Source: an optimization exercise on an open RTL-to-GDS flow (aim: small area, a short achievable clock period and few clock cycles). Production flows keep margins and buffers that such runs may drop.
Only simulation tests tie the RTL to the original design; equivalence was not proved.
Some runs may be left out. An edit can pass the tests and still lose a function that they never use.

**flow/config.mk**
```make
export PLATFORM = sky130hd
export DESIGN_NAME = riscv_sys
export DESIGN_NICKNAME = riscv_sys
export VERILOG_FILES = /design/flow/design.v
export SDC_FILE = /design/flow/constraint.sdc
export NUM_CORES = 8
export LEC_CHECK = 0
export CAP_MARGIN = 20
export CORE_MARGIN = 2
export CORE_UTILIZATION = 28
export PLACE_DENSITY = 0.34
export SLEW_MARGIN = 20
```
**flow/constraint.sdc**
```tcl
create_clock -name core_clock -period 25.0 [get_ports {i_clk}]
set_input_delay 5.0000 -clock core_clock [delete_from_list [all_inputs] [get_ports {i_clk}]]
set_output_delay 5.0000 -clock core_clock [all_outputs]
set_load 0.01 [all_outputs]
```
**flow/design.v**
```verilog
module CHIP #(                                                                                  
    parameter BIT_W = 32                                                                        
)(                                                                                              
        input               i_clk,                                                              
        input               i_rst_n,                                                            
        input  [BIT_W-1:0]  i_IMEM_data,                                                        
        output [BIT_W-1:0]  o_IMEM_addr,                                                        
        output              o_IMEM_cen,                                                         
        input               i_DMEM_stall,                                                       
        input  [BIT_W-1:0]  i_DMEM_rdata,                                                       
        output              o_DMEM_cen,                                                         
        output              o_DMEM_wen,                                                         
        output [BIT_W-1:0]  o_DMEM_addr,                                                        
        output [BIT_W-1:0]  o_DMEM_wdata,                                                       
        output              o_finish,                                                           
        input               i_cache_finish,                                                     
        output              o_proc_finish                                                       
);                                                                                              
    parameter           S_TYPE = 7'b0100011;
    parameter           B_TYPE = 7'b1100011;
    parameter           J_TYPE = 7'b1101111;
    parameter           R_TYPE = 7'b0110011;
    parameter           I_TYPE = 7'b0010011;
    parameter           I_TYPE_LOAD = 7'b0000011;
    parameter           I_TYPE_JALR = 7'b1100111;
    parameter           U_TYPE_AUIPC = 7'b0010111;
    parameter           ECALL = 7'b1110011;
        reg [BIT_W-1:0] PC, next_PC;
        wire mem_cen, mem_wen;
        wire [BIT_W-1:0] mem_addr, o_mem_wdata, mem_rdata;
        wire mem_stall;
        wire    [BIT_W-1:0]  instr;
        wire    [6:0]       opcode;
        wire    [BIT_W-1:0]  imm;
        reg     [BIT_W-1:0]  imm_gen_output;
        wire                ctrl_jalr, ctrl_jal, ctrl_branch, ctrl_mem_to_reg, ctrl_mem_write, ctrl_alu_src, ctrl_reg_write, ctrl_shamt;
        wire                ctrl_auipc,ctrl_mem_read, ctrl_ecall;
        wire    [BIT_W-1:0]  write_data, rs1_data, rs2_data;
        wire    [BIT_W-1:0]  alu_in_1, alu_in_2, alu_result;
        wire                br_comp; 
        wire                br_equal, br_less;
        reg     [3:0]       ctrl_alu;
        wire    [BIT_W-1:0]  read_or_alu_result; 
        wire    [BIT_W-1:0]  pc_plus_4, pc_plus_imm;
        wire    [BIT_W-1:0]  jal_addr, jalr_addr;
        wire    [6:0]       funct7;
        wire    [2:0]       funct3;
        wire                alu_ready;
    assign instr = i_IMEM_data;
    assign opcode = instr[6:0];
    assign funct3 = instr[14:12];
    assign funct7 = instr[31:25];
    assign o_IMEM_addr = PC;
    assign imm = imm_gen_output;
    assign ctrl_jalr = (opcode == I_TYPE_JALR) ? 1'b1 : 1'b0;
    assign ctrl_jal = (opcode == J_TYPE) ? 1'b1 : 1'b0;
    assign ctrl_shamt = ((opcode == I_TYPE) && ((funct3 == 3'b001) || (funct3 == 3'b101))) ? 1'b1 : 1'b0;
    assign ctrl_alu_src = ( (opcode == I_TYPE_LOAD)||(opcode == I_TYPE)||(opcode == S_TYPE)||(opcode == U_TYPE_AUIPC) ) ? 1'b1 : 1'b0;
    assign ctrl_auipc = (opcode == U_TYPE_AUIPC) ? 1'b1 : 1'b0;
    assign ctrl_mem_to_reg = ( opcode == I_TYPE_LOAD ) ? 1'b1 : 1'b0;
    assign ctrl_reg_write = (( (opcode == S_TYPE) || (opcode == B_TYPE) ) || i_DMEM_stall) ? 1'b0 : 1'b1;
    assign ctrl_mem_write = ( opcode == S_TYPE) ? 1'b1 : 1'b0;
    assign ctrl_mem_read = ( opcode == I_TYPE_LOAD) ? 1'b1 : 1'b0;
    assign ctrl_branch = ( opcode == B_TYPE) ? 1'b1 : 1'b0;
    assign alu_in_1 = rs1_data;
    assign alu_in_2 = (ctrl_shamt) ? {27'b0, instr[24:20]}
                    :(ctrl_alu_src) ? imm : rs2_data;
    assign read_or_alu_result = (ctrl_mem_to_reg) ? i_DMEM_rdata: alu_result;
    assign write_data = (ctrl_auipc) ? pc_plus_imm
                        : (ctrl_jal ||ctrl_jalr) ? pc_plus_4 : read_or_alu_result;
    assign o_DMEM_cen = (ctrl_mem_write || ctrl_mem_read) ; 
    assign o_DMEM_wen = ctrl_mem_write;
    assign o_DMEM_addr = alu_result;
    assign o_DMEM_wdata = rs2_data;
    assign pc_plus_4 = PC +4;
    assign pc_plus_imm = PC + imm;
    assign br_comp = ( 
        (funct3 == 3'b000 && br_equal) || 
        (funct3 == 3'b001 && ~br_equal) || 
        (funct3 == 3'b100 && br_less) || 
        (funct3 == 3'b101 && ~br_less) 
    );
    assign jal_addr = (ctrl_jal||(ctrl_branch && br_comp)) ? pc_plus_imm : pc_plus_4;
    assign jalr_addr = rs1_data + imm;
    always @(*) begin
        next_PC = (i_DMEM_stall || !alu_ready) ? PC 
                : (ctrl_jalr) ? jalr_addr : jal_addr;
    end
    assign o_IMEM_cen = 1'b1;
    assign ctrl_ecall = ({funct3, opcode}== {3'b000, ECALL}) ? 1'b1 : 1'b0;
    assign o_proc_finish = ctrl_ecall;
    assign o_finish = (ctrl_ecall && i_cache_finish) ? 1'b1 : 1'b0;
    Reg_file reg0(               
        .i_clk  (i_clk),             
        .i_rst_n(i_rst_n),         
        .wen    (ctrl_reg_write),          
        .rs1    (instr[19:15]),                
        .rs2    (instr[24:20]),                
        .rd     (instr[11:7]),                 
        .wdata  (write_data),             
        .rdata1 (rs1_data),           
        .rdata2 (rs2_data)
    );
    alu #(.BIT_W(BIT_W)) alu_U0(
        .ctrl(ctrl_alu),
        .x(alu_in_1),
        .y(alu_in_2),
        .i_clk(i_clk),
        .br_equal(br_equal),
        .br_less(br_less),
        .out(alu_result),
        .o_ready(alu_ready)
    );
    always @(*) begin
        case(opcode)
            I_TYPE, I_TYPE_JALR, I_TYPE_LOAD : begin
                imm_gen_output = {{21{instr[31]}}, instr[30:25], instr[24:21], instr[20]};
            end
            S_TYPE : begin
                imm_gen_output = {{21{instr[31]}}, instr[30:25], instr[11:8], instr[7]};
            end
            B_TYPE : begin
                imm_gen_output = {{20{instr[31]}}, instr[7], instr[30:25], instr[11:8], 1'b0};
            end
            J_TYPE : begin
                imm_gen_output = {{12{instr[31]}}, instr[19:12], instr[20],instr[30:25], instr[24:21], 1'b0};
            end
            U_TYPE_AUIPC : begin
                imm_gen_output = {instr[31:12], 12'b0};
            end
            default : imm_gen_output = 0;  
        endcase
    end
    always @(*) begin
        case(opcode)
            R_TYPE : begin
                case ({funct7, funct3})
                    {7'b0000000, 3'b111} : ctrl_alu = 4'b0000; 
                    {7'b0000000, 3'b110} : ctrl_alu = 4'b0001; 
                    {7'b0000000, 3'b000} : ctrl_alu = 4'b0010; 
                    {7'b0100000, 3'b000} : ctrl_alu = 4'b0110; 
                    {7'b0000000, 3'b100} : ctrl_alu = 4'b0100; 
                    {7'b0000001, 3'b000} : ctrl_alu = 4'b0111; 
                    default : ctrl_alu = 4'b0010; 
                endcase
            end
            B_TYPE : ctrl_alu = 4'b0110; 
            I_TYPE : begin
                case (funct3)
                    {3'b000} : ctrl_alu = 4'b0010; 
                    {3'b001} : ctrl_alu = 4'b0101; 
                    {3'b101} : ctrl_alu = 4'b0011; 
                    {3'b010} : ctrl_alu = 4'b1000; 
                    default : ctrl_alu = 4'b0010; 
                endcase
            end
            S_TYPE, I_TYPE_LOAD : ctrl_alu = 4'b0010; 
            default : ctrl_alu = 4'b0010; 
        endcase
    end
    always @(posedge i_clk or negedge i_rst_n) begin
        if (!i_rst_n) begin
            PC <= 32'h00010000;  
        end
        else begin
            PC <= next_PC;
        end
    end
endmodule
module Reg_file(i_clk, i_rst_n, wen, rs1, rs2, rd, wdata, rdata1, rdata2);
    parameter BITS = 32;
    parameter word_depth = 32;
    parameter addr_width = 5;  
    input i_clk, i_rst_n, wen;  
    input [BITS-1:0] wdata;
    input [addr_width-1:0] rs1, rs2, rd;
    output [BITS-1:0] rdata1, rdata2;
    reg [BITS-1:0] mem [0:word_depth-1];
    reg [BITS-1:0] mem_nxt [0:word_depth-1];
    integer i;
    assign rdata1 = mem[rs1];
    assign rdata2 = mem[rs2];
    always @(*) begin
        for (i=0; i<word_depth; i=i+1)
            mem_nxt[i] = (wen && (rd == i)) ? wdata : mem[i];
    end
    always @(posedge i_clk or negedge i_rst_n) begin
        if (!i_rst_n) begin
            mem[0] <= 0;
            for (i=1; i<word_depth; i=i+1) begin
                case(i)
                    32'd2: mem[i] <= 32'hbffffff0;
                    32'd3: mem[i] <= 32'h10008000;
                    default: mem[i] <= 32'h0;
                endcase
            end
        end
        else begin
            mem[0] <= 0;
            for (i=1; i<word_depth; i=i+1)
                mem[i] <= mem_nxt[i];
        end       
    end
endmodule
module Cache#(
        parameter BIT_W = 32,
        parameter ADDR_W = 32
    )(
        input i_clk,
        input i_rst_n,
            input i_proc_cen,
            input i_proc_wen,
            input [ADDR_W-1:0] i_proc_addr,
            input [BIT_W-1:0]  i_proc_wdata,
            output reg [BIT_W-1:0] o_proc_rdata,
            output reg o_proc_stall,
            input i_proc_finish,
            output reg o_cache_finish,
            output o_mem_cen,
            output o_mem_wen,
            output [ADDR_W-1:0] o_mem_addr,
            output reg [BIT_W*4-1:0]  o_mem_wdata,
            input [BIT_W*4-1:0] i_mem_rdata,
            input i_mem_stall,
            output o_cache_available,
        input  [ADDR_W-1: 0] i_offset
    );
    assign o_cache_available = 1;  
        reg  [  2:0] state_r, state_w;
        reg  [ 31:0] cache_data [0:31], cache_data_w [0:31];
        reg  [ 25:0] cache_tags [0:7 ], cache_tags_w [0:7 ];
        reg          cache_valid[0:7 ], cache_valid_w[0:7 ];
        reg          cache_dirty[0:7 ], cache_dirty_w[0:7 ];
        reg          cache_lru  [0:3 ], cache_lru_w  [0:3 ];
        wire         miss;
        wire [ 25:0] tag;
        wire [  1:0] set_i;
        wire [  1:0] offset;
        wire [  3:0] word_i;
        wire [29:0] proc_addr;
        wire         ele_i, lru_i;
        reg  [ 27:0] mem_addr;
        wire mem_ready;
        assign mem_ready = ~i_mem_stall;
        wire   proc_read, proc_write;
        assign proc_read = (i_proc_cen && (!i_proc_wen));
        assign proc_write = (i_proc_cen && i_proc_wen);
        reg mem_read, mem_write;
        assign o_mem_cen = (mem_read || mem_write);
        assign o_mem_wen = mem_write;
        integer i;
        localparam S_IDLE    = 3'd0;
        localparam S_READ    = 3'd1;
        localparam S_WRITE   = 3'd2;
        localparam S_FLUSH   = 3'd3;
        localparam S_FINISH  = 3'd4;
        wire [31:0] correct_address;
        assign correct_address = i_proc_addr - i_offset;
        assign proc_addr = correct_address[31:2];
        assign {tag, word_i}   = proc_addr;
        assign {set_i, offset} = word_i;
        assign miss            = (!cache_valid[{1'b0, set_i}] || (cache_tags[{1'b0, set_i}] != tag))
                            && (!cache_valid[{1'b1, set_i}] || (cache_tags[{1'b1, set_i}] != tag));
        assign ele_i           = (cache_valid[{1'b1, set_i}] && cache_tags[{1'b1, set_i}] == tag);
        assign lru_i           = cache_lru[{set_i}];
        reg [2:0] flush_index;
        wire flush_done;
        assign flush_done = (flush_index == 3'd7) && mem_ready;
        always @(*) begin
            case (state_r)
                S_IDLE : state_w = (i_proc_cen && miss) ? (cache_dirty[{lru_i, set_i}] ? S_WRITE : S_READ) :
                                   (i_proc_finish ? S_FLUSH : S_IDLE);
                S_READ : state_w = mem_ready ? S_IDLE : S_READ;
                S_WRITE: state_w = mem_ready ? S_READ : S_WRITE;
                S_FLUSH: state_w = (mem_ready && flush_done) ? S_FINISH : (mem_ready ? S_FLUSH : S_FLUSH);
                S_FINISH: state_w = S_IDLE;
                default: state_w = S_IDLE;
            endcase
        end
        always @(*) begin
            for (i = 0; i < 32; i = i + 1)
                cache_data_w[i] = cache_data[i];
            if (state_r == S_IDLE && proc_write && !miss)
                cache_data_w[{ele_i, word_i}] = i_proc_wdata;
            if (state_r == S_READ) begin
                {cache_data_w[{lru_i, set_i, 2'b11}], cache_data_w[{lru_i, set_i, 2'b10}],
                cache_data_w[{lru_i, set_i, 2'b01}], cache_data_w[{lru_i, set_i, 2'b00}]} = i_mem_rdata;
                if (proc_write) cache_data_w[{lru_i, word_i}] = i_proc_wdata;
            end
        end
        always @(*) begin
            for (i = 0; i < 8; i = i + 1) begin
                cache_dirty_w[i] = cache_dirty[i];
                cache_tags_w [i] = cache_tags [i];
            end
            if (state_r == S_IDLE && proc_write) begin
                if (miss) cache_dirty_w[{lru_i, set_i}] = 1'b1;
                else      cache_dirty_w[{ele_i, set_i}] = 1'b1;
            end
            if (state_r == S_READ) begin
                cache_dirty_w[{lru_i, set_i}] = proc_write;
                cache_tags_w [{lru_i, set_i}] = tag;
            end
        end
        always @(*) begin
            for (i = 0; i < 8; i = i + 1)
                cache_valid_w[i] = cache_valid[i] || (state_r == S_READ && i == {lru_i, set_i});
        end
        always @(*) begin
            for (i = 0; i < 4; i = i + 1)
                cache_lru_w[i] = cache_lru[i];
            if (state_r == S_IDLE && i_proc_cen && !miss)
                cache_lru_w[set_i] = !ele_i;
            if (state_r == S_READ && mem_ready)
                cache_lru_w[set_i] = !lru_i;
        end
        always @(*) begin
            case (state_r)
                S_IDLE : o_proc_stall = i_proc_cen && miss;
                S_READ : o_proc_stall = i_mem_stall;
                S_WRITE: o_proc_stall = 1'b1;
                S_FLUSH: o_proc_stall = 1'b1;
                S_FINISH: o_proc_stall = 1'b0;
                default: o_proc_stall = 1'b0;
            endcase
        end
        always @(*) begin
            case (state_r)
                S_IDLE: o_proc_rdata = cache_data[{ele_i, set_i, offset}];
                S_READ: o_proc_rdata = i_mem_rdata[32 * offset +: 32];
                default: o_proc_rdata = cache_data[{ele_i, set_i, offset}];
            endcase
        end
        always @(*) begin
            case (state_r)
                S_IDLE: begin
                    mem_read  = proc_read  && miss;
                    mem_write = proc_write && miss && cache_dirty[{lru_i, set_i}];
                end
                S_READ: begin
                    mem_read  = 1'b1;
                    mem_write = 1'b0;
                end
                S_WRITE: begin
                    mem_read  = 1'b0;
                    mem_write = 1'b1;
                end
                S_FLUSH: begin
                    mem_read  = 1'b0;
                    mem_write = cache_dirty[flush_index];
                end
                S_FINISH: begin
                    mem_read  = 1'b0;
                    mem_write = 1'b0;
                end
                default: begin
                    mem_read  = 1'b0;
                    mem_write = 1'b0;
                end
            endcase
        end
        always @(*) begin
            case (state_r)
                S_IDLE : mem_addr = cache_dirty[{lru_i, set_i}] ? {cache_tags[{lru_i, set_i}], set_i} : {tag, set_i};
                S_READ : mem_addr = {tag, set_i};
                S_WRITE: mem_addr = {cache_tags[{lru_i, set_i}], set_i};
                S_FLUSH: mem_addr = {cache_tags[flush_index], flush_index[1:0]};
                default: mem_addr = {tag, set_i};
            endcase
        end
        assign o_mem_addr = {mem_addr, 4'b0}+ i_offset;
        always @(*) begin
            o_mem_wdata = {cache_data[{lru_i, set_i, 2'b11}], cache_data[{lru_i, set_i, 2'b10}],
                        cache_data[{lru_i, set_i, 2'b01}], cache_data[{lru_i, set_i, 2'b00}]};
            if (state_r == S_FLUSH)
                o_mem_wdata = {cache_data[{flush_index, 2'b11}], cache_data[{flush_index, 2'b10}],
                             cache_data[{flush_index, 2'b01}], cache_data[{flush_index, 2'b00}]};
        end
    always@( posedge i_clk ) begin
        if( !i_rst_n ) begin
            for (i = 0; i < 32; i = i + 1) begin
                cache_data [i] <= 32'b0;
            end
            for (i = 0; i < 8; i = i + 1) begin
                cache_tags [i] <= 26'b0;
                cache_valid[i] <= 1'b0;
                cache_dirty[i] <= 1'b0;
            end
            for (i = 0; i < 4; i = i + 1) begin
                cache_lru  [i] <= 1'b0;
            end
            state_r <= S_IDLE;
            flush_index <= 3'd0;
            o_cache_finish <= 1'b0;
        end
        else begin
            for (i = 0; i < 32; i = i + 1) begin
                cache_data [i] <= cache_data_w [i];
            end
            for (i = 0; i < 8; i = i + 1) begin
                cache_tags [i] <= cache_tags_w [i];
                cache_valid[i] <= cache_valid_w[i];
                cache_dirty[i] <= cache_dirty_w[i];
            end
            for (i = 0; i < 4; i = i + 1) begin
                cache_lru  [i] <= cache_lru_w  [i];
            end
            state_r <= state_w;
            if (state_r == S_FLUSH && mem_ready) begin
                    flush_index <= flush_index + 1;
                end
            if (state_r == S_FINISH) begin
                o_cache_finish <= 1'b1;
            end else if (i_proc_finish) begin
                o_cache_finish <= 1'b0;
            end
        end
    end
endmodule
module alu #(
    parameter BIT_W = 32
)(
    ctrl,
    x,
    y,
    i_clk,
    br_equal,
    br_less,
    out,
    o_ready
);
    input  [3:0] ctrl;
    input  i_clk;
    input  [BIT_W-1:0] x; 
    input  [BIT_W-1:0] y; 
    output reg      br_equal, br_less;
    output [BIT_W-1:0] out;
    output o_ready;
    parameter   BITWISE_AND = 4'b0000, BITWISE_OR = 4'b0001, ADD = 4'b0010, SUB = 4'b0110, SLT = 4'b1000,
                SRA = 4'b0011, XOR = 4'b0100, SLL = 4'b0101, MUL = 4'b0111; 
    reg            carry;
    reg [BIT_W-1:0] out;
    reg start_calc;
    wire o_ready;
    wire [63:0] out_64;
    MUL_unit muldiv_unit(
        .A(x),
        .B(y),
        .i_clk(i_clk),
        .i_start_calc(start_calc),
        .Y(out_64),
        .o_ready(o_ready)
    );
    always@(*)begin
        start_calc = 0;
        case(ctrl)
            ADD: begin
                {carry, out} = {x[BIT_W-1], x} + {y[BIT_W-1],y};
                br_equal = 1'b0;
                br_less = 1'b0;
            end
            SUB: begin
                {carry, out} = {x[BIT_W-1], x} - {y[BIT_W-1],y};
                br_equal = ~(|out); 
                br_less = carry; 
            end
            BITWISE_AND:  begin
                {carry, out} = {1'b0, x & y};
                br_equal = 1'b0;
                br_less = 1'b0;
            end  
            BITWISE_OR:begin
                {carry, out} = {1'b0,  x | y};
                br_equal = 1'b0;
                br_less = 1'b0;
            end     
            SLT:  begin
                carry = 1'b0;
                out = ($signed(x) < $signed(y)) ? {31'b0, 1'b1} : {31'b0, 1'b0};
                br_equal = 1'b0;
                br_less = 1'b0;
            end 
            SRA:  begin
                carry = 1'b0;
                out = $signed(x) >>> y[4:0];
                br_equal = 1'b0;
                br_less = 1'b0;
            end 
            SLL:  begin
                carry = 1'b0;
                out = x << y[4:0];
                br_equal = 1'b0;
                br_less = 1'b0;
            end 
            XOR:  begin
                {carry, out} = {1'b0, x ^ y};
                br_equal = 1'b0;
                br_less = 1'b0;
            end 
            MUL : begin
                {carry, out} = {1'b0, out_64[31:0]};
                br_equal = 1'b0;
                br_less = 1'b0;
                start_calc = 1;
            end
            default:    {start_calc, br_equal, br_less, carry, out} = {1'b0, 1'b0, 1'b0, 1'b0, 32'b0};
        endcase
    end   
endmodule
module MUL_unit(
    input [31:0] A, 
    input [31:0] B, 
    input i_clk,
    input i_start_calc,  
    output o_ready,
    output [63:0] Y
);
    reg  [32:0] adder_out;
    reg  [4: 0] counter, counter_nxt;
    reg  [64:0] shreg, shreg_nxt;
    reg state, state_nxt;
    reg [31:0] a, b, a_nxt, b_nxt;
    reg finished, finished_nxt;
    assign Y = shreg;
    assign o_ready = state_nxt;
    localparam S_IDLE = 1'b1, S_CALC = 1'b0;
    always @(*) begin
        case (state)
            S_IDLE: state_nxt = i_start_calc ? S_CALC : S_IDLE;
            S_CALC: state_nxt = (counter == 5'b11111) ? S_IDLE : S_CALC;
            default: state_nxt = S_IDLE;
        endcase
    end
    always @(*) begin
        case (state)
            S_IDLE: begin
                a_nxt = A;
                b_nxt = B;
            end
            default : begin
                a_nxt = a;
                b_nxt = b;
            end
        endcase
    end
    always @(*) begin
        case (state)
            S_IDLE: counter_nxt = 5'b0;
            S_CALC: counter_nxt = (counter == 5'b11111) ? 5'b0 : counter + 5'b1;
        endcase
    end 
    always @(*) begin
        case (counter)
            5'b11111: finished_nxt = 1'b1;
            default: finished_nxt = 1'b0;
        endcase
    end
    always @(*) begin
        adder_out = shreg[63:32] + b;
    end
    always @(*) begin
        case (state)
            S_IDLE: 
                case (state_nxt)
                    S_IDLE: shreg_nxt = 0;
                    S_CALC: 
                        if (A[0]) shreg_nxt = {B, A[31:1]};
                        else shreg_nxt = {33'b0, A[31:1]};
                endcase
            S_CALC:    
                if (shreg[0]) shreg_nxt = {adder_out, shreg[31:1]};
                else shreg_nxt = {1'b0, shreg[64:1]};
        endcase
    end
    always @(posedge i_clk) begin
        begin
            state <= state_nxt;
            counter <= counter_nxt;
            shreg <= shreg_nxt;
            a <= a_nxt;
            b <= b_nxt;
            finished <= finished_nxt;
        end
    end
endmodule
module riscv_sys (
    input          i_clk,
    input          i_rst_n,
    input  [31:0]  i_IMEM_data,
    output [31:0]  o_IMEM_addr,
    output         o_mem_cen,
    output         o_mem_wen,
    output [31:0]  o_mem_addr,
    output [127:0] o_mem_wdata,
    input  [127:0] i_mem_rdata,
    input          i_mem_stall,
    output         o_finish
);
    wire        imem_cen;
    wire        dmem_cen, dmem_wen, dmem_stall;
    wire [31:0] dmem_addr, dmem_wdata, dmem_rdata;
    wire        proc_finish, cache_finish, cache_available;
    CHIP #(.BIT_W(32)) u_chip (
        .i_clk          (i_clk),
        .i_rst_n        (i_rst_n),
        .i_IMEM_data    (i_IMEM_data),
        .o_IMEM_addr    (o_IMEM_addr),
        .o_IMEM_cen     (imem_cen),
        .i_DMEM_stall   (dmem_stall),
        .i_DMEM_rdata   (dmem_rdata),
        .o_DMEM_cen     (dmem_cen),
        .o_DMEM_wen     (dmem_wen),
        .o_DMEM_addr    (dmem_addr),
        .o_DMEM_wdata   (dmem_wdata),
        .o_finish       (o_finish),
        .i_cache_finish (cache_finish),
        .o_proc_finish  (proc_finish)
    );
    Cache #(.BIT_W(32), .ADDR_W(32)) u_cache (
        .i_clk            (i_clk),
        .i_rst_n          (i_rst_n),
        .i_proc_cen       (dmem_cen),
        .i_proc_wen       (dmem_wen),
        .i_proc_addr      (dmem_addr),
        .i_proc_wdata     (dmem_wdata),
        .o_proc_rdata     (dmem_rdata),
        .o_proc_stall     (dmem_stall),
        .i_proc_finish    (proc_finish),
        .o_cache_finish   (cache_finish),
        .o_mem_cen        (o_mem_cen),
        .o_mem_wen        (o_mem_wen),
        .o_mem_addr       (o_mem_addr),
        .o_mem_wdata      (o_mem_wdata),
        .i_mem_rdata      (i_mem_rdata),
        .i_mem_stall      (i_mem_stall),
        .o_cache_available(cache_available),
        .i_offset         (32'd0)
    );
endmodule
```
**flow/run.sh**
```bash
#!/bin/bash
# synth_recipe.tcl (not shown) runs the flow's synth.tcl, then flattens the netlist and writes it again
# the make line also repeats each setting of config.mk as NAME=value (left out here)
make -C /OpenROAD-flow-scripts/flow DESIGN_CONFIG=/design/flow/config.mk WORK_HOME=/design/flow/orfs CLKGATE_MAP_FILE= SYNTH_SCRIPT=/design/flow/synth_recipe.tcl finish
```
==> run summary, run 1 <==
The relative area change from synthesis to final layout is 15.5%. The endpoint with the worst hold slack is u_chip.alu_U0.muldiv_unit.counter[0]. The overall die height is approximately 760 um. Among the stages of the critical path, the cell type that occurs most often is sky130_fd_sc_hd__buf_4. The total of clock buffers placed in the layout came out at 483. The global-route usage over all layers came out at approximately 44%. The end of the worst register-to-register path is u_chip.reg0.mem[6][28].

The final-layout non-clock buffer area share is approximately 5.6%. The biggest slice of the area belongs to multi-input combinational cells. The number of endpoints with negative hold slack in the final report is 0. The run finished with no timing, DRC or antenna violations. The most used flip-flop cell after synthesis is sky130_fd_sc_hd__dfxtp_1. Of all the cell area in the finished design, the clock network holds 5.99%.

Based on the critical path, the design can be clocked at up to 45.2 MHz. The final wirelength is ~1,300,000 um. The type of element launching the critical path is an input pin. The worst register-to-register path begins at u_chip.reg0.mem[24][0].

The number of synthesized register bits is 2,385. The final sum of negative setup slack came out at 0 ns.

The worst clock skew came out at roughly 0.10 ns. The sink count of the clock tree came out at ~2,400. The initial antenna violation count is 214.

The count of instances resized after the clock tree is built came out at 0. The number of inverters outside the clock class in the layout came out at 199. The floorplan has around 280 rows. The remaining global-route overflow is 0. The share of cell area taken by multi-input logic gates is roughly 54%. The total die area is between 500,000 and 600,000 sq um. The clock insertion delay at the later pin of the skew report is around 1.1 ns. The starting density of the core came out at between 20% and 30%. The final-report setup violation count came out at 0.

Entering global routing, the biggest net connects ~130 pins. There are about 2,400 flip-flops and latches. The library cell used most frequently in the layout, excluding fill and tap cells, is sky130_fd_sc_hd__nor2_1.

The distinct cell type count of the synthesized netlist came out at about 120. The startpoint of the tightest hold check path is u_chip.alu_U0.muldiv_unit.counter[0]. The cell count after synthesis came out at 19,600.

Of the synthesized area, sequential elements account for 33.2%. The final weighted congestion of routability-driven global placement is 0.976. The quantity of I/O buffers inserted on ports came out at around 350. The register-to-register path setup slack came out at 10.86 ns. The area used by multi-input combinational logic is approximately 100,000 sq um.

The normalized max-slew margin came out at under 10%. The cell family contributing the most delay on the critical path is simple AND/OR/NAND/NOR gates. The maximum fanout along the worst path came out at 40. The die extent in x came out at 760 um.

STA classifies the critical path endpoint as a primary output. The share of flip-flops with an asynchronous set or reset is between 40% and 50%.

The length of the first detailed-routing pass in iterations is 11. The number of multi-input logic gates came out at 14,800. The first global-routing pass estimated about 1,700,000 um of wire.

Counting cells, the worst reg-to-reg path comes to 34. The maximum count of clock buffers along a single path came out at 4. The total count of max-transition violations in the final report came out at 0. The total number of cells along the worst setup path came out at 35.

The number of buffers created by CTS came out at ~330. The HPWL reported at the end of detailed placement is between 800,000 and 900,000 um. Clock-pin slew was measured on the worst setup and hold paths at about 0.06 ns. The via count of the first global-routing pass is between 150k and 200k. For this run, the post-layout net count is 19,300. Setup repair after global routing left no endpoint under its margin. The most critical setup path has its endpoint at o_mem_cen. The biggest cell delay along the critical path is approximately 0.86 ns. The detailed router placed about 190k vias in this run. The repair_antennas step left the layout with diodes totalling 138. Counting flops with a built-in enable in the synthesized netlist gives 32.
Testbench counts for the RTL of run 1, summed over its fixed seeds: cycles 165,265.
==> run 1: metal layers <==
metal / vias up / share of wire, % / global-route usage (%)
li1: 72700 / - / -
met1: 96100 / 40 / 57.6
met2: 15600 / 40 / 61.3
met3: 3942 / 12 / 13.7
met4: 61 / 7.9 / 29.9
met5: - / 0.034 / 0
==> run 1: state kept, by name, summed over array words and instances (netlist names) <==
register and cells:
u_cache.cache_data 1024, u_chip.reg0.mem 992, u_cache.cache_tags 208, u_chip.alu_U0.muldiv_unit.shreg 64
u_chip.PC 32, u_chip.alu_U0.muldiv_unit.b 32, u_cache.cache_dirty 8, u_cache.cache_valid 8
u_chip.alu_U0.muldiv_unit.counter 5, u_cache.cache_lru 4, u_cache.flush_index 3, u_cache.state_r 3
u_cache.o_cache_finish 1, u_chip.alu_U0.muldiv_unit.state 1
==> run 1: worst reg2reg max path: cells and delay by family (launching register included) <==
| family | cells | cell delay (ns) |
|---|---|---|
| fa+ha+maj | 2 | 0.55 |
| simple gates | 8 | 3.70 |
| compound gates | 12 | 4.64 |
| buf+inv | 9 | 3.95 |
| mux | 2 | 0.59 |
| flops | 1 | 0.45 |
| xor+xnor | 1 | 0.21 |
==> run 1: logic make-up after synthesis <==
kind of cell,after synthesis,share of synthesized area (%)
buffers and inverters,2405,6.08
AO/OA/AOI/OAI,6197,26.4
adder cells (fa/ha/maj),193,1.53
other,1,0.00234
flip-flops,2385,33.2
multiplexers,1989,13.6
XOR/XNOR,184,1.01
AND/OR/NAND/NOR,6279,18.2
==> run 1: through the flow <==
step | area, sq um | utilization [%] | std cells
after floorplan | 160000 | - | 19600
after global placement | 173000 | 30.5 | 26200
after detailed placement | 174000 | 30.5 | 26200
after CTS | 185000 | 32.4 | 26800
after global routing | 185000 | 32.5 | 26800
final | 185000 | 32.5 | 26900
==> run 1: Yosys cell counts (all sizes together) (227+ instances only) <==
cell | count | share of area (%)
nand2 | 1758 | 4.1
o21ai | 1099 | 3.4
nor2 | 1823 | 4.3
nor3 | 233 | 0.78
a31oi | 342 | 1.3
clkbuf | 1641 | 3.8
a21oi | 1034 | 3.2
dfrtp | 994 | 16
a22oi | 1084 | 5.1
mux2i | 681 | 4.3
a211oi | 425 | 2.0
o22ai | 580 | 2.3
dfxtp | 1329 | 17
a222oi | 227 | 1.4
nand3 | 1097 | 3.4
mux2 | 1303 | 9.2
buf | 565 | 1.8
and3 | 533 | 2.1
==> run_1/final_placement.png <==
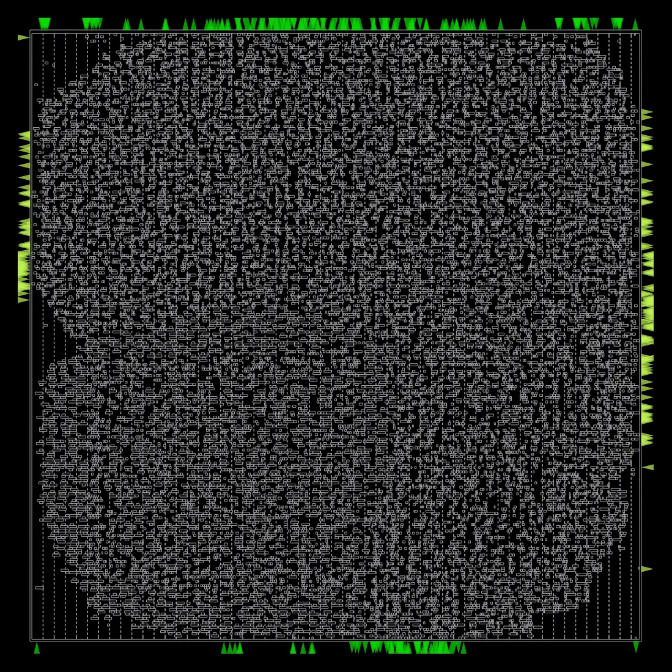
core area: 569,000 sq um
register share of the cell area: 28.8%
number of non-filler instances in the completed layout: 26,900
post-layout util: 32.5%
Well Taps: 7,533

==> run_1/cell_classes.png <==
Fill, decap, tap and diode cells in gray.
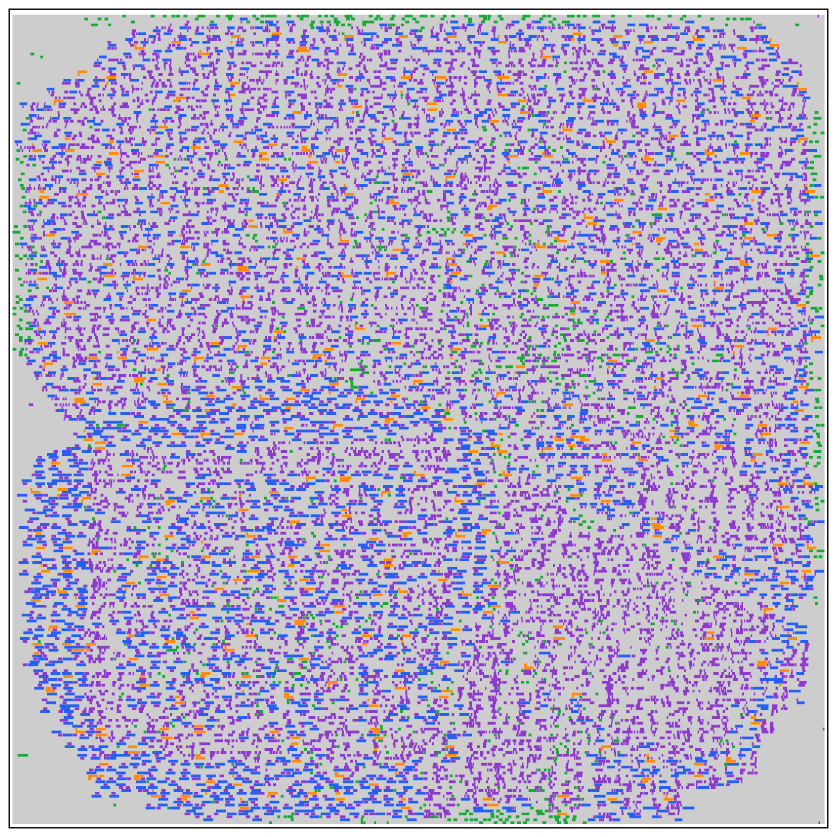
Key: other buffers and delay cells = green [cells 1,219, share of their area 5.9%]; clock drivers and dummy loads = orange [cells 590, share of their area 6.3%]; all other logic = purple [cells 15,045, share of their area 57%]; flip-flops = blue [cells 2,385, share of their area 30%]

==> run_1/density.png <==
The die is cut into 38 by 38 equal tiles; dark blue is low, red is high, 0 to 100% covered.
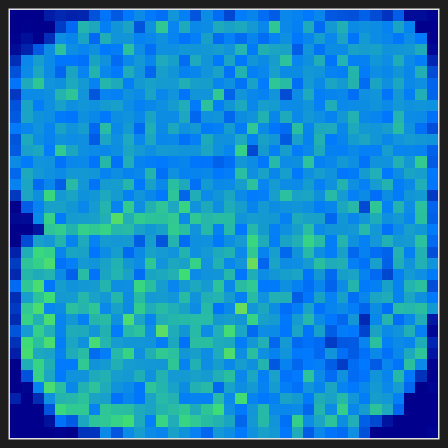
The mean over all tiles is 30%. The fullest tile reaches 56%. 3.9% of the tiles are nearly empty.

## Run 2: large edit since run 1, in outline
flow/design.v: 639 -> 1191 lines; modules unchanged: 0
  CHIP: edited, 169 -> 188 lines
  mul_csa: new, 976 lines
  riscv_sys: edited, 54 -> 27 lines
  removed: Reg_file, Cache, alu, MUL_unit
==> module CHIP as of run 2 <==
module CHIP (
    input          i_clk,
    input          i_rst_n,
    input  [31:0]  i_IMEM_data,
    output [31:0]  o_IMEM_addr,
    output         o_mem_cen,
    output         o_mem_wen,
    output [31:0]  o_mem_addr,
    output [127:0] o_mem_wdata,
    input  [127:0] i_mem_rdata,
    input          i_mem_stall,
    output         o_finish
);
    reg  [31:2] fpc;             
    reg  [31:0] ir;              
    reg  [31:2] xpc;             
    reg         xv;              
    reg         mph;             
    reg  [31:0] ms, mc;          
    reg  [27:0] ltag;            
    reg         lval, ldirty;
    reg  [127:0] line;
    reg         mcen, mwen;      
    reg         fin;
    assign o_IMEM_addr = {fpc, 2'b00};
    assign o_mem_cen   = mcen;
    assign o_mem_wen   = mwen;
    assign o_mem_addr  = {ltag, 4'b0000};
    assign o_mem_wdata = line;
    assign o_finish    = fin;
    wire [2:0] f3  = ir[14:12];
    wire [4:0] rs1 = ir[19:15];
    wire [4:0] rs2 = ir[24:20];
    wire [4:0] rd  = ir[11:7];
    wire op_jmp  =  ir[6] &  ir[2];                        
    wire op_jal  =  ir[6] &  ir[3];
    wire op_jalr =  ir[6] & ~ir[3] & ir[2];
    wire op_br   =  ir[6] & ~ir[4] & ~ir[2];
    wire op_sys  =  ir[6] &  ir[4];
    wire op_ld   = ~ir[6] & ~ir[5] & ~ir[4];
    wire op_st   = ~ir[6] &  ir[5] & ~ir[4];
    wire op_mem  = ~ir[6] & ~ir[4];
    wire op_r    = ~ir[6] &  ir[5] &  ir[4];
    wire op_i    = ~ir[6] & ~ir[5] &  ir[4] & ~ir[2];
    wire op_aui  = ~ir[6] &  ir[4] &  ir[2];
    wire op_mul  =  op_r & ir[25];
    wire op_wr   = ~(op_st | op_br | op_sys);
    wire [31:0] rfq [0:31];
    reg  [31:1] rfv;             
    wire [31:0] rfv0 = {rfv, 1'b0};
    wire        rf_we;
    reg  [31:0] wd;
    assign rfq[0] = 32'd0;
    genvar g;
    generate for (g = 1; g < 32; g = g + 1) begin : g_rf
        reg [31:0] r;
        always @(posedge i_clk)
            if (rf_we && rd == g) r <= wd;
        assign rfq[g] = r;
    end endgenerate
    always @(posedge i_clk or negedge i_rst_n)
        if (!i_rst_n) rfv <= 31'd0;
        else if (rf_we) rfv[rd] <= 1'b1;    
    function [31:0] rf_init(input [4:0] r);
        rf_init = (r == 5'd2) ? 32'hbffffff0 : (r == 5'd3) ? 32'h10008000 : 32'd0;
    endfunction
    wire [31:0] r1 = rfv0[rs1] ? rfq[rs1] : rf_init(rs1);
    wire [31:0] r2 = rfv0[rs2] ? rfq[rs2] : rf_init(rs2);
    wire [31:0] imm_i = {{20{ir[31]}}, ir[31:20]};
    wire [31:0] imm_s = {{20{ir[31]}}, ir[31:25], ir[11:7]};
    wire        b_reg = ir[5] & (ir[4] | (ir[6] & ~ir[2]));   
    wire [31:0] bv    = b_reg ? r2 : (op_st ? imm_s : imm_i);
    wire        sub   = (op_r & ir[30]) | op_br | (op_i & f3 == 3'b010);
    wire [32:0] sum_c = {r1, 1'b1} + {bv ^ {32{sub}}, sub};
    wire [31:0] sum   = sum_c[32:1];
    wire        lt    = (r1[31] ^ bv[31]) ? r1[31] : sum[31];
    wire        eq    = ~|sum;
    wire [31:0] sh_in, sh_out;
    wire [31:0] sh_r = $signed({f3[2] & r1[31], sh_in}) >>> rs2;
    generate for (g = 0; g < 32; g = g + 1) begin : g_rev
        assign sh_in[g]  = f3[2] ? r1[g] : r1[31-g];
        assign sh_out[g] = f3[2] ? sh_r[g] : sh_r[31-g];
    end endgenerate
    reg [31:0] alu;
    always @(*)
        case (f3)
            3'b000:         alu = sum;
            3'b001, 3'b101: alu = sh_out;
            3'b010:         alu = {31'd0, lt};
            3'b100:         alu = r1 ^ bv;
            3'b110:         alu = r1 | bv;
            default:        alu = r1 & bv;
        endcase
    wire [31:0] ts, tc;
    mul_csa u_mul (.a(r1), .b(r2), .ts(ts), .tc(tc));
    always @(posedge i_clk) begin
        ms <= ts;
        mc <= tc;
    end
    wire [31:0] mul_res = ms + mc;
    wire [31:2] imm_t = op_br  ? {{19{ir[31]}}, ir[31], ir[7], ir[30:25], ir[11:9]} :
                        op_jal ? {{11{ir[31]}}, ir[31], ir[19:12], ir[20], ir[30:22]} :
                                 {ir[31:12], 10'd0};
    wire [31:2] tgt   = xpc + imm_t;
    wire        taken = op_br & (f3[2] ? (lt ^ f3[0]) : (eq ^ f3[0]));
    wire        hit     = lval & (ltag == sum[31:4]);
    wire        mem_done = mcen & ~i_mem_stall;
    wire        rd_act  = mcen & ~mwen;
    wire        rd_done = mem_done & ~mwen;
    wire        wb_done = mem_done & mwen;
    wire        mem_ok  = hit | rd_done;
    wire        need    = xv & op_mem & ~hit;
    wire        st_go   = xv & op_st & mem_ok;
    wire        start_rd = need & ((~mcen & ~ldirty) | wb_done);
    wire        dirty_n = st_go | (ldirty & ~mem_done);
    reg  [31:0] ld_line, ld_mem;
    always @(*) begin
        case (sum[3:2])
            2'd0: begin ld_line = line[31:0];   ld_mem = i_mem_rdata[31:0];   end
            2'd1: begin ld_line = line[63:32];  ld_mem = i_mem_rdata[63:32];  end
            2'd2: begin ld_line = line[95:64];  ld_mem = i_mem_rdata[95:64];  end
            default: begin ld_line = line[127:96]; ld_mem = i_mem_rdata[127:96]; end
        endcase
    end
    wire [31:0] ld_data = rd_act ? ld_mem : ld_line;
    generate for (g = 0; g < 4; g = g + 1) begin : g_line
        wire st_here = st_go && sum[3:2] == g;
        always @(posedge i_clk)
            if (st_here) line[32*g +: 32] <= r2;
            else if (rd_done) line[32*g +: 32] <= i_mem_rdata[32*g +: 32];
    end endgenerate
    always @(posedge i_clk)
        if (start_rd) ltag <= sum[31:4];
    always @(posedge i_clk or negedge i_rst_n)
        if (!i_rst_n) begin
            lval   <= 1'b0;
            ldirty <= 1'b0;
            mcen   <= 1'b0;
            mwen   <= 1'b0;
            fin    <= 1'b0;
        end else begin
            if (start_rd) lval <= 1'b0;
            else if (rd_done) lval <= 1'b1;
            ldirty <= dirty_n;
            if (~mcen | mem_done) begin
                if (start_rd) begin
                    mcen <= 1'b1;
                    mwen <= 1'b0;
                end else begin
                    mcen <= dirty_n;
                    mwen <= 1'b1;
                end
            end
            fin <= xv & op_sys & ((~mcen & ~ldirty) | wb_done);
        end
    wire stall    = xv & ((op_mul & ~mph) | (op_mem & ~mem_ok) | op_sys);
    wire redirect = xv & (taken | op_jmp);
    assign rf_we  = xv & ~stall & op_wr & (rd != 5'd0);
    always @(*) begin
        if (op_mul)       wd = mul_res;
        else if (op_ld)   wd = ld_data;
        else if (op_jmp)  wd = {fpc, 2'b00};
        else if (op_aui)  wd = {tgt, 2'b00};
        else              wd = alu;
    end
    always @(posedge i_clk or negedge i_rst_n)
        if (!i_rst_n) begin
            fpc <= 30'h00004000;
            xv  <= 1'b0;
            mph <= 1'b0;
        end else begin
            mph <= xv & op_mul & ~mph;
            if (!stall) begin
                if (redirect) begin
                    fpc <= op_jalr ? sum[31:2] : tgt;
                    xv  <= 1'b0;
                end else begin
                    fpc <= fpc + 30'd1;
                    xv  <= 1'b1;
                end
            end
        end
    always @(posedge i_clk)
        if (!stall) begin
            ir  <= i_IMEM_data;
            xpc <= fpc;
        end
endmodule
==> module riscv_sys as of run 2 <==
module riscv_sys (
    input          i_clk,
    input          i_rst_n,
    input  [31:0]  i_IMEM_data,
    output [31:0]  o_IMEM_addr,
    output         o_mem_cen,
    output         o_mem_wen,
    output [31:0]  o_mem_addr,
    output [127:0] o_mem_wdata,
    input  [127:0] i_mem_rdata,
    input          i_mem_stall,
    output         o_finish
);
    CHIP u_chip (
        .i_clk       (i_clk),
        .i_rst_n     (i_rst_n),
        .i_IMEM_data (i_IMEM_data),
        .o_IMEM_addr (o_IMEM_addr),
        .o_mem_cen   (o_mem_cen),
        .o_mem_wen   (o_mem_wen),
        .o_mem_addr  (o_mem_addr),
        .o_mem_wdata (o_mem_wdata),
        .i_mem_rdata (i_mem_rdata),
        .i_mem_stall (i_mem_stall),
        .o_finish    (o_finish)
    );
endmodule
==> run summary, run 2 <==
The number of instances in the synthesized netlist is about 8,000. The worst clock skew is just under 0.09 ns. Using the TritonRoute via totals, the vias-per-cell ratio works out to about 6.1. The worst slack on hold paths is between 0.4 and 0.5 ns.

The maximum count of clock buffers along a single path came out at 4. The critical path in this run is classified as reg -> reg. The final wirelength is approximately 530,000 um.

For this design, the sink count on the clock tree is 1,339. The residual antenna-violating net count after detailed routing came out at 0. The worst setup path is captured at a flip-flop. The worst setup path is launched from a flip-flop. The endpoint identified for the worst register-to-register timing path is u_chip.g_rf[7].r[29]. The register with the most flip-flops in the final layout is u_chip.g_rf.r. The part of the Yosys area used for sequential elements is between 40% and 50%. The number of hold buffers added after CTS was 0. The total count of max-transition violations in the final report was 0. At the end of the flow, the number of nets in the layout was roughly 9,000.

The minimum clock period after layout came out at around 14 ns. Along the worst path, the maximum fanout reaches 50. The die extent in x is about 560 um. Leaving out fill and tap cells, the most frequent cell in the layout is sky130_fd_sc_hd__edfxtp_1.

The final sum of negative setup slack is 0 ns. The count of instances resized after the clock tree is built is 0. The number of endpoints with negative hold slack in the final report came to 0. The top cell types in the final layout, fill and taps aside, are sky130_fd_sc_hd__edfxtp_1 (1,208), sky130_fd_sc_hd__inv_1 (679), sky130_fd_sc_hd__nand3_1 (530). Among all flip-flop cells after synthesis, the most frequent one is sky130_fd_sc_hd__edfxtp_1. The commonest cells after synthesis are sky130_fd_sc_hd__edfxtp_1 (1,208), sky130_fd_sc_hd__inv_1 (680), sky130_fd_sc_hd__nand3_1 (531). The transition at the pin with the smallest max-transition slack came out at roughly 1.3 ns. The later pin in the worst-skew pair is clocked with a latency of 0.92 ns.

The most critical setup path has its endpoint at u_chip.g_rf[7].r[29]. The run finished with no timing, DRC or antenna violations. The number of flops mapped to enable cells by yosys came out at roughly 1,200. At the worst endpoint, the arrival time is about 15 ns. From synthesis to final layout, the design area changed by 19.5%. The overall die height is around 560 um. Dividing the final minimum period by the clock period gives ~57%.

The register-to-register path setup slack is 10.78 ns. The worst flop-to-flop path startpoint is u_chip.ir[21]. On the critical path, the stage with the largest delay is an instance of sky130_fd_sc_hd__nor2_4. The number of warnings reported in the yosys synthesis log is 2. The final weighted congestion of routability-driven global placement is a little over 0.9. Of all flip-flops after synthesis, the portion carrying an async set or reset was 5.08%.

The count of cells along the worst hold path came out at 1. The pin count of the biggest net entering global routing is 82. In this run, the number of DRC markers left after iteration 0 of detailed routing was approximately 10,000. The number of setup buffers added after CTS is 0.

The overall via count from detail_route came out at 75,300. The normalized max-slew margin came out at between 10% and 20%. The HPWL reported at the end of detailed placement is roughly 350,000 um. The length in cells of the worst reg-to-reg path is 34. The global-route wire length before repair is around 700,000 um. The cell type with the largest total area after synthesis is sky130_fd_sc_hd__edfxtp_1. The placement-stage worst setup slack is 11.02 ns. The distinct cell type count of the synthesized netlist came out at 113. The final-report setup violation count is 0. The average wire length per cell after detail routing came out at 42.9 um. Sorting the synthesized cells by area gives the leading types as sky130_fd_sc_hd__edfxtp_1 (43%), sky130_fd_sc_hd__fa_1 (9.6%), sky130_fd_sc_hd__a22oi_1 (3.4%). The remaining global-route overflow is 0. At the worst endpoint, the required time is about 25 ns. In the final layout, the registers with the most flip-flops are u_chip.g_rf.r x992, u_chip.line x128, u_chip.ms x32. In this run the most critical hold path is launched from u_chip.mph. The initial utilization of the core area, before any placement, comes to 28.1%. The area share of the leading cell type in the synthesized netlist came out at about 43%.

The via count of the first global-routing pass came out at ~74,000. For this run, the detailed router's first-pass iteration total came to 7. Global routing consumed, over all layers together, between 30% and 40% of the routing resources. The path category of the worst min-delay check is reg -> reg. Setup slack closes at between 10 and 15 ns. The most critical setup path has its startpoint at u_chip.ir[21].

The clock transition at the register clock pins on the worst setup and hold paths after CTS came out at roughly 0.06 ns. The initial antenna violation count came out at 44. The largest single stage delay on the critical path is roughly 1.1 ns.

The highest clock frequency the design can meet is 70.3 MHz. The total die area is 309,000 sq um. The final routed DRC violation total came out at 0.

The average cell area after synthesis came out at between 10 and 15 sq um. The number of synthesized register bits is roughly 1,300.

The reported max-cap violation count is 0. The most common cell in the netlist is sky130_fd_sc_hd__edfxtp_1. The CTS tree is yes.

The cell area that synthesis handed to floorplanning was roughly 85,000 sq um. The number of flip-flops in the largest register is ~1,000. The proportion of layout cells with a drive suffix above 1 is between 10% and 20%.

Setup repair after global routing left no endpoint under its margin.
Testbench counts for the RTL of run 2, summed over its fixed seeds: cycles 108,154.
-- run 2: cell count changes in the layout (fill, tap and decap cells not counted), sizes merged, moves of 697 or more --
cell	previous run	this run
o21ai	1099	300
nand2	1758	515
edfxtp	32	1208
a21oi	1034	224
mux2	1303	69
dfrtp	994	67
a22oi	1084	387
nor2	1823	531
dfxtp	1329	63
-- run 2: layer usage --
layer,GRT usage (%),vias up,wire (um)
met5,0,-,149
met4,17.8,22,33700
met3,6.24,1242,44100
met2,53.3,4751,239000
met1,42.9,39300,212000
li1,-,30000,-
-- run 2: stage by stage --
stage               std cells  util (%)  cell area, sq um
finish                  12300      33.6            102000
global route            12300      33.6            102000
CTS                     12300      33.6            102000
detailed placement      12000      31.7             96000
global placement        12000      31.7             96000
floorplan                7853         -             85200
-- run 2: worst min-delay path by stage --
| stage | to | slack (ns) |
|---|---|---|
| after floorplan | u_chip.mph | 0.41 |
| after global placement | u_chip.mph | 0.43 |
| after detailed placement | u_chip.mph | 0.42 |
| after CTS | u_chip.mph | 0.43 |
| after global routing | u_chip.mph | 0.45 |
| final | u_chip.mph | 0.43 |
-- run 2: layout make-up --
cell class	count	area, sq um
Timing Repair Buffer	746	6600
Sequential cell	1339	39200
Clock buffer	208	4510
Inverter	692	2600
Fill cell	30500	201000
Tap cell	3978	4980
Multi-Input combinational cell	5257	42600
Antenna cell	23	57.6
Clock inverter	101	1240
-- run 2: critical path: cells and delay by family (launching register included) --
family / cells / cell delay (ns)
buf+inv: 6 / 3.32
compound gates: 5 / 1.59
simple gates: 21 / 7.73
fa+ha+maj: 1 / 0.46
flops: 1 / 0.32
xor+xnor: 1 / 0.26
-- run 2: kinds of logic after synthesis --
group                    after synthesis  synth area share (%)
other                                  1               0.00440
AND/OR/NAND/NOR                     2367                  13.8
multiplexers                         311                  4.72
buffers and inverters               1257                  5.71
AO/OA/AOI/OAI                       1770                  15.1
flip-flops                          1339                  46.1
adder cells (fa/ha/maj)              605                  12.5
XOR/XNOR                             198                  2.17
==> run_2/final_placement.png <==
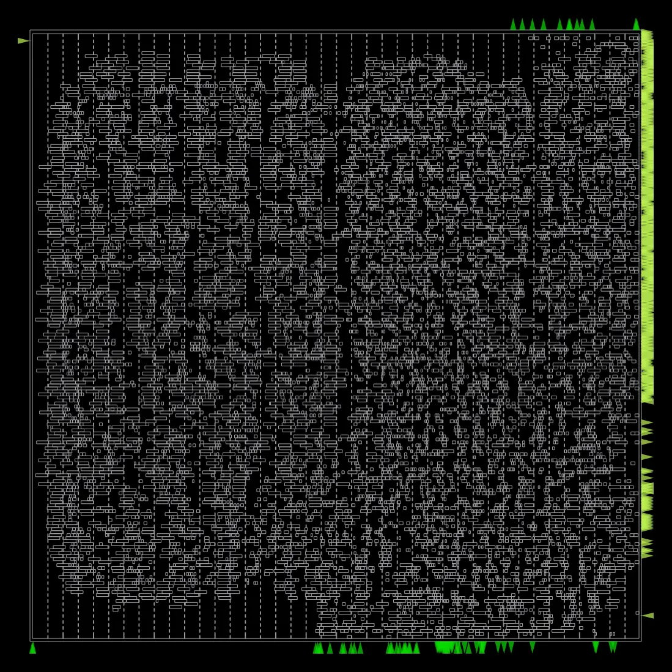
Site Rows: 202
post-layout util: 33.6%
core area: 303,000 sq um
seq_cells: 1,339
fill cell instance count of the final layout: 30,500

==> run_2/cts_layout.png <==
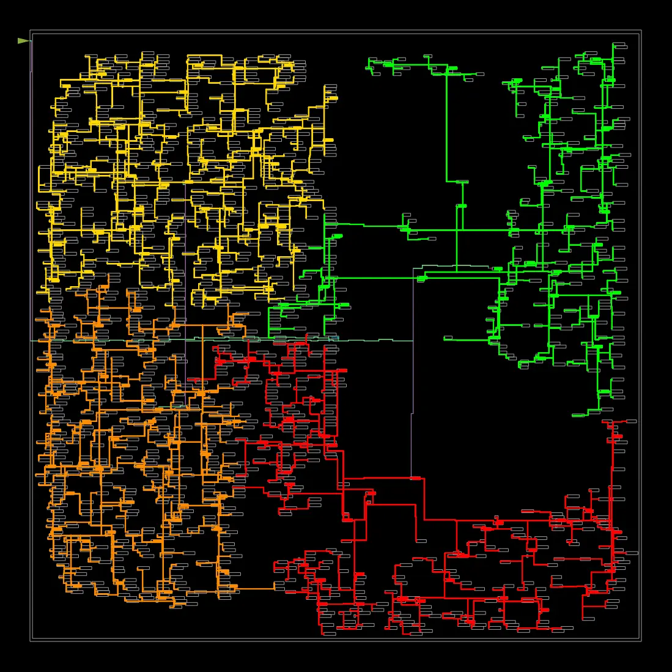
number of H-tree levels: 4
root buffer cell: sky130_fd_sc_hd__clkbuf_16
number of buffers created by CTS: 171

==> run_2/port_nets.png <==
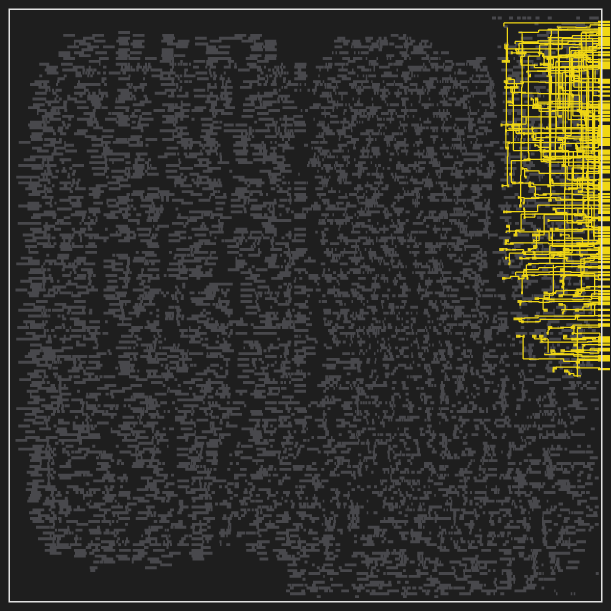
Key: i_mem_rdata = yellow [bits 128, direction input, end cells 205, buffers 128, wire 11,500 um]
port bufs: 349
I/O pin count: 358

==> run 3, diff against run 2 <==
--- a/flow/design.v
+++ b/flow/design.v
@@ -15,7 +15,7 @@
     reg  [31:0] ir;              
     reg  [31:2] xpc;             
     reg         xv;              
-    reg         mph;             
+    reg  [1:0]  mph;             
     reg  [31:0] ms, mc;          
     reg  [27:0] ltag;            
     reg         lval, ldirty;
@@ -49,18 +49,20 @@
     reg  [31:1] rfv;             
     wire [31:0] rfv0 = {rfv, 1'b0};
     wire        rf_we;
+    wire [4:0]  rf_wa;
+    wire [31:0] rf_wd;
     reg  [31:0] wd;
     assign rfq[0] = 32'd0;
     genvar g;
     generate for (g = 1; g < 32; g = g + 1) begin : g_rf
         reg [31:0] r;
         always @(posedge i_clk)
-            if (rf_we && rd == g) r <= wd;
+            if (rf_we && rf_wa == g) r <= rf_wd;
         assign rfq[g] = r;
     end endgenerate
     always @(posedge i_clk or negedge i_rst_n)
         if (!i_rst_n) rfv <= 31'd0;
-        else if (rf_we) rfv[rd] <= 1'b1;    
+        else if (rf_we) rfv[rf_wa] <= 1'b1;    
     function [31:0] rf_init(input [4:0] r);
         rf_init = (r == 5'd2) ? 32'hbffffff0 : (r == 5'd3) ? 32'h10008000 : 32'd0;
     endfunction
@@ -74,7 +76,7 @@
     wire [32:0] sum_c = {r1, 1'b1} + {bv ^ {32{sub}}, sub};
     wire [31:0] sum   = sum_c[32:1];
     wire        lt    = (r1[31] ^ bv[31]) ? r1[31] : sum[31];
-    wire        eq    = ~|sum;
+    wire        eq    = r1 == r2;
     wire [31:0] sh_in, sh_out;
     wire [31:0] sh_r = $signed({f3[2] & r1[31], sh_in}) >>> rs2;
     generate for (g = 0; g < 32; g = g + 1) begin : g_rev
@@ -91,9 +93,12 @@
             3'b110:         alu = r1 | bv;
             default:        alu = r1 & bv;
         endcase
+    reg  [31:0] ma, mb;
     wire [31:0] ts, tc;
-    mul_csa u_mul (.a(r1), .b(r2), .ts(ts), .tc(tc));
+    mul_csa u_mul (.a(ma), .b(mb), .ts(ts), .tc(tc));
     always @(posedge i_clk) begin
+        ma <= r1;
+        mb <= r2;
         ms <= ts;
         mc <= tc;
     end
@@ -103,45 +108,73 @@
                                  {ir[31:12], 10'd0};
     wire [31:2] tgt   = xpc + imm_t;
     wire        taken = op_br & (f3[2] ? (lt ^ f3[0]) : (eq ^ f3[0]));
-    wire        hit     = lval & (ltag == sum[31:4]);
+    reg         pl, ps;          
+    reg  [4:0]  prd;             
+    reg  [1:0]  pwi;             
+    wire [31:0] kt = {ltag, 4'd0};
+    wire [4:0]  lo4 = {1'b0, r1[3:0]} + {1'b0, bv[3:0]};
+    wire [31:4] ec;              
+    assign ec[4] = lo4[4];
+    generate for (g = 5; g < 32; g = g + 1) begin : g_ec
+        assign ec[g] = (r1[g-1] & bv[g-1]) | ((r1[g-1] | bv[g-1]) & ~kt[g-1]);
+    end endgenerate
+    wire        hit      = lval & ((r1[31:4] ^ bv[31:4] ^ kt[31:4]) == ec[31:4]);
     wire        mem_done = mcen & ~i_mem_stall;
-    wire        rd_act  = mcen & ~mwen;
-    wire        rd_done = mem_done & ~mwen;
-    wire        wb_done = mem_done & mwen;
-    wire        mem_ok  = hit | rd_done;
-    wire        need    = xv & op_mem & ~hit;
-    wire        st_go   = xv & op_st & mem_ok;
-    wire        start_rd = need & ((~mcen & ~ldirty) | wb_done);
-    wire        dirty_n = st_go | (ldirty & ~mem_done);
-    reg  [31:0] ld_line, ld_mem;
+    wire        rd_act   = mcen & ~mwen;
+    wire        rd_done  = mem_done & ~mwen;
+    wire        wb_done  = mem_done & mwen;
+    wire        xw_raw   = xv & op_wr & ~op_mem & ~(op_mul & (mph != 2'd2)) & ~pl_hz & (rd != 5'd0);
+    wire        lwb      = pl & lval & ~xw_raw;
+    wire        can_rd   = (~mcen & ~ldirty) | wb_done;
+    wire        mem_go   = xv & op_mem & ~pl_hz & ~(pl & lval & op_ld) & (hit | can_rd);
+    wire        start_rd = mem_go & ~hit;
+    wire        st_go    = mem_go & op_st;
+    wire        dirty_n  = (st_go & hit) | (ldirty & ~wb_done) | (rd_done & ps);
+    reg  [31:0] ld_line, lwb_data;
     always @(*) begin
         case (sum[3:2])
-            2'd0: begin ld_line = line[31:0];   ld_mem = i_mem_rdata[31:0];   end
-            2'd1: begin ld_line = line[63:32];  ld_mem = i_mem_rdata[63:32];  end
-            2'd2: begin ld_line = line[95:64];  ld_mem = i_mem_rdata[95:64];  end
-            default: begin ld_line = line[127:96]; ld_mem = i_mem_rdata[127:96]; end
+            2'd0: ld_line = line[31:0];
+            2'd1: ld_line = line[63:32];
+            2'd2: ld_line = line[95:64];
+            default: ld_line = line[127:96];
+        endcase
+        case (pwi)
+            2'd0: lwb_data = line[31:0];
+            2'd1: lwb_data = line[63:32];
+            2'd2: lwb_data = line[95:64];
+            default: lwb_data = line[127:96];
         endcase
     end
-    wire [31:0] ld_data = rd_act ? ld_mem : ld_line;
     generate for (g = 0; g < 4; g = g + 1) begin : g_line
         wire st_here = st_go && sum[3:2] == g;
+        wire keep    = ps && pwi == g;
         always @(posedge i_clk)
             if (st_here) line[32*g +: 32] <= r2;
-            else if (rd_done) line[32*g +: 32] <= i_mem_rdata[32*g +: 32];
+            else if (rd_done && !keep) line[32*g +: 32] <= i_mem_rdata[32*g +: 32];
     end endgenerate
     always @(posedge i_clk)
-        if (start_rd) ltag <= sum[31:4];
+        if (start_rd) begin
+            ltag <= sum[31:4];
+            pwi  <= sum[3:2];
+            prd  <= rd;
+        end
     always @(posedge i_clk or negedge i_rst_n)
         if (!i_rst_n) begin
             lval   <= 1'b0;
             ldirty <= 1'b0;
             mcen   <= 1'b0;
             mwen   <= 1'b0;
+            pl     <= 1'b0;
+            ps     <= 1'b0;
             fin    <= 1'b0;
         end else begin
             if (start_rd) lval <= 1'b0;
             else if (rd_done) lval <= 1'b1;
             ldirty <= dirty_n;
+            if (start_rd) ps <= op_st;
+            else if (rd_done) ps <= 1'b0;
+            if (start_rd) pl <= op_ld & (rd != 5'd0);
+            else if (lwb) pl <= 1'b0;
             if (~mcen | mem_done) begin
                 if (start_rd) begin
                     mcen <= 1'b1;
@@ -151,14 +184,22 @@
                     mwen <= 1'b1;
                 end
             end
-            fin <= xv & op_sys & ((~mcen & ~ldirty) | wb_done);
+            fin <= xv & op_sys & ~pl & ((~mcen & ~ldirty) | wb_done);
         end
-    wire stall    = xv & ((op_mul & ~mph) | (op_mem & ~mem_ok) | op_sys);
+    wire use1  = ~(op_jal | op_aui | op_sys);
+    wire use2  = b_reg | op_st;
+    wire pl_hz = pl & ((use1 & rs1 == prd) | (use2 & rs2 == prd) | (op_wr & rd == prd));
+    wire hz    = pl_hz | (lwb & op_ld);
+    wire stall = xv & ((op_mul & (mph != 2'd2)) | (op_mem & ~mem_go) | op_sys | hz);
     wire redirect = xv & (taken | op_jmp);
-    assign rf_we  = xv & ~stall & op_wr & (rd != 5'd0);
+    wire x_we  = xv & op_wr & (rd != 5'd0) & ~(op_mul & (mph != 2'd2)) & ~hz &
+                 (op_ld ? hit & ~(pl & lval) & ~pl_hz : ~op_mem);
+    assign rf_we  = x_we | lwb;
+    assign rf_wa  = lwb ? prd : rd;
+    assign rf_wd  = lwb ? lwb_data : wd;
     always @(*) begin
         if (op_mul)       wd = mul_res;
-        else if (op_ld)   wd = ld_data;
+        else if (op_ld)   wd = ld_line;
         else if (op_jmp)  wd = {fpc, 2'b00};
         else if (op_aui)  wd = {tgt, 2'b00};
         else              wd = alu;
@@ -167,9 +208,14 @@
         if (!i_rst_n) begin
             fpc <= 30'h00004000;
             xv  <= 1'b0;
-            mph <= 1'b0;
+            mph <= 2'd0;
         end else begin
-            mph <= xv & op_mul & ~mph;
+            if (!(xv & op_mul) | (mph == 2'd0 & hz))
+                mph <= 2'd0;
+            else if (mph != 2'd2)
+                mph <= mph + 2'd1;
+            else if (!hz)
+                mph <= 2'd0;
             if (!stall) begin
                 if (redirect) begin
                     fpc <= op_jalr ? sum[31:2] : tgt;
==> flow/flow/run.sh (new file) <==
#!/bin/bash
# The standard ORFS layout (standard.sh, unchanged synthesis), with timing
# repair asked to leave 18 ns of setup slack at the 25 ns clock, so that the
# layout is made for the shortest period it can reach. Each step's full
# output goes to make_finish.log here; ORFS's own logs stay under orfs/logs.
set -uo pipefail
bash standard.sh SETUP_SLACK_MARGIN=18 finish > make_finish.log 2>&1
status=$?
tail -n 20 make_finish.log
exit $status
==> flow/standard.sh (new file) <==
#!/bin/bash
# synth_recipe.tcl (not shown) runs the flow's synth.tcl, then flattens the netlist and writes it again
# the make line also repeats each setting of config.mk as NAME=value (left out here)
make -C /OpenROAD-flow-scripts/flow DESIGN_CONFIG=/design/flow/config.mk WORK_HOME=/design/flow/orfs CLKGATE_MAP_FILE= SYNTH_SCRIPT=/design/flow/synth_recipe.tcl "${@:-finish}"
--- a/flow/config.mk
+++ b/flow/config.mk
@@ -7,6 +7,6 @@
 export LEC_CHECK = 0
 export CAP_MARGIN = 20
 export CORE_MARGIN = 2
-export CORE_UTILIZATION = 28
-export PLACE_DENSITY = 0.34
+export CORE_UTILIZATION = 40
+export PLACE_DENSITY = 0.5
 export SLEW_MARGIN = 20
removed: flow/run.sh
==> run summary, run 3 <==
The number of endpoints with negative hold slack in the final report is 0. In this run the deepest clock path goes through 3 buffers. The register with the most flip-flops in the layout has approximately 990 of them. The path category of the worst min-delay check is reg -> reg. The largest registers in the layout are u_chip.g_rf.r x992, u_chip.line x128. The die covers 228,000 sq um. Across all layers, the routed design uses ~87,000 vias. The worst setup path is of the reg -> reg kind. The summed instance area of the synthesized netlist came out at around 90,000 sq um. The iteration-0 DRC count of the detailed router came out at 16,500. STA classifies the critical path endpoint as a flip-flop. The cell type with the largest total area after synthesis is sky130_fd_sc_hd__edfxtp_1.

The total count of max-transition violations in the final report is 12. The residual antenna-violating net count after detailed routing is 0. The floorplan has around 170 rows. The number of nets in the layout is slightly below 10,000.

The final sum of negative setup slack came out at 0 ns. The number of levels in the clock H-tree is 4. The kind of cell with the highest combined delay along the critical path is simple AND/OR/NAND/NOR gates. The most common cell in the netlist is sky130_fd_sc_hd__edfxtp_1. The average cell area after synthesis came out at 11.1 sq um. The count of non-filler cells in the finished layout is 12,100. The filler cell count in the final layout is 19,800. The initial antenna violation count came out at slightly above 80. The HPWL reported at the end of detailed placement came out at about 330,000 um. The via count of the first global-routing pass came out at around 80,000. Counting flops per register, the top entry is u_chip.g_rf.r. The quantity of I/O buffers inserted on ports is around 350.

The normalized max-slew margin came out at -2.85%. Leaving out fill and tap cells, the most frequent cell in the layout is sky130_fd_sc_hd__edfxtp_1. Entering global routing, the biggest net connects 89 pins. The tool flagged a number of max-cap violations equal to 1. The final wirelength came out at 553,000 um. The number of flops mapped to enable cells by yosys came out at 1,215. The first global-routing pass estimated between 700,000 and 800,000 um of wire.

For this run, the total global-route usage over all layers was measured as 45.4%. The share of synthesized area in the top cell type comes to between 40 and 50%. Setup violations remaining at the end of the flow were counted as 0. The worst clock skew is approximately 0.065 ns. The data required time at the worst endpoint came out at ~26 ns. Sorting the synthesized cells by area gives the leading types as sky130_fd_sc_hd__edfxtp_1 (41%), sky130_fd_sc_hd__fa_1 (9.7%), sky130_fd_sc_hd__and3_1 (3.5%).

The highest clock frequency the design can meet is around 140 MHz. The placement-stage worst setup slack came out at roughly 14 ns. The share of flip-flops with an asynchronous set or reset came out at under 10%. The minimum clock period after layout is 7.38 ns.

For this run, design rule violations remaining after detail routing come to 0. For this design, the slowest cell found on the critical path is sky130_fd_sc_hd__fa_1. The number of synthesized register bits came out at 1,413.

The length of the first detailed-routing pass in iterations came out at 11. Of all nets on the critical path, the largest fanout is 32. The die is 478 um tall.

The clock tree root driver cell is sky130_fd_sc_hd__clkbuf_16. Ranked by instance count, the synthesized netlist is headed by sky130_fd_sc_hd__edfxtp_1 (1,215), sky130_fd_sc_hd__inv_1 (614), sky130_fd_sc_hd__and3_1 (500). The buffering stage count on the worst path with inverters included came out at 8. The proportion of layout cells with a drive suffix above 1 came out at approximately a fifth. STA puts the critical path data arrival time at between 7 and 8 ns.

On the final layout, the worst hold slack is approximately 0.46 ns. For this run, the slowest stage of the critical path takes ~0.56 ns. Setup repair after global routing could not meet its margin everywhere. By instance count, the cell type seen most on the critical path is sky130_fd_sc_hd__buf_4.

In the finished design, the share of the clock period the worst path needs comes to a little under 30%. The final weighted congestion of routability-driven global placement is 1.04. During synthesis, Yosys emitted a total of 2 warnings.

The number of placed I/O pins came out at 358. The die extent in x is roughly 480 um. In the layout the commonest cells are sky130_fd_sc_hd__edfxtp_1 (1,215), sky130_fd_sc_hd__inv_1 (606), sky130_fd_sc_hd__and3_1 (487).

For this run the aggregate overflow at the end of global routing stands at 0. TritonCTS built the clock tree. The clock transition at the register clock pins on the worst setup and hold paths after CTS is ~0.060 ns. The most used flip-flop cell after synthesis is sky130_fd_sc_hd__edfxtp_1. The share of the core filled with cells came out at about 51%. For the pin with the worst max-slew slack, the measured transition is 1.54 ns. Using the TritonRoute via totals, the vias-per-cell ratio works out to roughly 7. In this run the cell area measured after placement is 98,400 sq um. Once routing completed, OpenROAD measured the worst setup slack at around 18 ns. The initial utilization of the core area, before any placement, comes to 40.3%. For this run, the register share of the synthesized area comes to a little under half. The run finished, with violations left. Counting distinct cell types in the post-synthesis netlist gives 116. The worst setup path is launched from a flip-flop. The clock insertion delay at the later pin of the skew report is ~0.9 ns.

The relative area change from synthesis to final layout came out at 27.4%. The area of all placed cells without fillers came out at about 110,000 sq um. The average wire length per cell after detail routing is 45.8 um. Synthesis produced approximately 8,100 cells. The layout checks failed on capacitance limit, slew limit. The placed cell count is about 11,000.
Testbench counts for the RTL of run 3, summed over its fixed seeds: cycles 94,812.
-- run 3: changes by cell type after synthesis, sizes merged, moves of 63 or more --
cell | before | now
a2111oi | 35 | 131
a221oi | 168 | 71
and2 | 93 | 417
and3 | 110 | 500
dfxtp | 63 | 127
inv | 682 | 619
mux2i | 177 | 88
nand3 | 531 | 353
nor2 | 531 | 325
-- run 3: metal layers --
| layer | wire, um | global-route usage [%] |
|---|---|---|
| met5 | 515 | 0.0210 |
| met3 | 86700 | 19.5 |
| met4 | 60000 | 35.2 |
| met1 | 186000 | 54.5 |
| met2 | 220000 | 63.9 |
-- run 3: path summary, 6_finish.rpt --
check                                    from  cells after the start                    to  slack, ns
min in group asynchronous             i_rst_n                      1        u_chip.rfv[17]       3.97
max in group asynchronous             i_rst_n                      2        u_chip.fpc[19]      19.75
worst min-delay path            u_chip.mph[0]                      1         u_chip.mph[0]       0.46
worst max register to register  u_chip.ir[19]                     25  u_chip.g_rf[4].r[13]      17.62
worst min register to register  u_chip.mph[0]                      1         u_chip.mph[0]       0.46
worst max-delay path            u_chip.ir[19]                     25  u_chip.g_rf[4].r[13]      17.62
-- run 3: final cells by class --
type | instances | area (sq um) | share of cell area, %
clock inverters | 117 | 1310 | 1.15
well taps | 2975 | 3720 | 3.26
multi-input cells | 5517 | 47600 | 41.7
diodes | 75 | 188 | 0.164
flip-flops and latches | 1413 | 40800 | 35.7
repair buffers | 1174 | 13900 | 12.1
clock buffers | 194 | 4340 | 3.80
inverters | 624 | 2380 | 2.08
-- run 3: logic make-up after synthesis --
kind of cell / after synthesis / synth area share (%)
flops: 1413 / 45.5
fa+ha+maj: 632 / 12.5
simple gates: 2635 / 16.0
mux: 279 / 4.47
buf+inv: 1186 / 5.24
other cells: 1 / 0.00418
xor+xnor: 246 / 2.40
compound gates: 1709 / 13.9
-- run 3: timing repair --
action	CTS	global route
setup buffers	224	161
hold buffers	0	0
pin swaps	115	122
endpoints found under the setup margin	2480	2080
resized for setup	707	347
cloned	41	46
==> run_3/final_placement.png <==
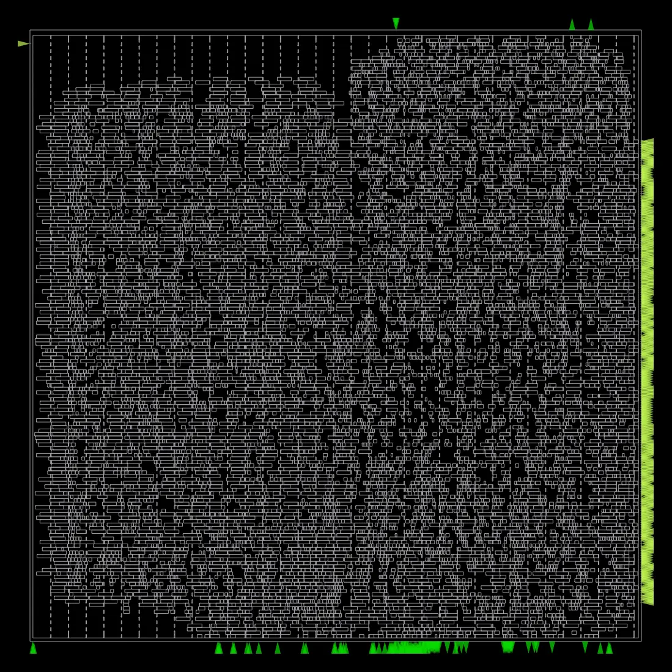
Well Taps: 2,975
register share of the cell area: 35.7%
core area: 223,000 sq um

==> run_3/cts_layout.png <==
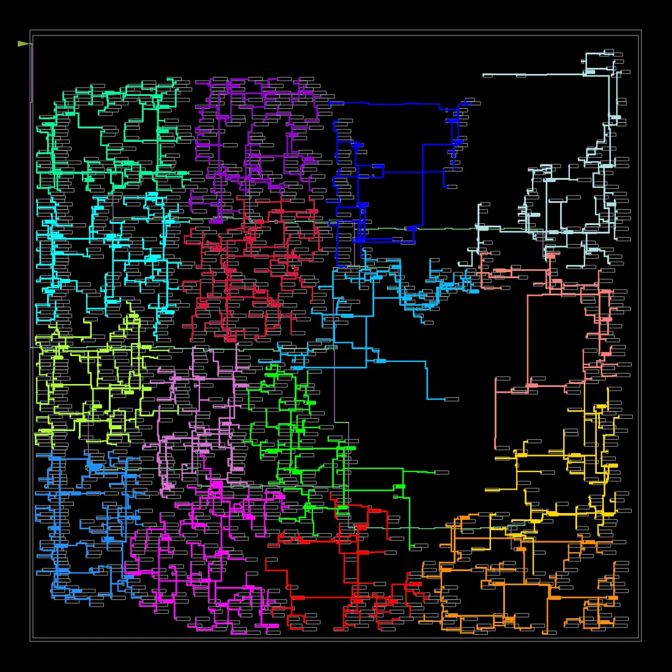
number of buffers created by CTS: 165
clock tree sinks: 1,413
seq_cells: 1,413

==> run_3/port_nets.png <==
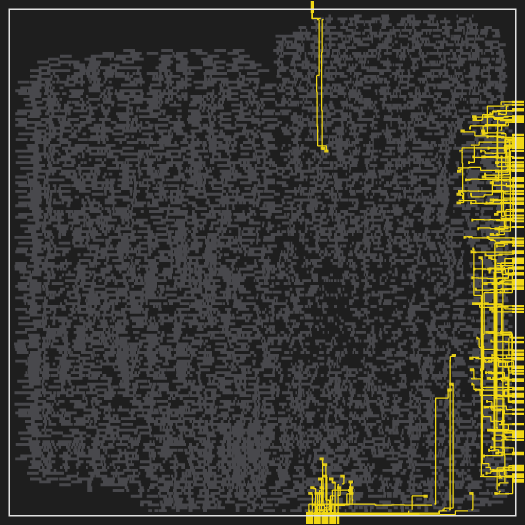
Key: i_mem_rdata = yellow [bits 128, direction input, end cells 128, buffers 128, wire 7,720 um]

==> run 4, diff against run 3 <==
--- a/flow/design.v
+++ b/flow/design.v
@@ -47,7 +47,6 @@
     wire op_wr   = ~(op_st | op_br | op_sys);
     wire [31:0] rfq [0:31];
     reg  [31:1] rfv;             
-    wire [31:0] rfv0 = {rfv, 1'b0};
     wire        rf_we;
     wire [4:0]  rf_wa;
     wire [31:0] rf_wd;
@@ -63,11 +62,17 @@
     always @(posedge i_clk or negedge i_rst_n)
         if (!i_rst_n) rfv <= 31'd0;
         else if (rf_we) rfv[rf_wa] <= 1'b1;    
-    function [31:0] rf_init(input [4:0] r);
-        rf_init = (r == 5'd2) ? 32'hbffffff0 : (r == 5'd3) ? 32'h10008000 : 32'd0;
-    endfunction
-    wire [31:0] r1 = rfv0[rs1] ? rfq[rs1] : rf_init(rs1);
-    wire [31:0] r2 = rfv0[rs2] ? rfq[rs2] : rf_init(rs2);
+    reg  [31:1] oh1, oh2;
+    reg  [31:0] r1, r2;
+    integer k;
+    always @(*) begin
+        r1 = ({32{oh1[2] & ~rfv[2]}} & 32'hbffffff0) | ({32{oh1[3] & ~rfv[3]}} & 32'h10008000);
+        r2 = ({32{oh2[2] & ~rfv[2]}} & 32'hbffffff0) | ({32{oh2[3] & ~rfv[3]}} & 32'h10008000);
+        for (k = 1; k < 32; k = k + 1) begin
+            r1 = r1 | ({32{oh1[k] & rfv[k]}} & rfq[k]);
+            r2 = r2 | ({32{oh2[k] & rfv[k]}} & rfq[k]);
+        end
+    end
     wire [31:0] imm_i = {{20{ir[31]}}, ir[31:20]};
     wire [31:0] imm_s = {{20{ir[31]}}, ir[31:25], ir[11:7]};
     wire        b_reg = ir[5] & (ir[4] | (ir[6] & ~ir[2]));   
@@ -150,7 +155,7 @@
         wire keep    = ps && pwi == g;
         always @(posedge i_clk)
             if (st_here) line[32*g +: 32] <= r2;
-            else if (rd_done && !keep) line[32*g +: 32] <= i_mem_rdata[32*g +: 32];
+            else if (rd_act && !keep) line[32*g +: 32] <= i_mem_rdata[32*g +: 32];
     end endgenerate
     always @(posedge i_clk)
         if (start_rd) begin
@@ -200,7 +205,7 @@
     always @(*) begin
         if (op_mul)       wd = mul_res;
         else if (op_ld)   wd = ld_line;
-        else if (op_jmp)  wd = {fpc, 2'b00};
+        else if (op_jmp)  wd = {fpc, 2'b00};      
         else if (op_aui)  wd = {tgt, 2'b00};
         else              wd = alu;
     end
@@ -228,8 +233,10 @@
         end
     always @(posedge i_clk)
         if (!stall) begin
-            ir  <= i_IMEM_data;
-            xpc <= fpc;
+            ir    <= i_IMEM_data;
+            oh1   <= 31'h7fffffff & (32'd1 << i_IMEM_data[19:15]) >> 1;
+            oh2   <= 31'h7fffffff & (32'd1 << i_IMEM_data[24:20]) >> 1;
+            xpc   <= fpc;
         end
 endmodule
 module mul_csa (
--- a/flow/config.mk
+++ b/flow/config.mk
@@ -5,8 +5,8 @@
 export SDC_FILE = /design/flow/constraint.sdc
 export NUM_CORES = 8
 export LEC_CHECK = 0
-export CAP_MARGIN = 20
+export CAP_MARGIN = 40
 export CORE_MARGIN = 2
 export CORE_UTILIZATION = 40
 export PLACE_DENSITY = 0.5
-export SLEW_MARGIN = 20
+export SLEW_MARGIN = 40
==> run summary, run 4 <==
For this run, the number of Yosys warnings is 2. Compared with the post-synthesis result, the final layout area differs by 19.3%. In the layout the commonest cells are sky130_fd_sc_hd__edfxtp_1 (1,277), sky130_fd_sc_hd__inv_1 (612), sky130_fd_sc_hd__nand3_1 (595). The average cell area after synthesis is ~11 sq um. The maximum count of clock buffers along a single path came out at 3.

The data required time at the worst endpoint is around 25 ns. The via count of the first global-routing pass came out at about 76,000. The area share of the leading cell type in the synthesized netlist is around 43%. Leaving out fill and tap cells, the most frequent cell in the layout is sky130_fd_sc_hd__edfxtp_1. The residual antenna-violating net count after detailed routing came out at 0. The maximum fanout along the worst path came out at 32.

In this run the most critical hold path is launched from u_chip.mph[1].

Counting instances in the post-synthesis netlist gives the leading cell types as sky130_fd_sc_hd__edfxtp_1 (1,277), sky130_fd_sc_hd__inv_1 (613), sky130_fd_sc_hd__nand3_1 (595). Summing all placed instances gives a cell area of 98,800 sq um.

Wires add up to about 520,000 um. The number of placed I/O pins is 358. The length of routed wiring on met1 came out at between 150,000 and 200,000 um.

The total number of cells along the worst setup path is 21. The summed instance area of the synthesized netlist is 89,800 sq um. Synthesis produced roughly 8,000 cells. The later pin in the worst-skew pair is clocked with a latency of ~0.91 ns.

The initial antenna violation count is 83. The worst clock skew came out at between 0.09 and 0.1 ns. The register-to-register path setup slack came out at 17.68 ns. The run finished with no timing, DRC or antenna violations. The number of nets in the layout came out at 9,102.

The final worst slack is around 18 ns. The final sum of negative setup slack is 0 ns. The number of levels in the clock H-tree is 4. The worst setup path is launched from a flip-flop. The sink count of the clock tree is 1,475. The total count of max-transition violations in the final report came out at 0.

The routed layout has a little over 80,000 vias. The clock tree root driver cell is sky130_fd_sc_hd__clkbuf_16. TritonCTS built the clock tree.

The largest registers in the layout are u_chip.g_rf.r x992, u_chip.line x128. The length in cells of the worst reg-to-reg path is 21. Port buffering added approximately 350 buffers. STA classifies the critical path endpoint as a flip-flop. The buffering stage count on the worst path with inverters included came out at 5. The register with the highest flop count is u_chip.g_rf.r. The endpoint identified for the worst register-to-register timing path is u_chip.g_rf[30].r[30]. The arrival time at the worst endpoint is roughly 7.8 ns. After synthesis, the cell types taking the most area are sky130_fd_sc_hd__edfxtp_1 (43%), sky130_fd_sc_hd__fa_1 (9.7%), sky130_fd_sc_hd__nand3_1 (3.3%). The transition at the pin with the smallest max-transition slack came out at 0.962 ns.

The overall die height came out at roughly 480 um. Subtracting the final worst setup slack from the clock period gives roughly 7.3 ns. The iteration-0 DRC count of the detailed router is between 15,000 and 20,000. The number of endpoints with negative hold slack in the final report came out at 0. After detailed routing, the average wire length per cell comes to between 40 and 50 um. The clock transition at the register clock pins on the worst setup and hold paths after CTS is around 0.060 ns. The final routed DRC violation total is 0. For this run, the slowest stage of the critical path takes 0.59 ns.

The final-report setup violation count came out at 0. The slowest stage of the critical path is the sky130_fd_sc_hd__buf_6 cell. The cell type with the largest total area after synthesis is sky130_fd_sc_hd__edfxtp_1. The path category of the worst min-delay check is reg -> reg. The placement-stage worst setup slack came out at about 16 ns. Entering global routing, the biggest net connects 67 pins. Among all flip-flop cells after synthesis, the most frequent one is sky130_fd_sc_hd__edfxtp_1. The number of buffers created by CTS is roughly 170.

Counting instances, the worst hold path has a depth of 1. The first global-routing pass estimated 683,000 um of wire. The routed design uses around 77,000 um of met3 wire. In the synthesized netlist the async set-or-reset flop fraction comes to 4.81%. The highest clock frequency the design can meet came out at ~140 MHz. By startpoint and endpoint, the worst setup path is classified as reg -> reg. The length of the first detailed-routing pass in iterations came out at 13. At the end of routability-driven placement, the weighted congestion stood at 1.01. The total die area came out at around 230,000 sq um. The die extent in x is 478 um.

The register with the most flip-flops in the layout has 992 of them. Counting flops and latches in the post-synthesis netlist gives between 1,000 and 1,500. The worst slack on hold paths is 0.461 ns. The last element of the critical path is u_chip.g_rf[30].r[30]. Setup repair after global routing left no endpoint under its margin. The part of the Yosys area used for sequential elements came out at around 48%. In the detailed route, the total length drawn on met2 is around 210,000 um. The wire-length estimate of the detail-placed layout is ~330,000 um. The final critical path takes up between 20% and 30% of the cycle. Counting tap cells, the placed design contains a total of roughly 11,000 instances.
Testbench counts for the RTL of run 4, summed over its fixed seeds: cycles 94,812.
==> run 4: changes by cell type after synthesis, moves of 43 or more <==
cell | previous run | this run
sky130_fd_sc_hd__nand4_1 | 135 | 183
sky130_fd_sc_hd__and3_1 | 500 | 349
sky130_fd_sc_hd__o21ai_0 | 222 | 156
sky130_fd_sc_hd__a21oi_1 | 239 | 163
sky130_fd_sc_hd__buf_2 | 108 | 65
sky130_fd_sc_hd__nand3_1 | 353 | 595
sky130_fd_sc_hd__edfxtp_1 | 1215 | 1277
sky130_fd_sc_hd__a22o_1 | 96 | 33
sky130_fd_sc_hd__clkbuf_1 | 410 | 470
sky130_fd_sc_hd__a32oi_1 | 19 | 145
sky130_fd_sc_hd__nand2_1 | 474 | 391
==> run 4: kinds of logic (layout without fill, tap and decap cells) <==
logic type | Yosys count | count (layout) | synth area share (%)
xor gates and xnor gates | 262 | 262 | 2.56
muxes | 316 | 316 | 5.26
other | 1 | 158 | 0.00418
DFF | 1475 | 1475 | 47.5
adders and majority gates | 631 | 631 | 12.4
AOI/OAI and AO/OA | 1401 | 1401 | 11.6
and+or+nand+nor | 2584 | 2585 | 15.4
buffers and inverters | 1209 | 1773 | 5.28
==> run 4: final cells by class <==
| class | count | area [sq um] |
|---|---|---|
| Clock inverter | 114 | 1430 |
| Timing Repair inverter | 1 | 16.3 |
| Sequential cell | 1475 | 42700 |
| Multi-Input combinational cell | 5201 | 43900 |
| Timing Repair Buffer | 844 | 8240 |
| Fill cell | 20000 | 116000 |
| Inverter | 618 | 2350 |
| Clock buffer | 196 | 4390 |
| Antenna cell | 152 | 380 |
| Tap cell | 2975 | 3720 |
==> run 4: per-layer routing <==
metal	track usage, %	up-vias
met4	33.6	37
met3	18.8	2826
met1	53.2	41100
met2	61.8	8925
met5	1.05	-
li1	-	30200
==> run 4: timing repair <==
action,CTS,global route
cloned,3,4
pin swaps,20,24
hold buffers,0,0
setup buffers,43,19
endpoints found under the setup margin,2420,1981
gates resized for setup,220,189
==> run_4/cell_classes.png <==
Fill, decap, tap and diode cells in gray.
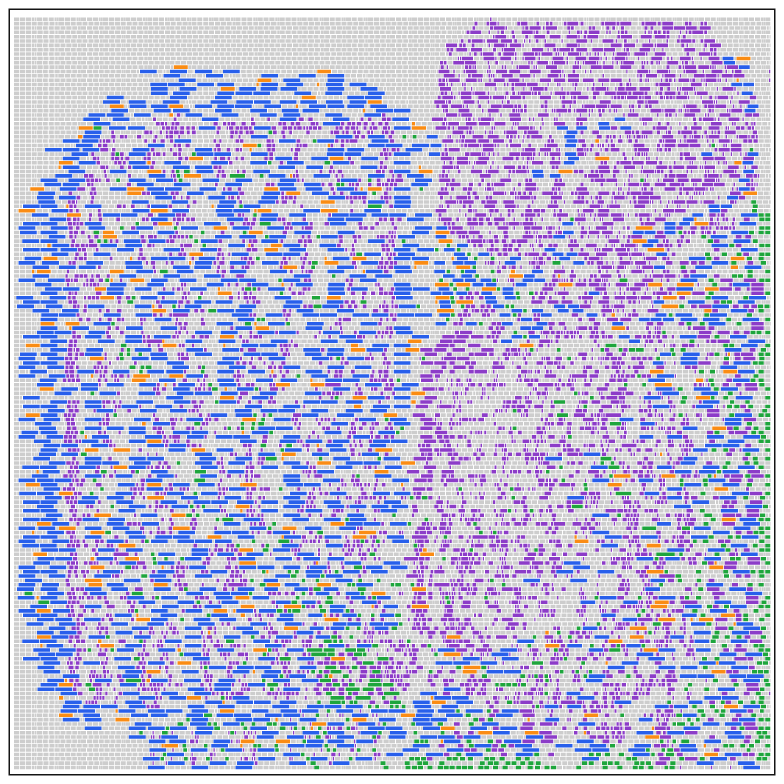
Key: clock drivers and dummy loads = orange [cells 310, share of their area 5.7%]; all other logic = purple [cells 5,820, share of their area 45%]; flip-flops = blue [cells 1,475, share of their area 41%]; other buffers and delay cells = green [cells 844, share of their area 8.0%]
register share of the cell area: 39.9%
post-layout util: 48.1%
total non-filler cell area in the finished layout: 107,000 sq um
core area: 223,000 sq um
Site Rows: 173

==> run_4/final_placement.png <==
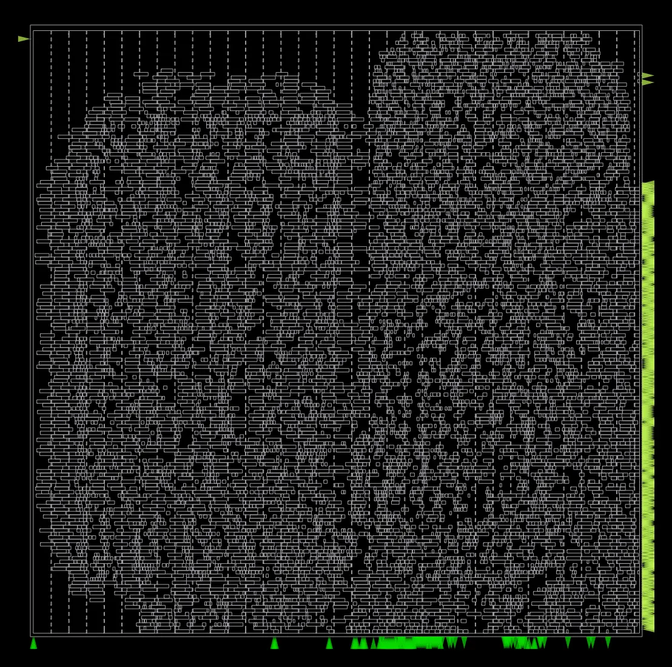
number of non-filler instances in the completed layout: 11,600
fill cell instance count of the final layout: 20,000
seq_cells: 1,475

==> run_4/density.png <==
The die is cut into 24 by 24 equal tiles; dark blue is low, red is high, 0 to 100% covered.
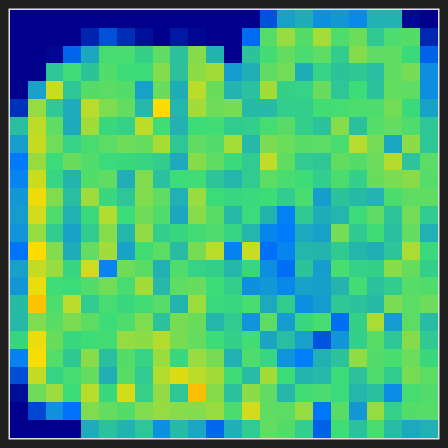
6.2% of the tiles are nearly empty. The fullest tile reaches 78%. The mean over all tiles is 45%. The emptiest ninth of the die: north-west. 0.50% of the tiles are over 75% full.
initial core utilization: 40.3%

==> run 5, diff against run 4 <==
--- a/flow/design.v
+++ b/flow/design.v
@@ -14,8 +14,8 @@
     reg  [31:2] fpc;             
     reg  [31:0] ir;              
     reg  [31:2] xpc;             
+    reg         xpred;           
     reg         xv;              
-    reg  [1:0]  mph;             
     reg  [31:0] ms, mc;          
     reg  [27:0] ltag;            
     reg         lval, ldirty;
@@ -46,31 +46,37 @@
     wire op_mul  =  op_r & ir[25];
     wire op_wr   = ~(op_st | op_br | op_sys);
     wire [31:0] rfq [0:31];
-    reg  [31:1] rfv;             
     wire        rf_we;
     wire [4:0]  rf_wa;
     wire [31:0] rf_wd;
     reg  [31:0] wd;
+    reg         rst_q;           
+    reg  [4:0]  ini;             
+    always @(posedge i_clk) begin
+        rst_q <= i_rst_n;
+        ini   <= ini + 5'd1;
+    end
+    wire        we_all = rf_we | ~rst_q;
+    wire [4:0]  wa_all = rst_q ? rf_wa : ini;
+    wire [31:0] wd_all = rst_q ? rf_wd :
+                         (ini == 5'd2) ? 32'hbffffff0 : (ini == 5'd3) ? 32'h10008000 : 32'd0;
     assign rfq[0] = 32'd0;
     genvar g;
     generate for (g = 1; g < 32; g = g + 1) begin : g_rf
         reg [31:0] r;
         always @(posedge i_clk)
-            if (rf_we && rf_wa == g) r <= rf_wd;
+            if (we_all && wa_all == g) r <= wd_all;
         assign rfq[g] = r;
     end endgenerate
-    always @(posedge i_clk or negedge i_rst_n)
-        if (!i_rst_n) rfv <= 31'd0;
-        else if (rf_we) rfv[rf_wa] <= 1'b1;    
     reg  [31:1] oh1, oh2;
     reg  [31:0] r1, r2;
     integer k;
     always @(*) begin
-        r1 = ({32{oh1[2] & ~rfv[2]}} & 32'hbffffff0) | ({32{oh1[3] & ~rfv[3]}} & 32'h10008000);
-        r2 = ({32{oh2[2] & ~rfv[2]}} & 32'hbffffff0) | ({32{oh2[3] & ~rfv[3]}} & 32'h10008000);
+        r1 = 32'd0;
+        r2 = 32'd0;
         for (k = 1; k < 32; k = k + 1) begin
-            r1 = r1 | ({32{oh1[k] & rfv[k]}} & rfq[k]);
-            r2 = r2 | ({32{oh2[k] & rfv[k]}} & rfq[k]);
+            r1 = r1 | ({32{oh1[k]}} & rfq[k]);
+            r2 = r2 | ({32{oh2[k]}} & rfq[k]);
         end
     end
     wire [31:0] imm_i = {{20{ir[31]}}, ir[31:20]};
@@ -99,11 +105,17 @@
             default:        alu = r1 & bv;
         endcase
     reg  [31:0] ma, mb;
+    reg         pm, pm1;         
+    reg  [4:0]  pmrd;            
     wire [31:0] ts, tc;
+    wire        mul_go;
     mul_csa u_mul (.a(ma), .b(mb), .ts(ts), .tc(tc));
     always @(posedge i_clk) begin
-        ma <= r1;
-        mb <= r2;
+        if (mul_go) begin
+            ma   <= r1;
+            mb   <= r2;
+            pmrd <= rd;
+        end
         ms <= ts;
         mc <= tc;
     end
@@ -112,6 +124,7 @@
                         op_jal ? {{11{ir[31]}}, ir[31], ir[19:12], ir[20], ir[30:22]} :
                                  {ir[31:12], 10'd0};
     wire [31:2] tgt   = xpc + imm_t;
+    wire [31:2] xpc1  = xpc + 30'd1;
     wire        taken = op_br & (f3[2] ? (lt ^ f3[0]) : (eq ^ f3[0]));
     reg         pl, ps;          
     reg  [4:0]  prd;             
@@ -128,10 +141,11 @@
     wire        rd_act   = mcen & ~mwen;
     wire        rd_done  = mem_done & ~mwen;
     wire        wb_done  = mem_done & mwen;
-    wire        xw_raw   = xv & op_wr & ~op_mem & ~(op_mul & (mph != 2'd2)) & ~pl_hz & (rd != 5'd0);
+    wire        xw_raw   = xv & op_wr & ~op_mem & ~op_mul & ~dep_hz & (rd != 5'd0);
     wire        lwb      = pl & lval & ~xw_raw;
+    wire        mwb      = pm & pm1 & ~xw_raw & ~lwb;
     wire        can_rd   = (~mcen & ~ldirty) | wb_done;
-    wire        mem_go   = xv & op_mem & ~pl_hz & ~(pl & lval & op_ld) & (hit | can_rd);
+    wire        mem_go   = xv & op_mem & ~dep_hz & ~(op_ld & (bwb_want)) & (hit | can_rd);
     wire        start_rd = mem_go & ~hit;
     wire        st_go    = mem_go & op_st;
     wire        dirty_n  = (st_go & hit) | (ldirty & ~wb_done) | (rd_done & ps);
@@ -189,23 +203,36 @@
                     mwen <= 1'b1;
                 end
             end
-            fin <= xv & op_sys & ~pl & ((~mcen & ~ldirty) | wb_done);
+            fin <= xv & op_sys & ~pl & ~pm & ((~mcen & ~ldirty) | wb_done);
         end
+    wire [31:0] fi      = i_IMEM_data;
+    wire [31:2] fpc_inc = fpc + 30'd1;
+    wire        f_jal   = fi[6] & fi[3];
+    wire        f_br    = fi[6] & ~fi[4] & ~fi[2];
+    wire [8:0]  f_js    = {1'b0, fpc[9:2]} + {1'b0, fi[29], fi[28:22]};
+    wire [8:0]  f_bs    = {1'b0, fpc[9:2]} + {2'b01, fi[28:25], fi[11:9]};
+    wire        f_jok   = f_jal & (fi[19:12] == {8{fi[29]}}) & (fi[31] == fi[29]) &
+                          (fi[20] == fi[29]) & (fi[30] == fi[29]) & (f_js[8] == fi[29]);
+    wire        f_bok   = f_br & fi[31] & fi[7] & fi[30] & fi[29] & f_bs[8];
+    wire        f_pred  = (f_jok | f_bok) & ~(&fpc[9:2]);
+    wire [9:2]  f_lo    = f_jal ? f_js[7:0] : f_bs[7:0];
     wire use1  = ~(op_jal | op_aui | op_sys);
     wire use2  = b_reg | op_st;
     wire pl_hz = pl & ((use1 & rs1 == prd) | (use2 & rs2 == prd) | (op_wr & rd == prd));
-    wire hz    = pl_hz | (lwb & op_ld);
-    wire stall = xv & ((op_mul & (mph != 2'd2)) | (op_mem & ~mem_go) | op_sys | hz);
-    wire redirect = xv & (taken | op_jmp);
-    wire x_we  = xv & op_wr & (rd != 5'd0) & ~(op_mul & (mph != 2'd2)) & ~hz &
-                 (op_ld ? hit & ~(pl & lval) & ~pl_hz : ~op_mem);
-    assign rf_we  = x_we | lwb;
-    assign rf_wa  = lwb ? prd : rd;
-    assign rf_wd  = lwb ? lwb_data : wd;
+    wire pm_hz = pm & ((use1 & rs1 == pmrd) | (use2 & rs2 == pmrd) | (op_wr & rd == pmrd));
+    wire dep_hz = pl_hz | pm_hz;
+    wire bwb_want = (pl & lval) | (pm & pm1);    
+    wire hz    = dep_hz | (op_ld & bwb_want) | (op_mul & pm);
+    assign mul_go = xv & op_mul & ~hz & (rd != 5'd0);
+    wire stall = xv & ((op_mem & ~mem_go) | op_sys | hz);
+    wire redirect = xv & (op_jalr | (op_jal & ~xpred) | (op_br & (taken ^ xpred)));
+    wire x_we  = xv & op_wr & (rd != 5'd0) & ~op_mul & ~hz & (~op_mem | hit);
+    assign rf_we  = x_we | lwb | mwb;
+    assign rf_wa  = lwb ? prd : mwb ? pmrd : rd;
+    assign rf_wd  = lwb ? lwb_data : mwb ? mul_res : wd;
     always @(*) begin
-        if (op_mul)       wd = mul_res;
-        else if (op_ld)   wd = ld_line;
-        else if (op_jmp)  wd = {fpc, 2'b00};      
+        if (op_ld)        wd = ld_line;
+        else if (op_jmp)  wd = {xpc1, 2'b00};
         else if (op_aui)  wd = {tgt, 2'b00};
         else              wd = alu;
     end
@@ -213,20 +240,18 @@
         if (!i_rst_n) begin
             fpc <= 30'h00004000;
             xv  <= 1'b0;
-            mph <= 2'd0;
+            pm  <= 1'b0;
+            pm1 <= 1'b0;
         end else begin
-            if (!(xv & op_mul) | (mph == 2'd0 & hz))
-                mph <= 2'd0;
-            else if (mph != 2'd2)
-                mph <= mph + 2'd1;
-            else if (!hz)
-                mph <= 2'd0;
+            if (mul_go) pm <= 1'b1;
+            else if (mwb) pm <= 1'b0;
+            pm1 <= pm & ~mul_go & ~mwb;
             if (!stall) begin
                 if (redirect) begin
-                    fpc <= op_jalr ? sum[31:2] : tgt;
+                    fpc <= op_jalr ? sum[31:2] : (op_br & xpred) ? xpc1 : tgt;
                     xv  <= 1'b0;
                 end else begin
-                    fpc <= fpc + 30'd1;
+                    fpc <= {fpc_inc[31:10], f_pred ? f_lo : fpc_inc[9:2]};
                     xv  <= 1'b1;
                 end
             end
@@ -237,6 +262,7 @@
             oh1   <= 31'h7fffffff & (32'd1 << i_IMEM_data[19:15]) >> 1;
             oh2   <= 31'h7fffffff & (32'd1 << i_IMEM_data[24:20]) >> 1;
             xpc   <= fpc;
+            xpred <= f_pred;
         end
 endmodule
 module mul_csa (
==> run summary, run 5 <==
The total number of cells along the worst setup path came out at 18. The share of flip-flops with an asynchronous set or reset came out at approximately 2.7%. The fraction of the cycle the final worst path needs is between 20% and 30%. The total count of max-transition violations in the final report came to 0. The type of element capturing the critical path is a flip-flop. The clock arrives with between 0.06 and 0.07 ns of skew.

The length of the first detailed-routing pass in iterations is 13. TritonCTS built the clock tree. The minimum clock period after layout came out at roughly 7 ns. The overall via count from detail_route is about 75,000.

The global-route wire length before repair is between 600,000 and 700,000 um. Once the floorplan was initialized, standard cells occupied between 40% and 50% of the core. The clock insertion delay at the later pin of the skew report is ~0.89 ns. The distinct cell type count of the synthesized netlist is 86. The reported max-cap violation count is 0. Of all cell types, the one taking the most synthesized area is sky130_fd_sc_hd__edfxtp_1.

The final wirelength is roughly 450,000 um. The most used flip-flop cell after synthesis is sky130_fd_sc_hd__edfxtp_1. The initial antenna violation count is 29. In the synthesized netlist, the cells that appear most often are sky130_fd_sc_hd__edfxtp_1 (1,347), sky130_fd_sc_hd__a22oi_1 (660), sky130_fd_sc_hd__inv_1 (657). The post-placement cell area is approximately 97,000 sq um.

Sorting the synthesized cells by area gives the leading types as sky130_fd_sc_hd__edfxtp_1 (46%), sky130_fd_sc_hd__fa_1 (10%), sky130_fd_sc_hd__a22oi_1 (5.6%). The quantity of I/O buffers inserted on ports came out at approximately 350. The biggest cell delay along the critical path is approximately 0.74 ns. Clock-pin slew was measured on the worst setup and hold paths at 0.06 ns. Setup repair after global routing left no endpoint under its margin. During synthesis, Yosys emitted a total of 2 warnings. The startpoint identified for the worst register-to-register timing path is u_chip.oh1[8]. The number of instances in the synthesized netlist came out at 7,555. The proportion of layout cells with a drive suffix above 1 is 12.7%. The HPWL reported at the end of detailed placement came out at roughly 280,000 um. The arrival time at the worst endpoint came out at ~7.5 ns. The total die area is around 220,000 sq um.

The type of element launching the critical path is a flip-flop. The library cells used most frequently in the layout, excluding fill and tap cells, are sky130_fd_sc_hd__edfxtp_1 (1,347), sky130_fd_sc_hd__a22oi_1 (659), sky130_fd_sc_hd__inv_1 (654). The final weighted congestion of routability-driven global placement is slightly below 1. The register with the highest flop count is u_chip.g_rf.r.

The global-route usage over all layers is 39.6%. Yosys mapped a number of flops with a built-in enable equal to roughly 1,300. For the pin with the worst max-slew slack, the measured transition is roughly 1.1 ns. Data on the critical path is required at its endpoint by approximately 26 ns.

After detailed routing, the number of vias per cell comes to about 7. The area of all placed cells without fillers is around 100,000 sq um. Among all cell types in the netlist, the one instantiated most often is sky130_fd_sc_hd__edfxtp_1. The number of nets in the layout is between 8,000 and 9,000.

The via count of the first global-routing pass came to around 72,000. The final routed DRC violation total is 0. The number of hold buffers added after CTS was 0. The final sum of negative setup slack came out at 0 ns.

The average instance in the mapped netlist occupies 11.6 sq um. The endpoint identified for the worst register-to-register timing path is u_chip.g_rf[16].r[11]. The pin count of the biggest net entering global routing came out at 64. The placeable core region is 219,000 sq um. The relative area change from synthesis to final layout came out at 18.0%. Headroom to the max-slew limit came out at between 20 and 30%.

The path category of the worst min-delay check is reg -> reg. The run finished with no timing, DRC or antenna violations. The cell occurring most often along the worst timing path is sky130_fd_sc_hd__buf_4. The H-tree was split into 4 levels. In this run, the number of DRC markers left after iteration 0 of detailed routing was ~13,000. The startpoint-to-endpoint class of the critical path is reg -> reg.

The area share of the leading cell type in the synthesized netlist came out at ~46%. In this run the worst setup path begins at u_chip.oh1[8]. The commonest non-fill, non-tap cell in the layout is sky130_fd_sc_hd__edfxtp_1.

The cell class contributing the biggest share of worst-path delay is simple AND/OR/NAND/NOR gates. The number of flip-flops in the largest register is between 900 and 1,000. The maximum count of clock buffers along a single path came out at 3.
Testbench counts for the RTL of run 5, summed over its fixed seeds: cycles 89,293.
-- run 5: cell type report --
cell class | count | area, sq um
diodes | 13 | 32.5
clock buffers | 219 | 4570
clock inverters | 91 | 1000
fillers | 19800 | 115000
inverters | 664 | 2520
multi-input cells | 4950 | 41900
flip-flops and latches | 1456 | 42800
well taps | 2871 | 3590
repair buffers | 757 | 7260
repair inverters | 1 | 8.76
-- run 5: how the worst min path moves through the flow --
| stage | from | end | slack [ns] | depth (start not counted) |
|---|---|---|---|---|
| after floorplan | u_chip.ini[0] | u_chip.ini[0] | 0.41 | 1 |
| after global placement | u_chip.ini[0] | u_chip.ini[0] | 0.43 | 1 |
| after detailed placement | u_chip.ini[0] | u_chip.ini[0] | 0.45 | 1 |
| after CTS | u_chip.ini[0] | u_chip.ini[0] | 0.46 | 1 |
| after global routing | u_chip.ini[0] | u_chip.ini[0] | 0.49 | 1 |
| final | u_chip.ini[0] | u_chip.ini[0] | 0.46 | 1 |
-- run 5: cells by family after synthesis --
kind of cell	Yosys count	synth area share, %
compound gates	1924	15.7
simple gates	1878	10.8
flops	1456	48.7
buf+inv	1156	5.11
fa+ha+maj	635	12.8
xor+xnor	312	3.11
mux	193	3.83
other cells	1	0.00427
-- run 5: repair_timing --
action,4_1_cts,5_1_grt
pin swaps,16,15
buffers inserted,36,22
cloned,3,1
gates resized for setup,121,88
endpoints found under the setup margin,2035,1869
-- run 5: through the flow --
stage	util, %	setup slack, ns	hold slack (ns)	std cells
after floorplan	-	17.45	0.405	7560
after CTS	47.1	17.99	0.461	11000
after global placement	43.9	16.24	0.431	10600
after detailed placement	44.2	16.15	0.449	10600
after global routing	47.3	18.00	0.487	11000
final	47.4	17.99	0.458	11000
-- run 5: per-layer routing --
metal	vias up	global-route usage [%]	wire length, um
met5	-	0	182
li1	29100	-	-
met4	22	28.7	40600
met3	1844	12.0	58200
met1	38000	49.6	162000
met2	6452	58.3	192000
==> run_5/final_placement.png <==
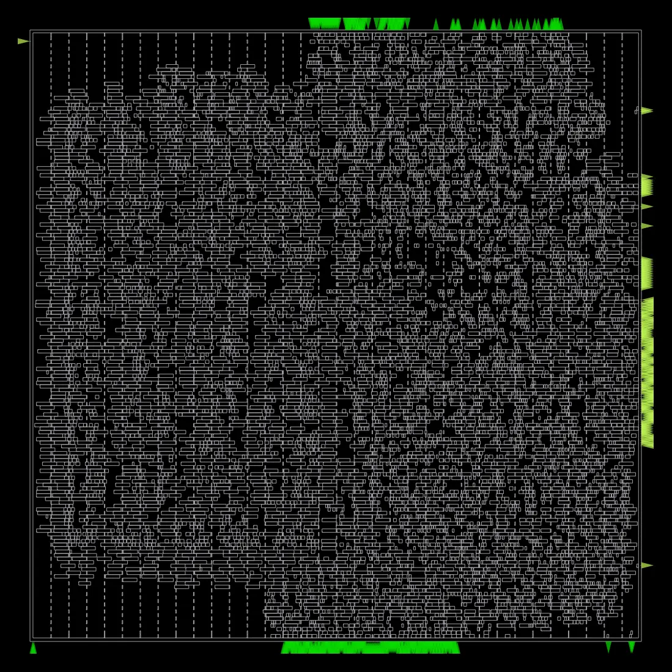
fill cell instance count of the final layout: 19,800
Well Taps: 2,871
number of non-filler instances in the completed layout: 11,000
post-layout util: 47.4%
Site Rows: 172

==> run_5/cts_layout.png <==
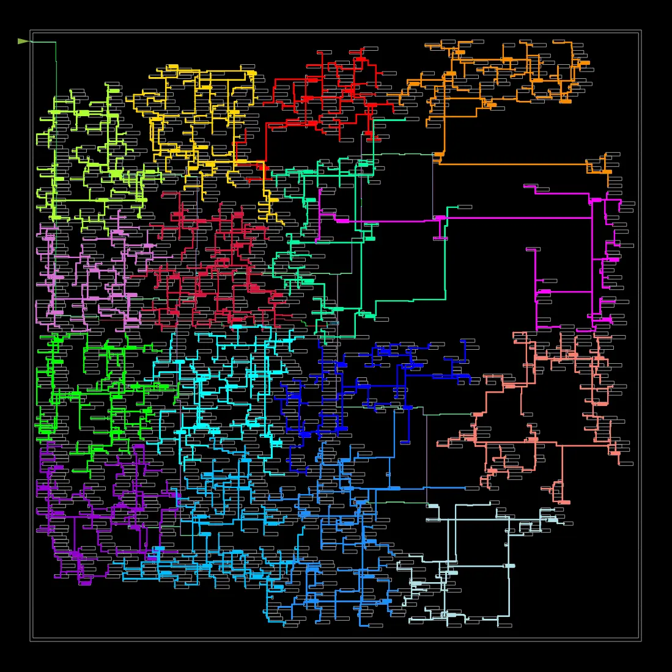
number of buffers created by CTS: 166
clock tree sinks: 1,456
seq_cells: 1,456

==> run_5/clock_map.png <==
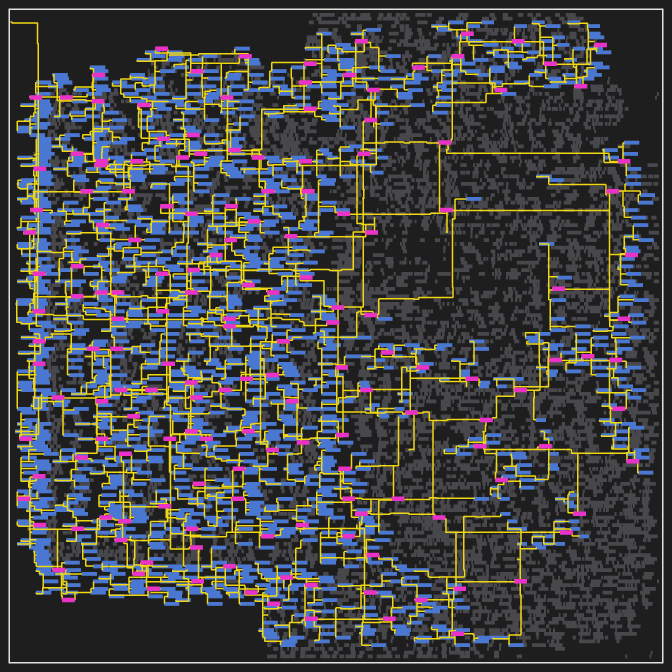
Key: clock wires = yellow [length 20.8 mm]; flip-flops = blue [count 1,456]; cells driving clock nets = magenta [count 166]
Position of the flops: spread over the die. There are 167 routed clock nets.

==> run 6, diff against run 5 <==
--- a/flow/design.v
+++ b/flow/design.v
@@ -147,16 +147,11 @@
     wire        can_rd   = (~mcen & ~ldirty) | wb_done;
     wire        mem_go   = xv & op_mem & ~dep_hz & ~(op_ld & (bwb_want)) & (hit | can_rd);
     wire        start_rd = mem_go & ~hit;
+    wire        ld_go    = mem_go & op_ld;
     wire        st_go    = mem_go & op_st;
     wire        dirty_n  = (st_go & hit) | (ldirty & ~wb_done) | (rd_done & ps);
-    reg  [31:0] ld_line, lwb_data;
+    reg  [31:0] lwb_data;
     always @(*) begin
-        case (sum[3:2])
-            2'd0: ld_line = line[31:0];
-            2'd1: ld_line = line[63:32];
-            2'd2: ld_line = line[95:64];
-            default: ld_line = line[127:96];
-        endcase
         case (pwi)
             2'd0: lwb_data = line[31:0];
             2'd1: lwb_data = line[63:32];
@@ -171,12 +166,13 @@
             if (st_here) line[32*g +: 32] <= r2;
             else if (rd_act && !keep) line[32*g +: 32] <= i_mem_rdata[32*g +: 32];
     end endgenerate
-    always @(posedge i_clk)
-        if (start_rd) begin
-            ltag <= sum[31:4];
+    always @(posedge i_clk) begin
+        if (start_rd) ltag <= sum[31:4];
+        if (start_rd | ld_go) begin
             pwi  <= sum[3:2];
             prd  <= rd;
         end
+    end
     always @(posedge i_clk or negedge i_rst_n)
         if (!i_rst_n) begin
             lval   <= 1'b0;
@@ -192,7 +188,7 @@
             ldirty <= dirty_n;
             if (start_rd) ps <= op_st;
             else if (rd_done) ps <= 1'b0;
-            if (start_rd) pl <= op_ld & (rd != 5'd0);
+            if (start_rd | ld_go) pl <= op_ld & (rd != 5'd0);
             else if (lwb) pl <= 1'b0;
             if (~mcen | mem_done) begin
                 if (start_rd) begin
@@ -207,15 +203,10 @@
         end
     wire [31:0] fi      = i_IMEM_data;
     wire [31:2] fpc_inc = fpc + 30'd1;
-    wire        f_jal   = fi[6] & fi[3];
-    wire        f_br    = fi[6] & ~fi[4] & ~fi[2];
-    wire [8:0]  f_js    = {1'b0, fpc[9:2]} + {1'b0, fi[29], fi[28:22]};
     wire [8:0]  f_bs    = {1'b0, fpc[9:2]} + {2'b01, fi[28:25], fi[11:9]};
-    wire        f_jok   = f_jal & (fi[19:12] == {8{fi[29]}}) & (fi[31] == fi[29]) &
-                          (fi[20] == fi[29]) & (fi[30] == fi[29]) & (f_js[8] == fi[29]);
-    wire        f_bok   = f_br & fi[31] & fi[7] & fi[30] & fi[29] & f_bs[8];
-    wire        f_pred  = (f_jok | f_bok) & ~(&fpc[9:2]);
-    wire [9:2]  f_lo    = f_jal ? f_js[7:0] : f_bs[7:0];
+    wire        f_pred  = fi[6] & ~fi[4] & ~fi[2] & fi[31] & fi[7] & fi[30] & fi[29] &
+                          f_bs[8] & ~(&fpc[9:2]);
+    wire [9:2]  f_lo    = f_bs[7:0];
     wire use1  = ~(op_jal | op_aui | op_sys);
     wire use2  = b_reg | op_st;
     wire pl_hz = pl & ((use1 & rs1 == prd) | (use2 & rs2 == prd) | (op_wr & rd == prd));
@@ -225,14 +216,13 @@
     wire hz    = dep_hz | (op_ld & bwb_want) | (op_mul & pm);
     assign mul_go = xv & op_mul & ~hz & (rd != 5'd0);
     wire stall = xv & ((op_mem & ~mem_go) | op_sys | hz);
-    wire redirect = xv & (op_jalr | (op_jal & ~xpred) | (op_br & (taken ^ xpred)));
-    wire x_we  = xv & op_wr & (rd != 5'd0) & ~op_mul & ~hz & (~op_mem | hit);
+    wire redirect = xv & (op_jmp | (op_br & (taken ^ xpred)));
+    wire x_we  = xv & op_wr & (rd != 5'd0) & ~op_mul & ~hz & ~op_mem;
     assign rf_we  = x_we | lwb | mwb;
     assign rf_wa  = lwb ? prd : mwb ? pmrd : rd;
     assign rf_wd  = lwb ? lwb_data : mwb ? mul_res : wd;
     always @(*) begin
-        if (op_ld)        wd = ld_line;
-        else if (op_jmp)  wd = {xpc1, 2'b00};
+        if (op_jmp)  wd = {xpc1, 2'b00};
         else if (op_aui)  wd = {tgt, 2'b00};
         else              wd = alu;
     end
==> flow/flow/run.sh (replaced) <==
#!/bin/bash
# The standard ORFS layout (standard.sh, unchanged synthesis) with two
# changes to how it is made: the port buffers buffer_ports inserts are
# buf_2 cells (every port still gets its buffer), and timing repair is asked
# to leave 18.5 ns of setup slack at the 25 ns clock, so that the layout is
# made for the shortest period it can reach. The full output of the make
# run goes to make_finish.log here; ORFS's own logs stay under orfs/logs.
set -uo pipefail
export BUFFER_PORTS_ARGS="-buffer_cell sky130_fd_sc_hd__buf_2"
bash standard.sh SETUP_SLACK_MARGIN=18.5 finish > make_finish.log 2>&1
status=$?
tail -n 20 make_finish.log
exit $status
==> run summary, run 6 <==
The final-report setup violation count is 0. The run finished with no timing, DRC or antenna violations. The number of flip-flops in the largest register is 992. The portion of netlist area occupied by mux cells is roughly 4.7%. In the layout the commonest cells are sky130_fd_sc_hd__edfxtp_1 (1,347), sky130_fd_sc_hd__a22oi_1 (766), sky130_fd_sc_hd__inv_1 (615). The pin count of the biggest net entering global routing came out at 71.

The total die area is approximately 220,000 sq um. Setup repair after global routing could not meet its margin everywhere. For this run, the post-layout net count is 8,475. The number of warnings reported in the yosys synthesis log is 2. The number of placed I/O pins is 358. The remaining global-route overflow is 0.

The quantity of I/O buffers inserted on ports is 349. The length in cells of the worst reg-to-reg path came out at 25. The total count of max-transition violations in the final report was 0. The average cell area after synthesis is around 12 sq um. Synthesis inferred between 1,000 and 1,500 register bits.

The reported max-cap violation count is 0. The area of all placed cells without fillers is a little over 100,000 sq um. STA classifies the critical path startpoint as a flip-flop.

The proportion of layout cells with a drive suffix above 1 is about a fifth. The worst setup path is captured at a primary output. The count of cells along the worst hold path is 1. In the synthesized netlist the async set-or-reset flop fraction comes to 2.75%. The amount of wire on met2 after detailed routing is about 180,000 um.

The arrival time at the worst endpoint came out at around 1.6 ns. The startpoint-to-endpoint class of the critical path is reg -> out. The synthesized-area fraction occupied by ao, oa, aoi and oai cells is between 10% and 20%.

The length of the first detailed-routing pass in iterations came out at 10. In this run, the number of DRC markers left after iteration 0 of detailed routing was about 13,000. The final weighted congestion of routability-driven global placement came out at 1.02.

The total number of cells along the worst setup path came out at 1. The via count of the first global-routing pass came out at between 60,000 and 70,000. The most used flip-flop cell after synthesis is sky130_fd_sc_hd__edfxtp_1. Synthesis instantiated slightly above 90 different standard cells from the library.

The number of flops mapped to enable cells by yosys is 1,347. The fraction of the cycle the final worst path needs is between 20% and 30%. The CTS tree is yes. The minimum clock period after layout is roughly 6.6 ns.

The row count came out at 171. Synthesis produced between 7,000 and 8,000 cells. The normalized max-slew margin is between 20% and 30%.

The post-placement cell area came out at between 90,000 and 100,000 sq um. The maximum count of clock buffers along a single path came out at 3. Summed over all instances, the cell type with the most area after synthesis is sky130_fd_sc_hd__edfxtp_1. The buffering stage count on the worst path with inverters included came out at 1.

By count the netlist is led by sky130_fd_sc_hd__edfxtp_1 (1,347), sky130_fd_sc_hd__a22oi_1 (768), sky130_fd_sc_hd__inv_1 (617). Summed over all nets, wire length on met3 after detailed routing comes to between 50,000 and 60,000 um. Of the total synthesized cell area, the portion taken by AND, OR, NAND and NOR gates is 10.3%.

The part of the Yosys area used for sequential elements is 49.3%. After Yosys synthesis, full adders, half adders and majority gates account for between 10% and 20% of the synthesized area. Compared with the post-synthesis result, the final layout area differs by 16.4%. The HPWL reported at the end of detailed placement is 260,000 um. The die extent in x is about 470 um. The library cell used most frequently in the layout, excluding fill and tap cells, is sky130_fd_sc_hd__edfxtp_1.

The final wirelength is ~420,000 um. The global-route usage over all layers came out at a little under two fifths. The sink count of the clock tree is between 1,000 and 1,500.

The number of levels in the clock H-tree came out at 4. The overall via count from detail_route is 72,200. At the placement stage, the worst setup path has a slack of around 17 ns.
Testbench counts for the RTL of run 6, summed over its fixed seeds: cycles 89,926.
run 6: changes by cell type after synthesis, sizes merged, moves of 53 or more:
cell,previous run,this run
nand2,548,375
o21ai,309,169
mux2,25,145
a22oi,660,768
nand3,140,196
a22o,130,76
a21oi,225,172
run 6: logic make-up after synthesis:
group           count (synthesis)
compound gates               1739
xor+xnor                      300
simple gates                 1723
flops                        1456
mux                           283
fa+ha+maj                     630
other cells                     1
buf+inv                      1122
run 6: what timing repair did:
item,4_1_cts,5_1_grt
gates cloned,9,2
pin swaps,20,34
setup buffers,53,27
setup endpoints to repair,1079,883
gates resized for setup,131,106
run 6: metal layers:
| metal | GRT usage [%] | up-vias |
|---|---|---|
| li1 | - | 28000 |
| met1 | 46.4 | 36200 |
| met4 | 23.3 | 20 |
| met3 | 12.2 | 1676 |
| met5 | 0 | - |
| met2 | 55.9 | 6338 |
run 6: path summary, 6_finish.rpt:
path / from / endpoint
setup reg to reg: u_chip.oh2[20] / u_chip.g_rf[31].r[27]
min in group asynchronous: i_rst_n / u_chip.fpc[23]
hold / removal: u_chip.ini[0] / u_chip.ini[0]
hold reg to reg: u_chip.ini[0] / u_chip.ini[0]
max in group asynchronous: i_rst_n / u_chip.fpc[5]
setup / recovery: u_chip.ltag[4] / o_mem_addr[8]
run 6: per-stage QoR:
stage | hold slack [ns] | instances
final | 0.455 | 10700
after global routing | 0.478 | 10700
after CTS | 0.462 | 10600
after detailed placement | 0.449 | 10300
after global placement | 0.437 | 10300
after floorplan | 0.405 | 7259
run 6: area by class of cell:
class                           instances  area [sq um]
Fill cell                           19800        115000
Clock inverter                        101          1100
Timing Repair inverter                  2          17.5
Multi-Input combinational cell       4682         41100
Antenna cell                           15          37.5
Inverter                              622          2350
Sequential cell                      1456         42900
Tap cell                             2854          3570
Timing Repair Buffer                  755          5770
Clock buffer                          204          4320
==> run_6/density.png <==
The die is cut into 24 by 24 equal tiles; dark blue is low, red is high, 0 to 100% covered.
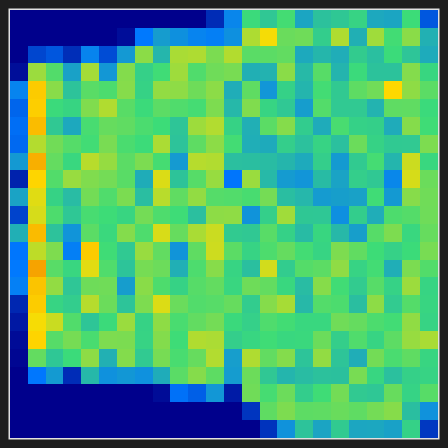
2.1% of the tiles are over 75% full. The mean over all tiles is 44%. The emptiest ninth of the die: south-west.
post-layout util: 46.7%
initial core utilization: 40.1%

==> run_6/cell_classes.png <==
Fill, decap, tap and diode cells in gray.
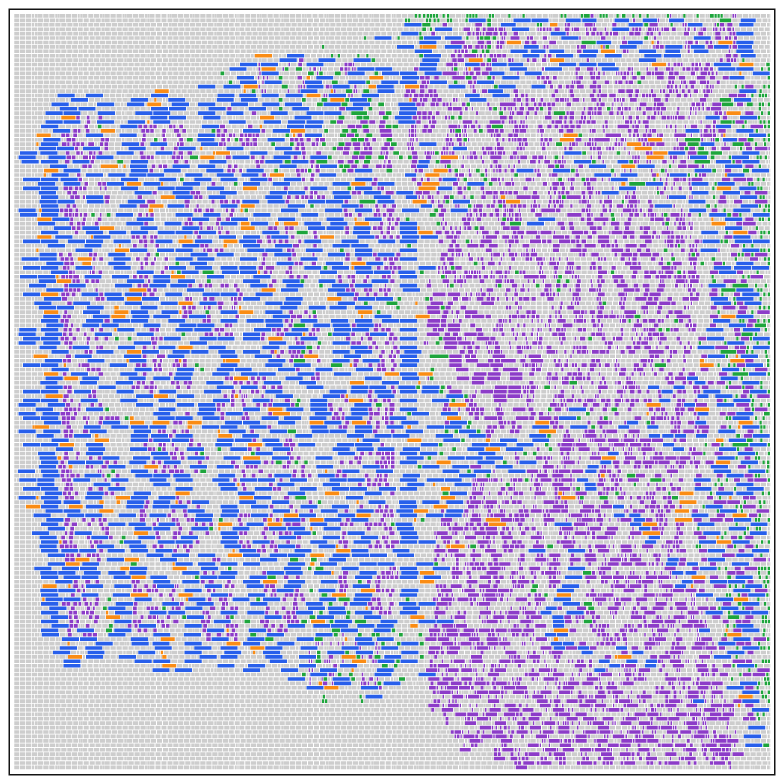
Key: clock drivers and dummy loads = orange [cells 305, share of their area 5.6%]; all other logic = purple [cells 5,306, share of their area 45%]; flip-flops = blue [cells 1,456, share of their area 44%]; other buffers and delay cells = green [cells 755, share of their area 5.9%]

==> run_6/port_nets.png <==
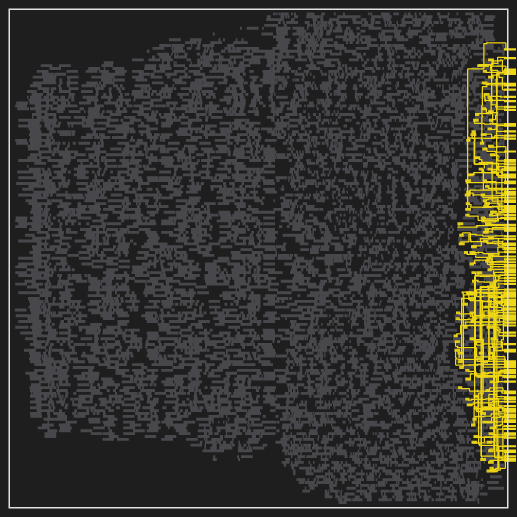
Key: i_mem_rdata = yellow [bits 128, direction input, end cells 128, buffers 128, wire 6,430 um]

==> run 7, diff against run 6 <==
--- a/flow/design.v
+++ b/flow/design.v
@@ -120,11 +120,10 @@
         mc <= tc;
     end
     wire [31:0] mul_res = ms + mc;
-    wire [31:2] imm_t = op_br  ? {{19{ir[31]}}, ir[31], ir[7], ir[30:25], ir[11:9]} :
+    wire [31:2] imm_t = op_br  ? (xpred ? 30'd1 : {{19{ir[31]}}, ir[31], ir[7], ir[30:25], ir[11:9]}) :
                         op_jal ? {{11{ir[31]}}, ir[31], ir[19:12], ir[20], ir[30:22]} :
                                  {ir[31:12], 10'd0};
     wire [31:2] tgt   = xpc + imm_t;
-    wire [31:2] xpc1  = xpc + 30'd1;
     wire        taken = op_br & (f3[2] ? (lt ^ f3[0]) : (eq ^ f3[0]));
     reg         pl, ps;          
     reg  [4:0]  prd;             
@@ -145,7 +144,7 @@
     wire        lwb      = pl & lval & ~xw_raw;
     wire        mwb      = pm & pm1 & ~xw_raw & ~lwb;
     wire        can_rd   = (~mcen & ~ldirty) | wb_done;
-    wire        mem_go   = xv & op_mem & ~dep_hz & ~(op_ld & (bwb_want)) & (hit | can_rd);
+    wire        mem_go   = xv & op_mem & ~dep_hz & (hit | can_rd);
     wire        start_rd = mem_go & ~hit;
     wire        ld_go    = mem_go & op_ld;
     wire        st_go    = mem_go & op_st;
@@ -212,8 +211,7 @@
     wire pl_hz = pl & ((use1 & rs1 == prd) | (use2 & rs2 == prd) | (op_wr & rd == prd));
     wire pm_hz = pm & ((use1 & rs1 == pmrd) | (use2 & rs2 == pmrd) | (op_wr & rd == pmrd));
     wire dep_hz = pl_hz | pm_hz;
-    wire bwb_want = (pl & lval) | (pm & pm1);    
-    wire hz    = dep_hz | (op_ld & bwb_want) | (op_mul & pm);
+    wire hz    = dep_hz | (op_mul & pm);
     assign mul_go = xv & op_mul & ~hz & (rd != 5'd0);
     wire stall = xv & ((op_mem & ~mem_go) | op_sys | hz);
     wire redirect = xv & (op_jmp | (op_br & (taken ^ xpred)));
@@ -222,7 +220,7 @@
     assign rf_wa  = lwb ? prd : mwb ? pmrd : rd;
     assign rf_wd  = lwb ? lwb_data : mwb ? mul_res : wd;
     always @(*) begin
-        if (op_jmp)  wd = {xpc1, 2'b00};
+        if (op_jmp)       wd = {fpc, 2'b00};      
         else if (op_aui)  wd = {tgt, 2'b00};
         else              wd = alu;
     end
@@ -238,7 +236,7 @@
             pm1 <= pm & ~mul_go & ~mwb;
             if (!stall) begin
                 if (redirect) begin
-                    fpc <= op_jalr ? sum[31:2] : (op_br & xpred) ? xpc1 : tgt;
+                    fpc <= op_jalr ? sum[31:2] : tgt;
                     xv  <= 1'b0;
                 end else begin
                     fpc <= {fpc_inc[31:10], f_pred ? f_lo : fpc_inc[9:2]};
--- a/flow/config.mk
+++ b/flow/config.mk
@@ -8,5 +8,7 @@
 export CAP_MARGIN = 40
 export CORE_MARGIN = 2
 export CORE_UTILIZATION = 40
-export PLACE_DENSITY = 0.5
+export CTS_CLUSTER_DIAMETER = 80
+export CTS_CLUSTER_SIZE = 24
+export PLACE_DENSITY = 0.6
 export SLEW_MARGIN = 40
==> run summary, run 7 <==
The slowest stage of the critical path belongs to the cell sky130_fd_sc_hd__edfxtp_1. The startpoint identified for the worst hold timing path is u_chip.ini[0]. The commonest cells after synthesis are sky130_fd_sc_hd__edfxtp_1 (1,347), sky130_fd_sc_hd__a22oi_1 (738), sky130_fd_sc_hd__inv_1 (610). In this run, the number of DRC markers left after iteration 0 of detailed routing was 13,900. The CTS tree is yes. The clock insertion delay at the later pin of the skew report is slightly above 0.8 ns.

The area share of the leading cell type in the synthesized netlist came out at a little under half. Headroom to the max-slew limit came out at a little under 30%. In this run the remaining antenna-violating nets after routing total 0. The global-route wire length before repair is 558,000 um. The busiest layer in global routing is met2. The post-placement cell area came out at between 90,000 and 100,000 sq um. The highest metal layer carrying signal wires in the routed design is met5.

Setup violations remaining at the end of the flow were counted as 0. The clock transition at the register clock pins on the worst setup and hold paths after CTS came out at around 0.09 ns. The starting density of the core is about two fifths.

sky130_fd_sc_hd__edfxtp_1 takes more of the synthesized area than any other cell. Ranked by flip-flop count, first place goes to u_chip.g_rf.r. Timing would allow up to between 150 and 200 MHz.

The path class of the tightest hold or removal check is reg -> reg. During synthesis, Yosys emitted a total of 2 warnings. Across every metal layer, demand over resource in global routing totals 36.7%. The number of nets in the layout is between 8,000 and 9,000. The flow ran to the end and the layout has no timing, DRC or antenna violations. The mean number of vias per cell is approximately 6.9. The most common cell in the netlist is sky130_fd_sc_hd__edfxtp_1.

The clock tree root driver cell is sky130_fd_sc_hd__clkbuf_16. In the detailed route, the total length drawn on met2 is between 150,000 and 200,000 um. The worst setup path is captured at a primary output.

The number of hold buffers added after CTS was 0. In the layout the commonest cells are sky130_fd_sc_hd__edfxtp_1 (1,347), sky130_fd_sc_hd__a22oi_1 (737), sky130_fd_sc_hd__inv_1 (608). The maximum count of clock buffers along a single path is 3.

The relative area change from synthesis to final layout is 12.9%. The worst flop-to-flop path startpoint is u_chip.oh2[12]. The number of buffers and inverters on the critical path is 1.

Data on the critical path arrives at its endpoint at 1.58 ns. The most used flip-flop cell after synthesis is sky130_fd_sc_hd__edfxtp_1. The synthesized design contains roughly 1,300 enable-type register cells. The die extent in x came out at around 470 um. The average wire length per cell after detail routing is 39.7 um. The initial antenna violation count came to 39.

The number of synthesized register bits came out at between 1,000 and 1,500. The length of routed wiring on met1 came out at about 140,000 um. Counting distinct cell types in the post-synthesis netlist gives 90. The average cell area after synthesis came out at around 12 sq um.

After synthesis, flip-flops and latches occupy between 40% and 50% of the total area. The number of flip-flops in the largest register is between 900 and 1,000. The largest registers in the layout are u_chip.g_rf.r x992, u_chip.line x128. The number of endpoints with negative hold slack in the final report is 0.

The fraction of the cycle the final worst path needs is about a quarter. The number of instances in the synthesized netlist came out at about 7,100.
Testbench counts for the RTL of run 7, summed over its fixed seeds: cycles 88,284.
-- run 7: cell count changes after synthesis, sizes merged, moves of 17 or more --
cell / previous run / this run
a22o: 76 / 96
xnor2: 157 / 175
xor2: 143 / 118
o21a: 42 / 14
nand4: 161 / 144
a22oi: 768 / 738
-- run 7: cells by family (layout without fill, tap and decap cells) --
group,Yosys count,count (layout),synth area share [%]
other cells,1,33,0.00435
flops,1456,1456,49.7
compound gates,1676,1679,14.2
xor+xnor,293,293,2.98
mux,294,294,4.82
simple gates,1689,1689,10.1
fa+ha+maj,629,629,12.9
buf+inv,1111,1511,5.23
-- run 7: cell type report --
| cell class | instances | area (sq um) |
|---|---|---|
| Clock buffer | 94 | 2290 |
| Tap cell | 2838 | 3550 |
| Clock inverter | 53 | 803 |
| Antenna cell | 27 | 67.6 |
| Sequential cell | 1456 | 42900 |
| Inverter | 617 | 2330 |
| Timing Repair Buffer | 747 | 5440 |
| Multi-Input combinational cell | 4590 | 40000 |
| Fill cell | 19500 | 117000 |
-- run 7: timing repair --
action	in CTS	in global routing
setup endpoints to repair	1348	1025
setup buffers	66	22
pin swaps	20	28
gates cloned	2	3
gates resized for setup	124	82
hold endpoints to repair	0	0
-- run 7: worst max-delay path by stage --
stage | from | end | slack, ns | depth (start not counted)
after floorplan | i_IMEM_data[9] | u_chip.fpc[9] | 18.03 | 15
after global placement | u_chip.oh2[31] | u_chip.g_rf[13].r[31] | 16.95 | 22
after detailed placement | i_mem_stall | u_chip.oh1[15] | 17.18 | 10
after CTS | u_chip.line[110] | o_mem_wdata[110] | 18.41 | 1
after global routing | u_chip.ltag[0] | o_mem_addr[4] | 18.42 | 1
final | u_chip.line[110] | o_mem_wdata[110] | 18.42 | 1
-- run 7: per-stage QoR --
stage               hold WS [ns]  worst slack, ns  utilization, %  instances
finish                     0.463            18.42            45.4      10400
global route               0.480            18.42            45.4      10400
CTS                        0.461            18.41            45.0      10400
detailed placement         0.438            17.18            43.1      10100
global placement           0.427            16.95            42.9      10100
floorplan                  0.407            18.03               -       7154
==> run_7/clock_map.png <==
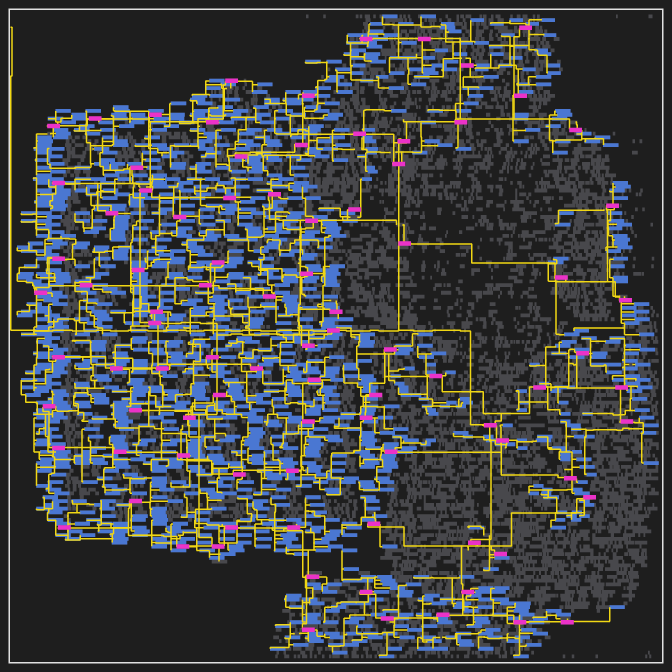
Key: cells driving clock nets = magenta [count 90]; flip-flops = blue [count 1,456]; clock wires = yellow [length 17,800 um]
Position of the flops: spread over the die. There are 91 routed clock nets.

==> run_7/density.png <==
The die is cut into 23 by 23 equal tiles; dark blue is low, red is high, 0 to 100% covered.
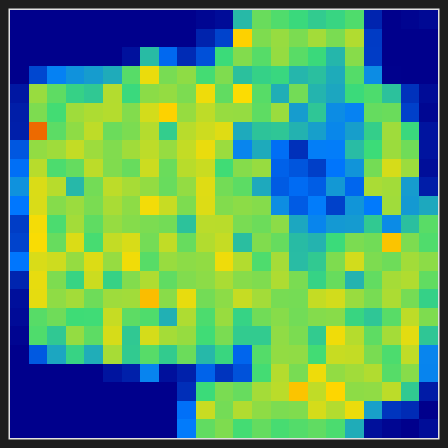
1.3% of the tiles are over 75% full. The mean over all tiles is 43%. The emptiest ninth of the die: south-west.

==> run_7/cts_layout.png <==
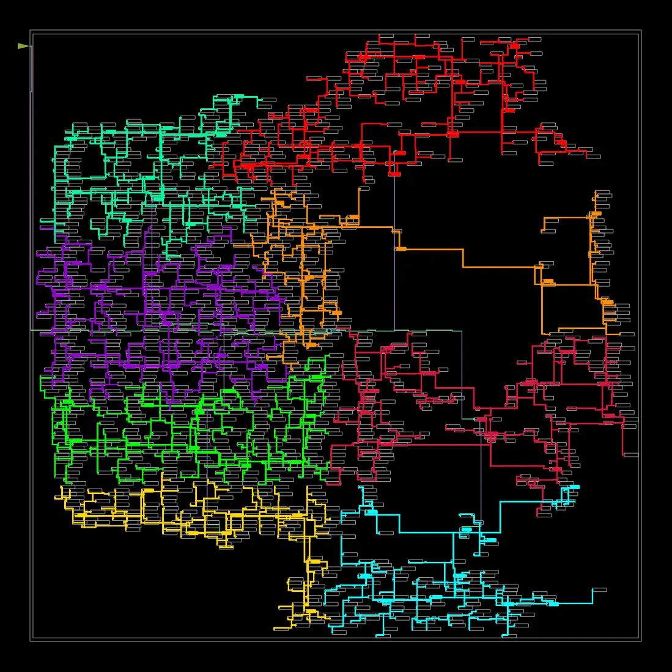
number of buffers created by CTS: 90
number of H-tree levels: 3

port drivers added, routing unchanged:
In the flow no input, the clock included, has a driving cell. The finished layouts below were timed again as built, in two steps. Step 1: set_driving_cell puts a clkbuf_16 on i_clk and a buf_2 on each other input, an assumption about the parent block. Step 2 moves the port delays by t, midway between the first and last clock arrival at a register: inputs arrive t later, outputs are due t later. That takes back most of the time a late clock gives input paths. a / b / c = ideal / step 1 / step 2; a / b = the first two.
run | shift t [ns] | setup slack, ns | worst hold slack (ns) | worst setup path at the end | latest minus earliest clock arrival (ns)
run 1 | 1.166 | 2.869 / 2.846 / 2.846 | 0.461 / 0.461 / 0.461 | input to output | 0.100 / 0.100
run 2 | 0.974 | 10.776 / 10.776 / 10.776 | 0.431 / 0.431 / 0.431 | register to register | 0.087 / 0.086
run 3 | 0.958 | 17.621 / 17.621 / 17.284 | 0.463 / 0.463 / 0.463 | input to register | 0.068 / 0.068
run 4 | 0.952 | 17.678 / 17.678 / 17.260 | 0.461 / 0.461 / 0.461 | input to register | 0.096 / 0.096
run 5 | 0.938 | 17.986 / 17.923 / 17.209 | 0.458 / 0.458 / 0.458 | input to register | 0.066 / 0.066
run 6 | 0.918 | 18.410 / 18.322 / 17.626 | 0.455 / 0.455 / 0.455 | input to register | 0.061 / 0.061
run 7 | 0.871 | 18.418 / 18.328 / 17.723 | 0.463 / 0.463 / 0.463 | input to register | 0.085 / 0.085
The setup slack of run 6, which loses most, moves by -0.088 ns with the drivers and by -0.784 ns with both steps.
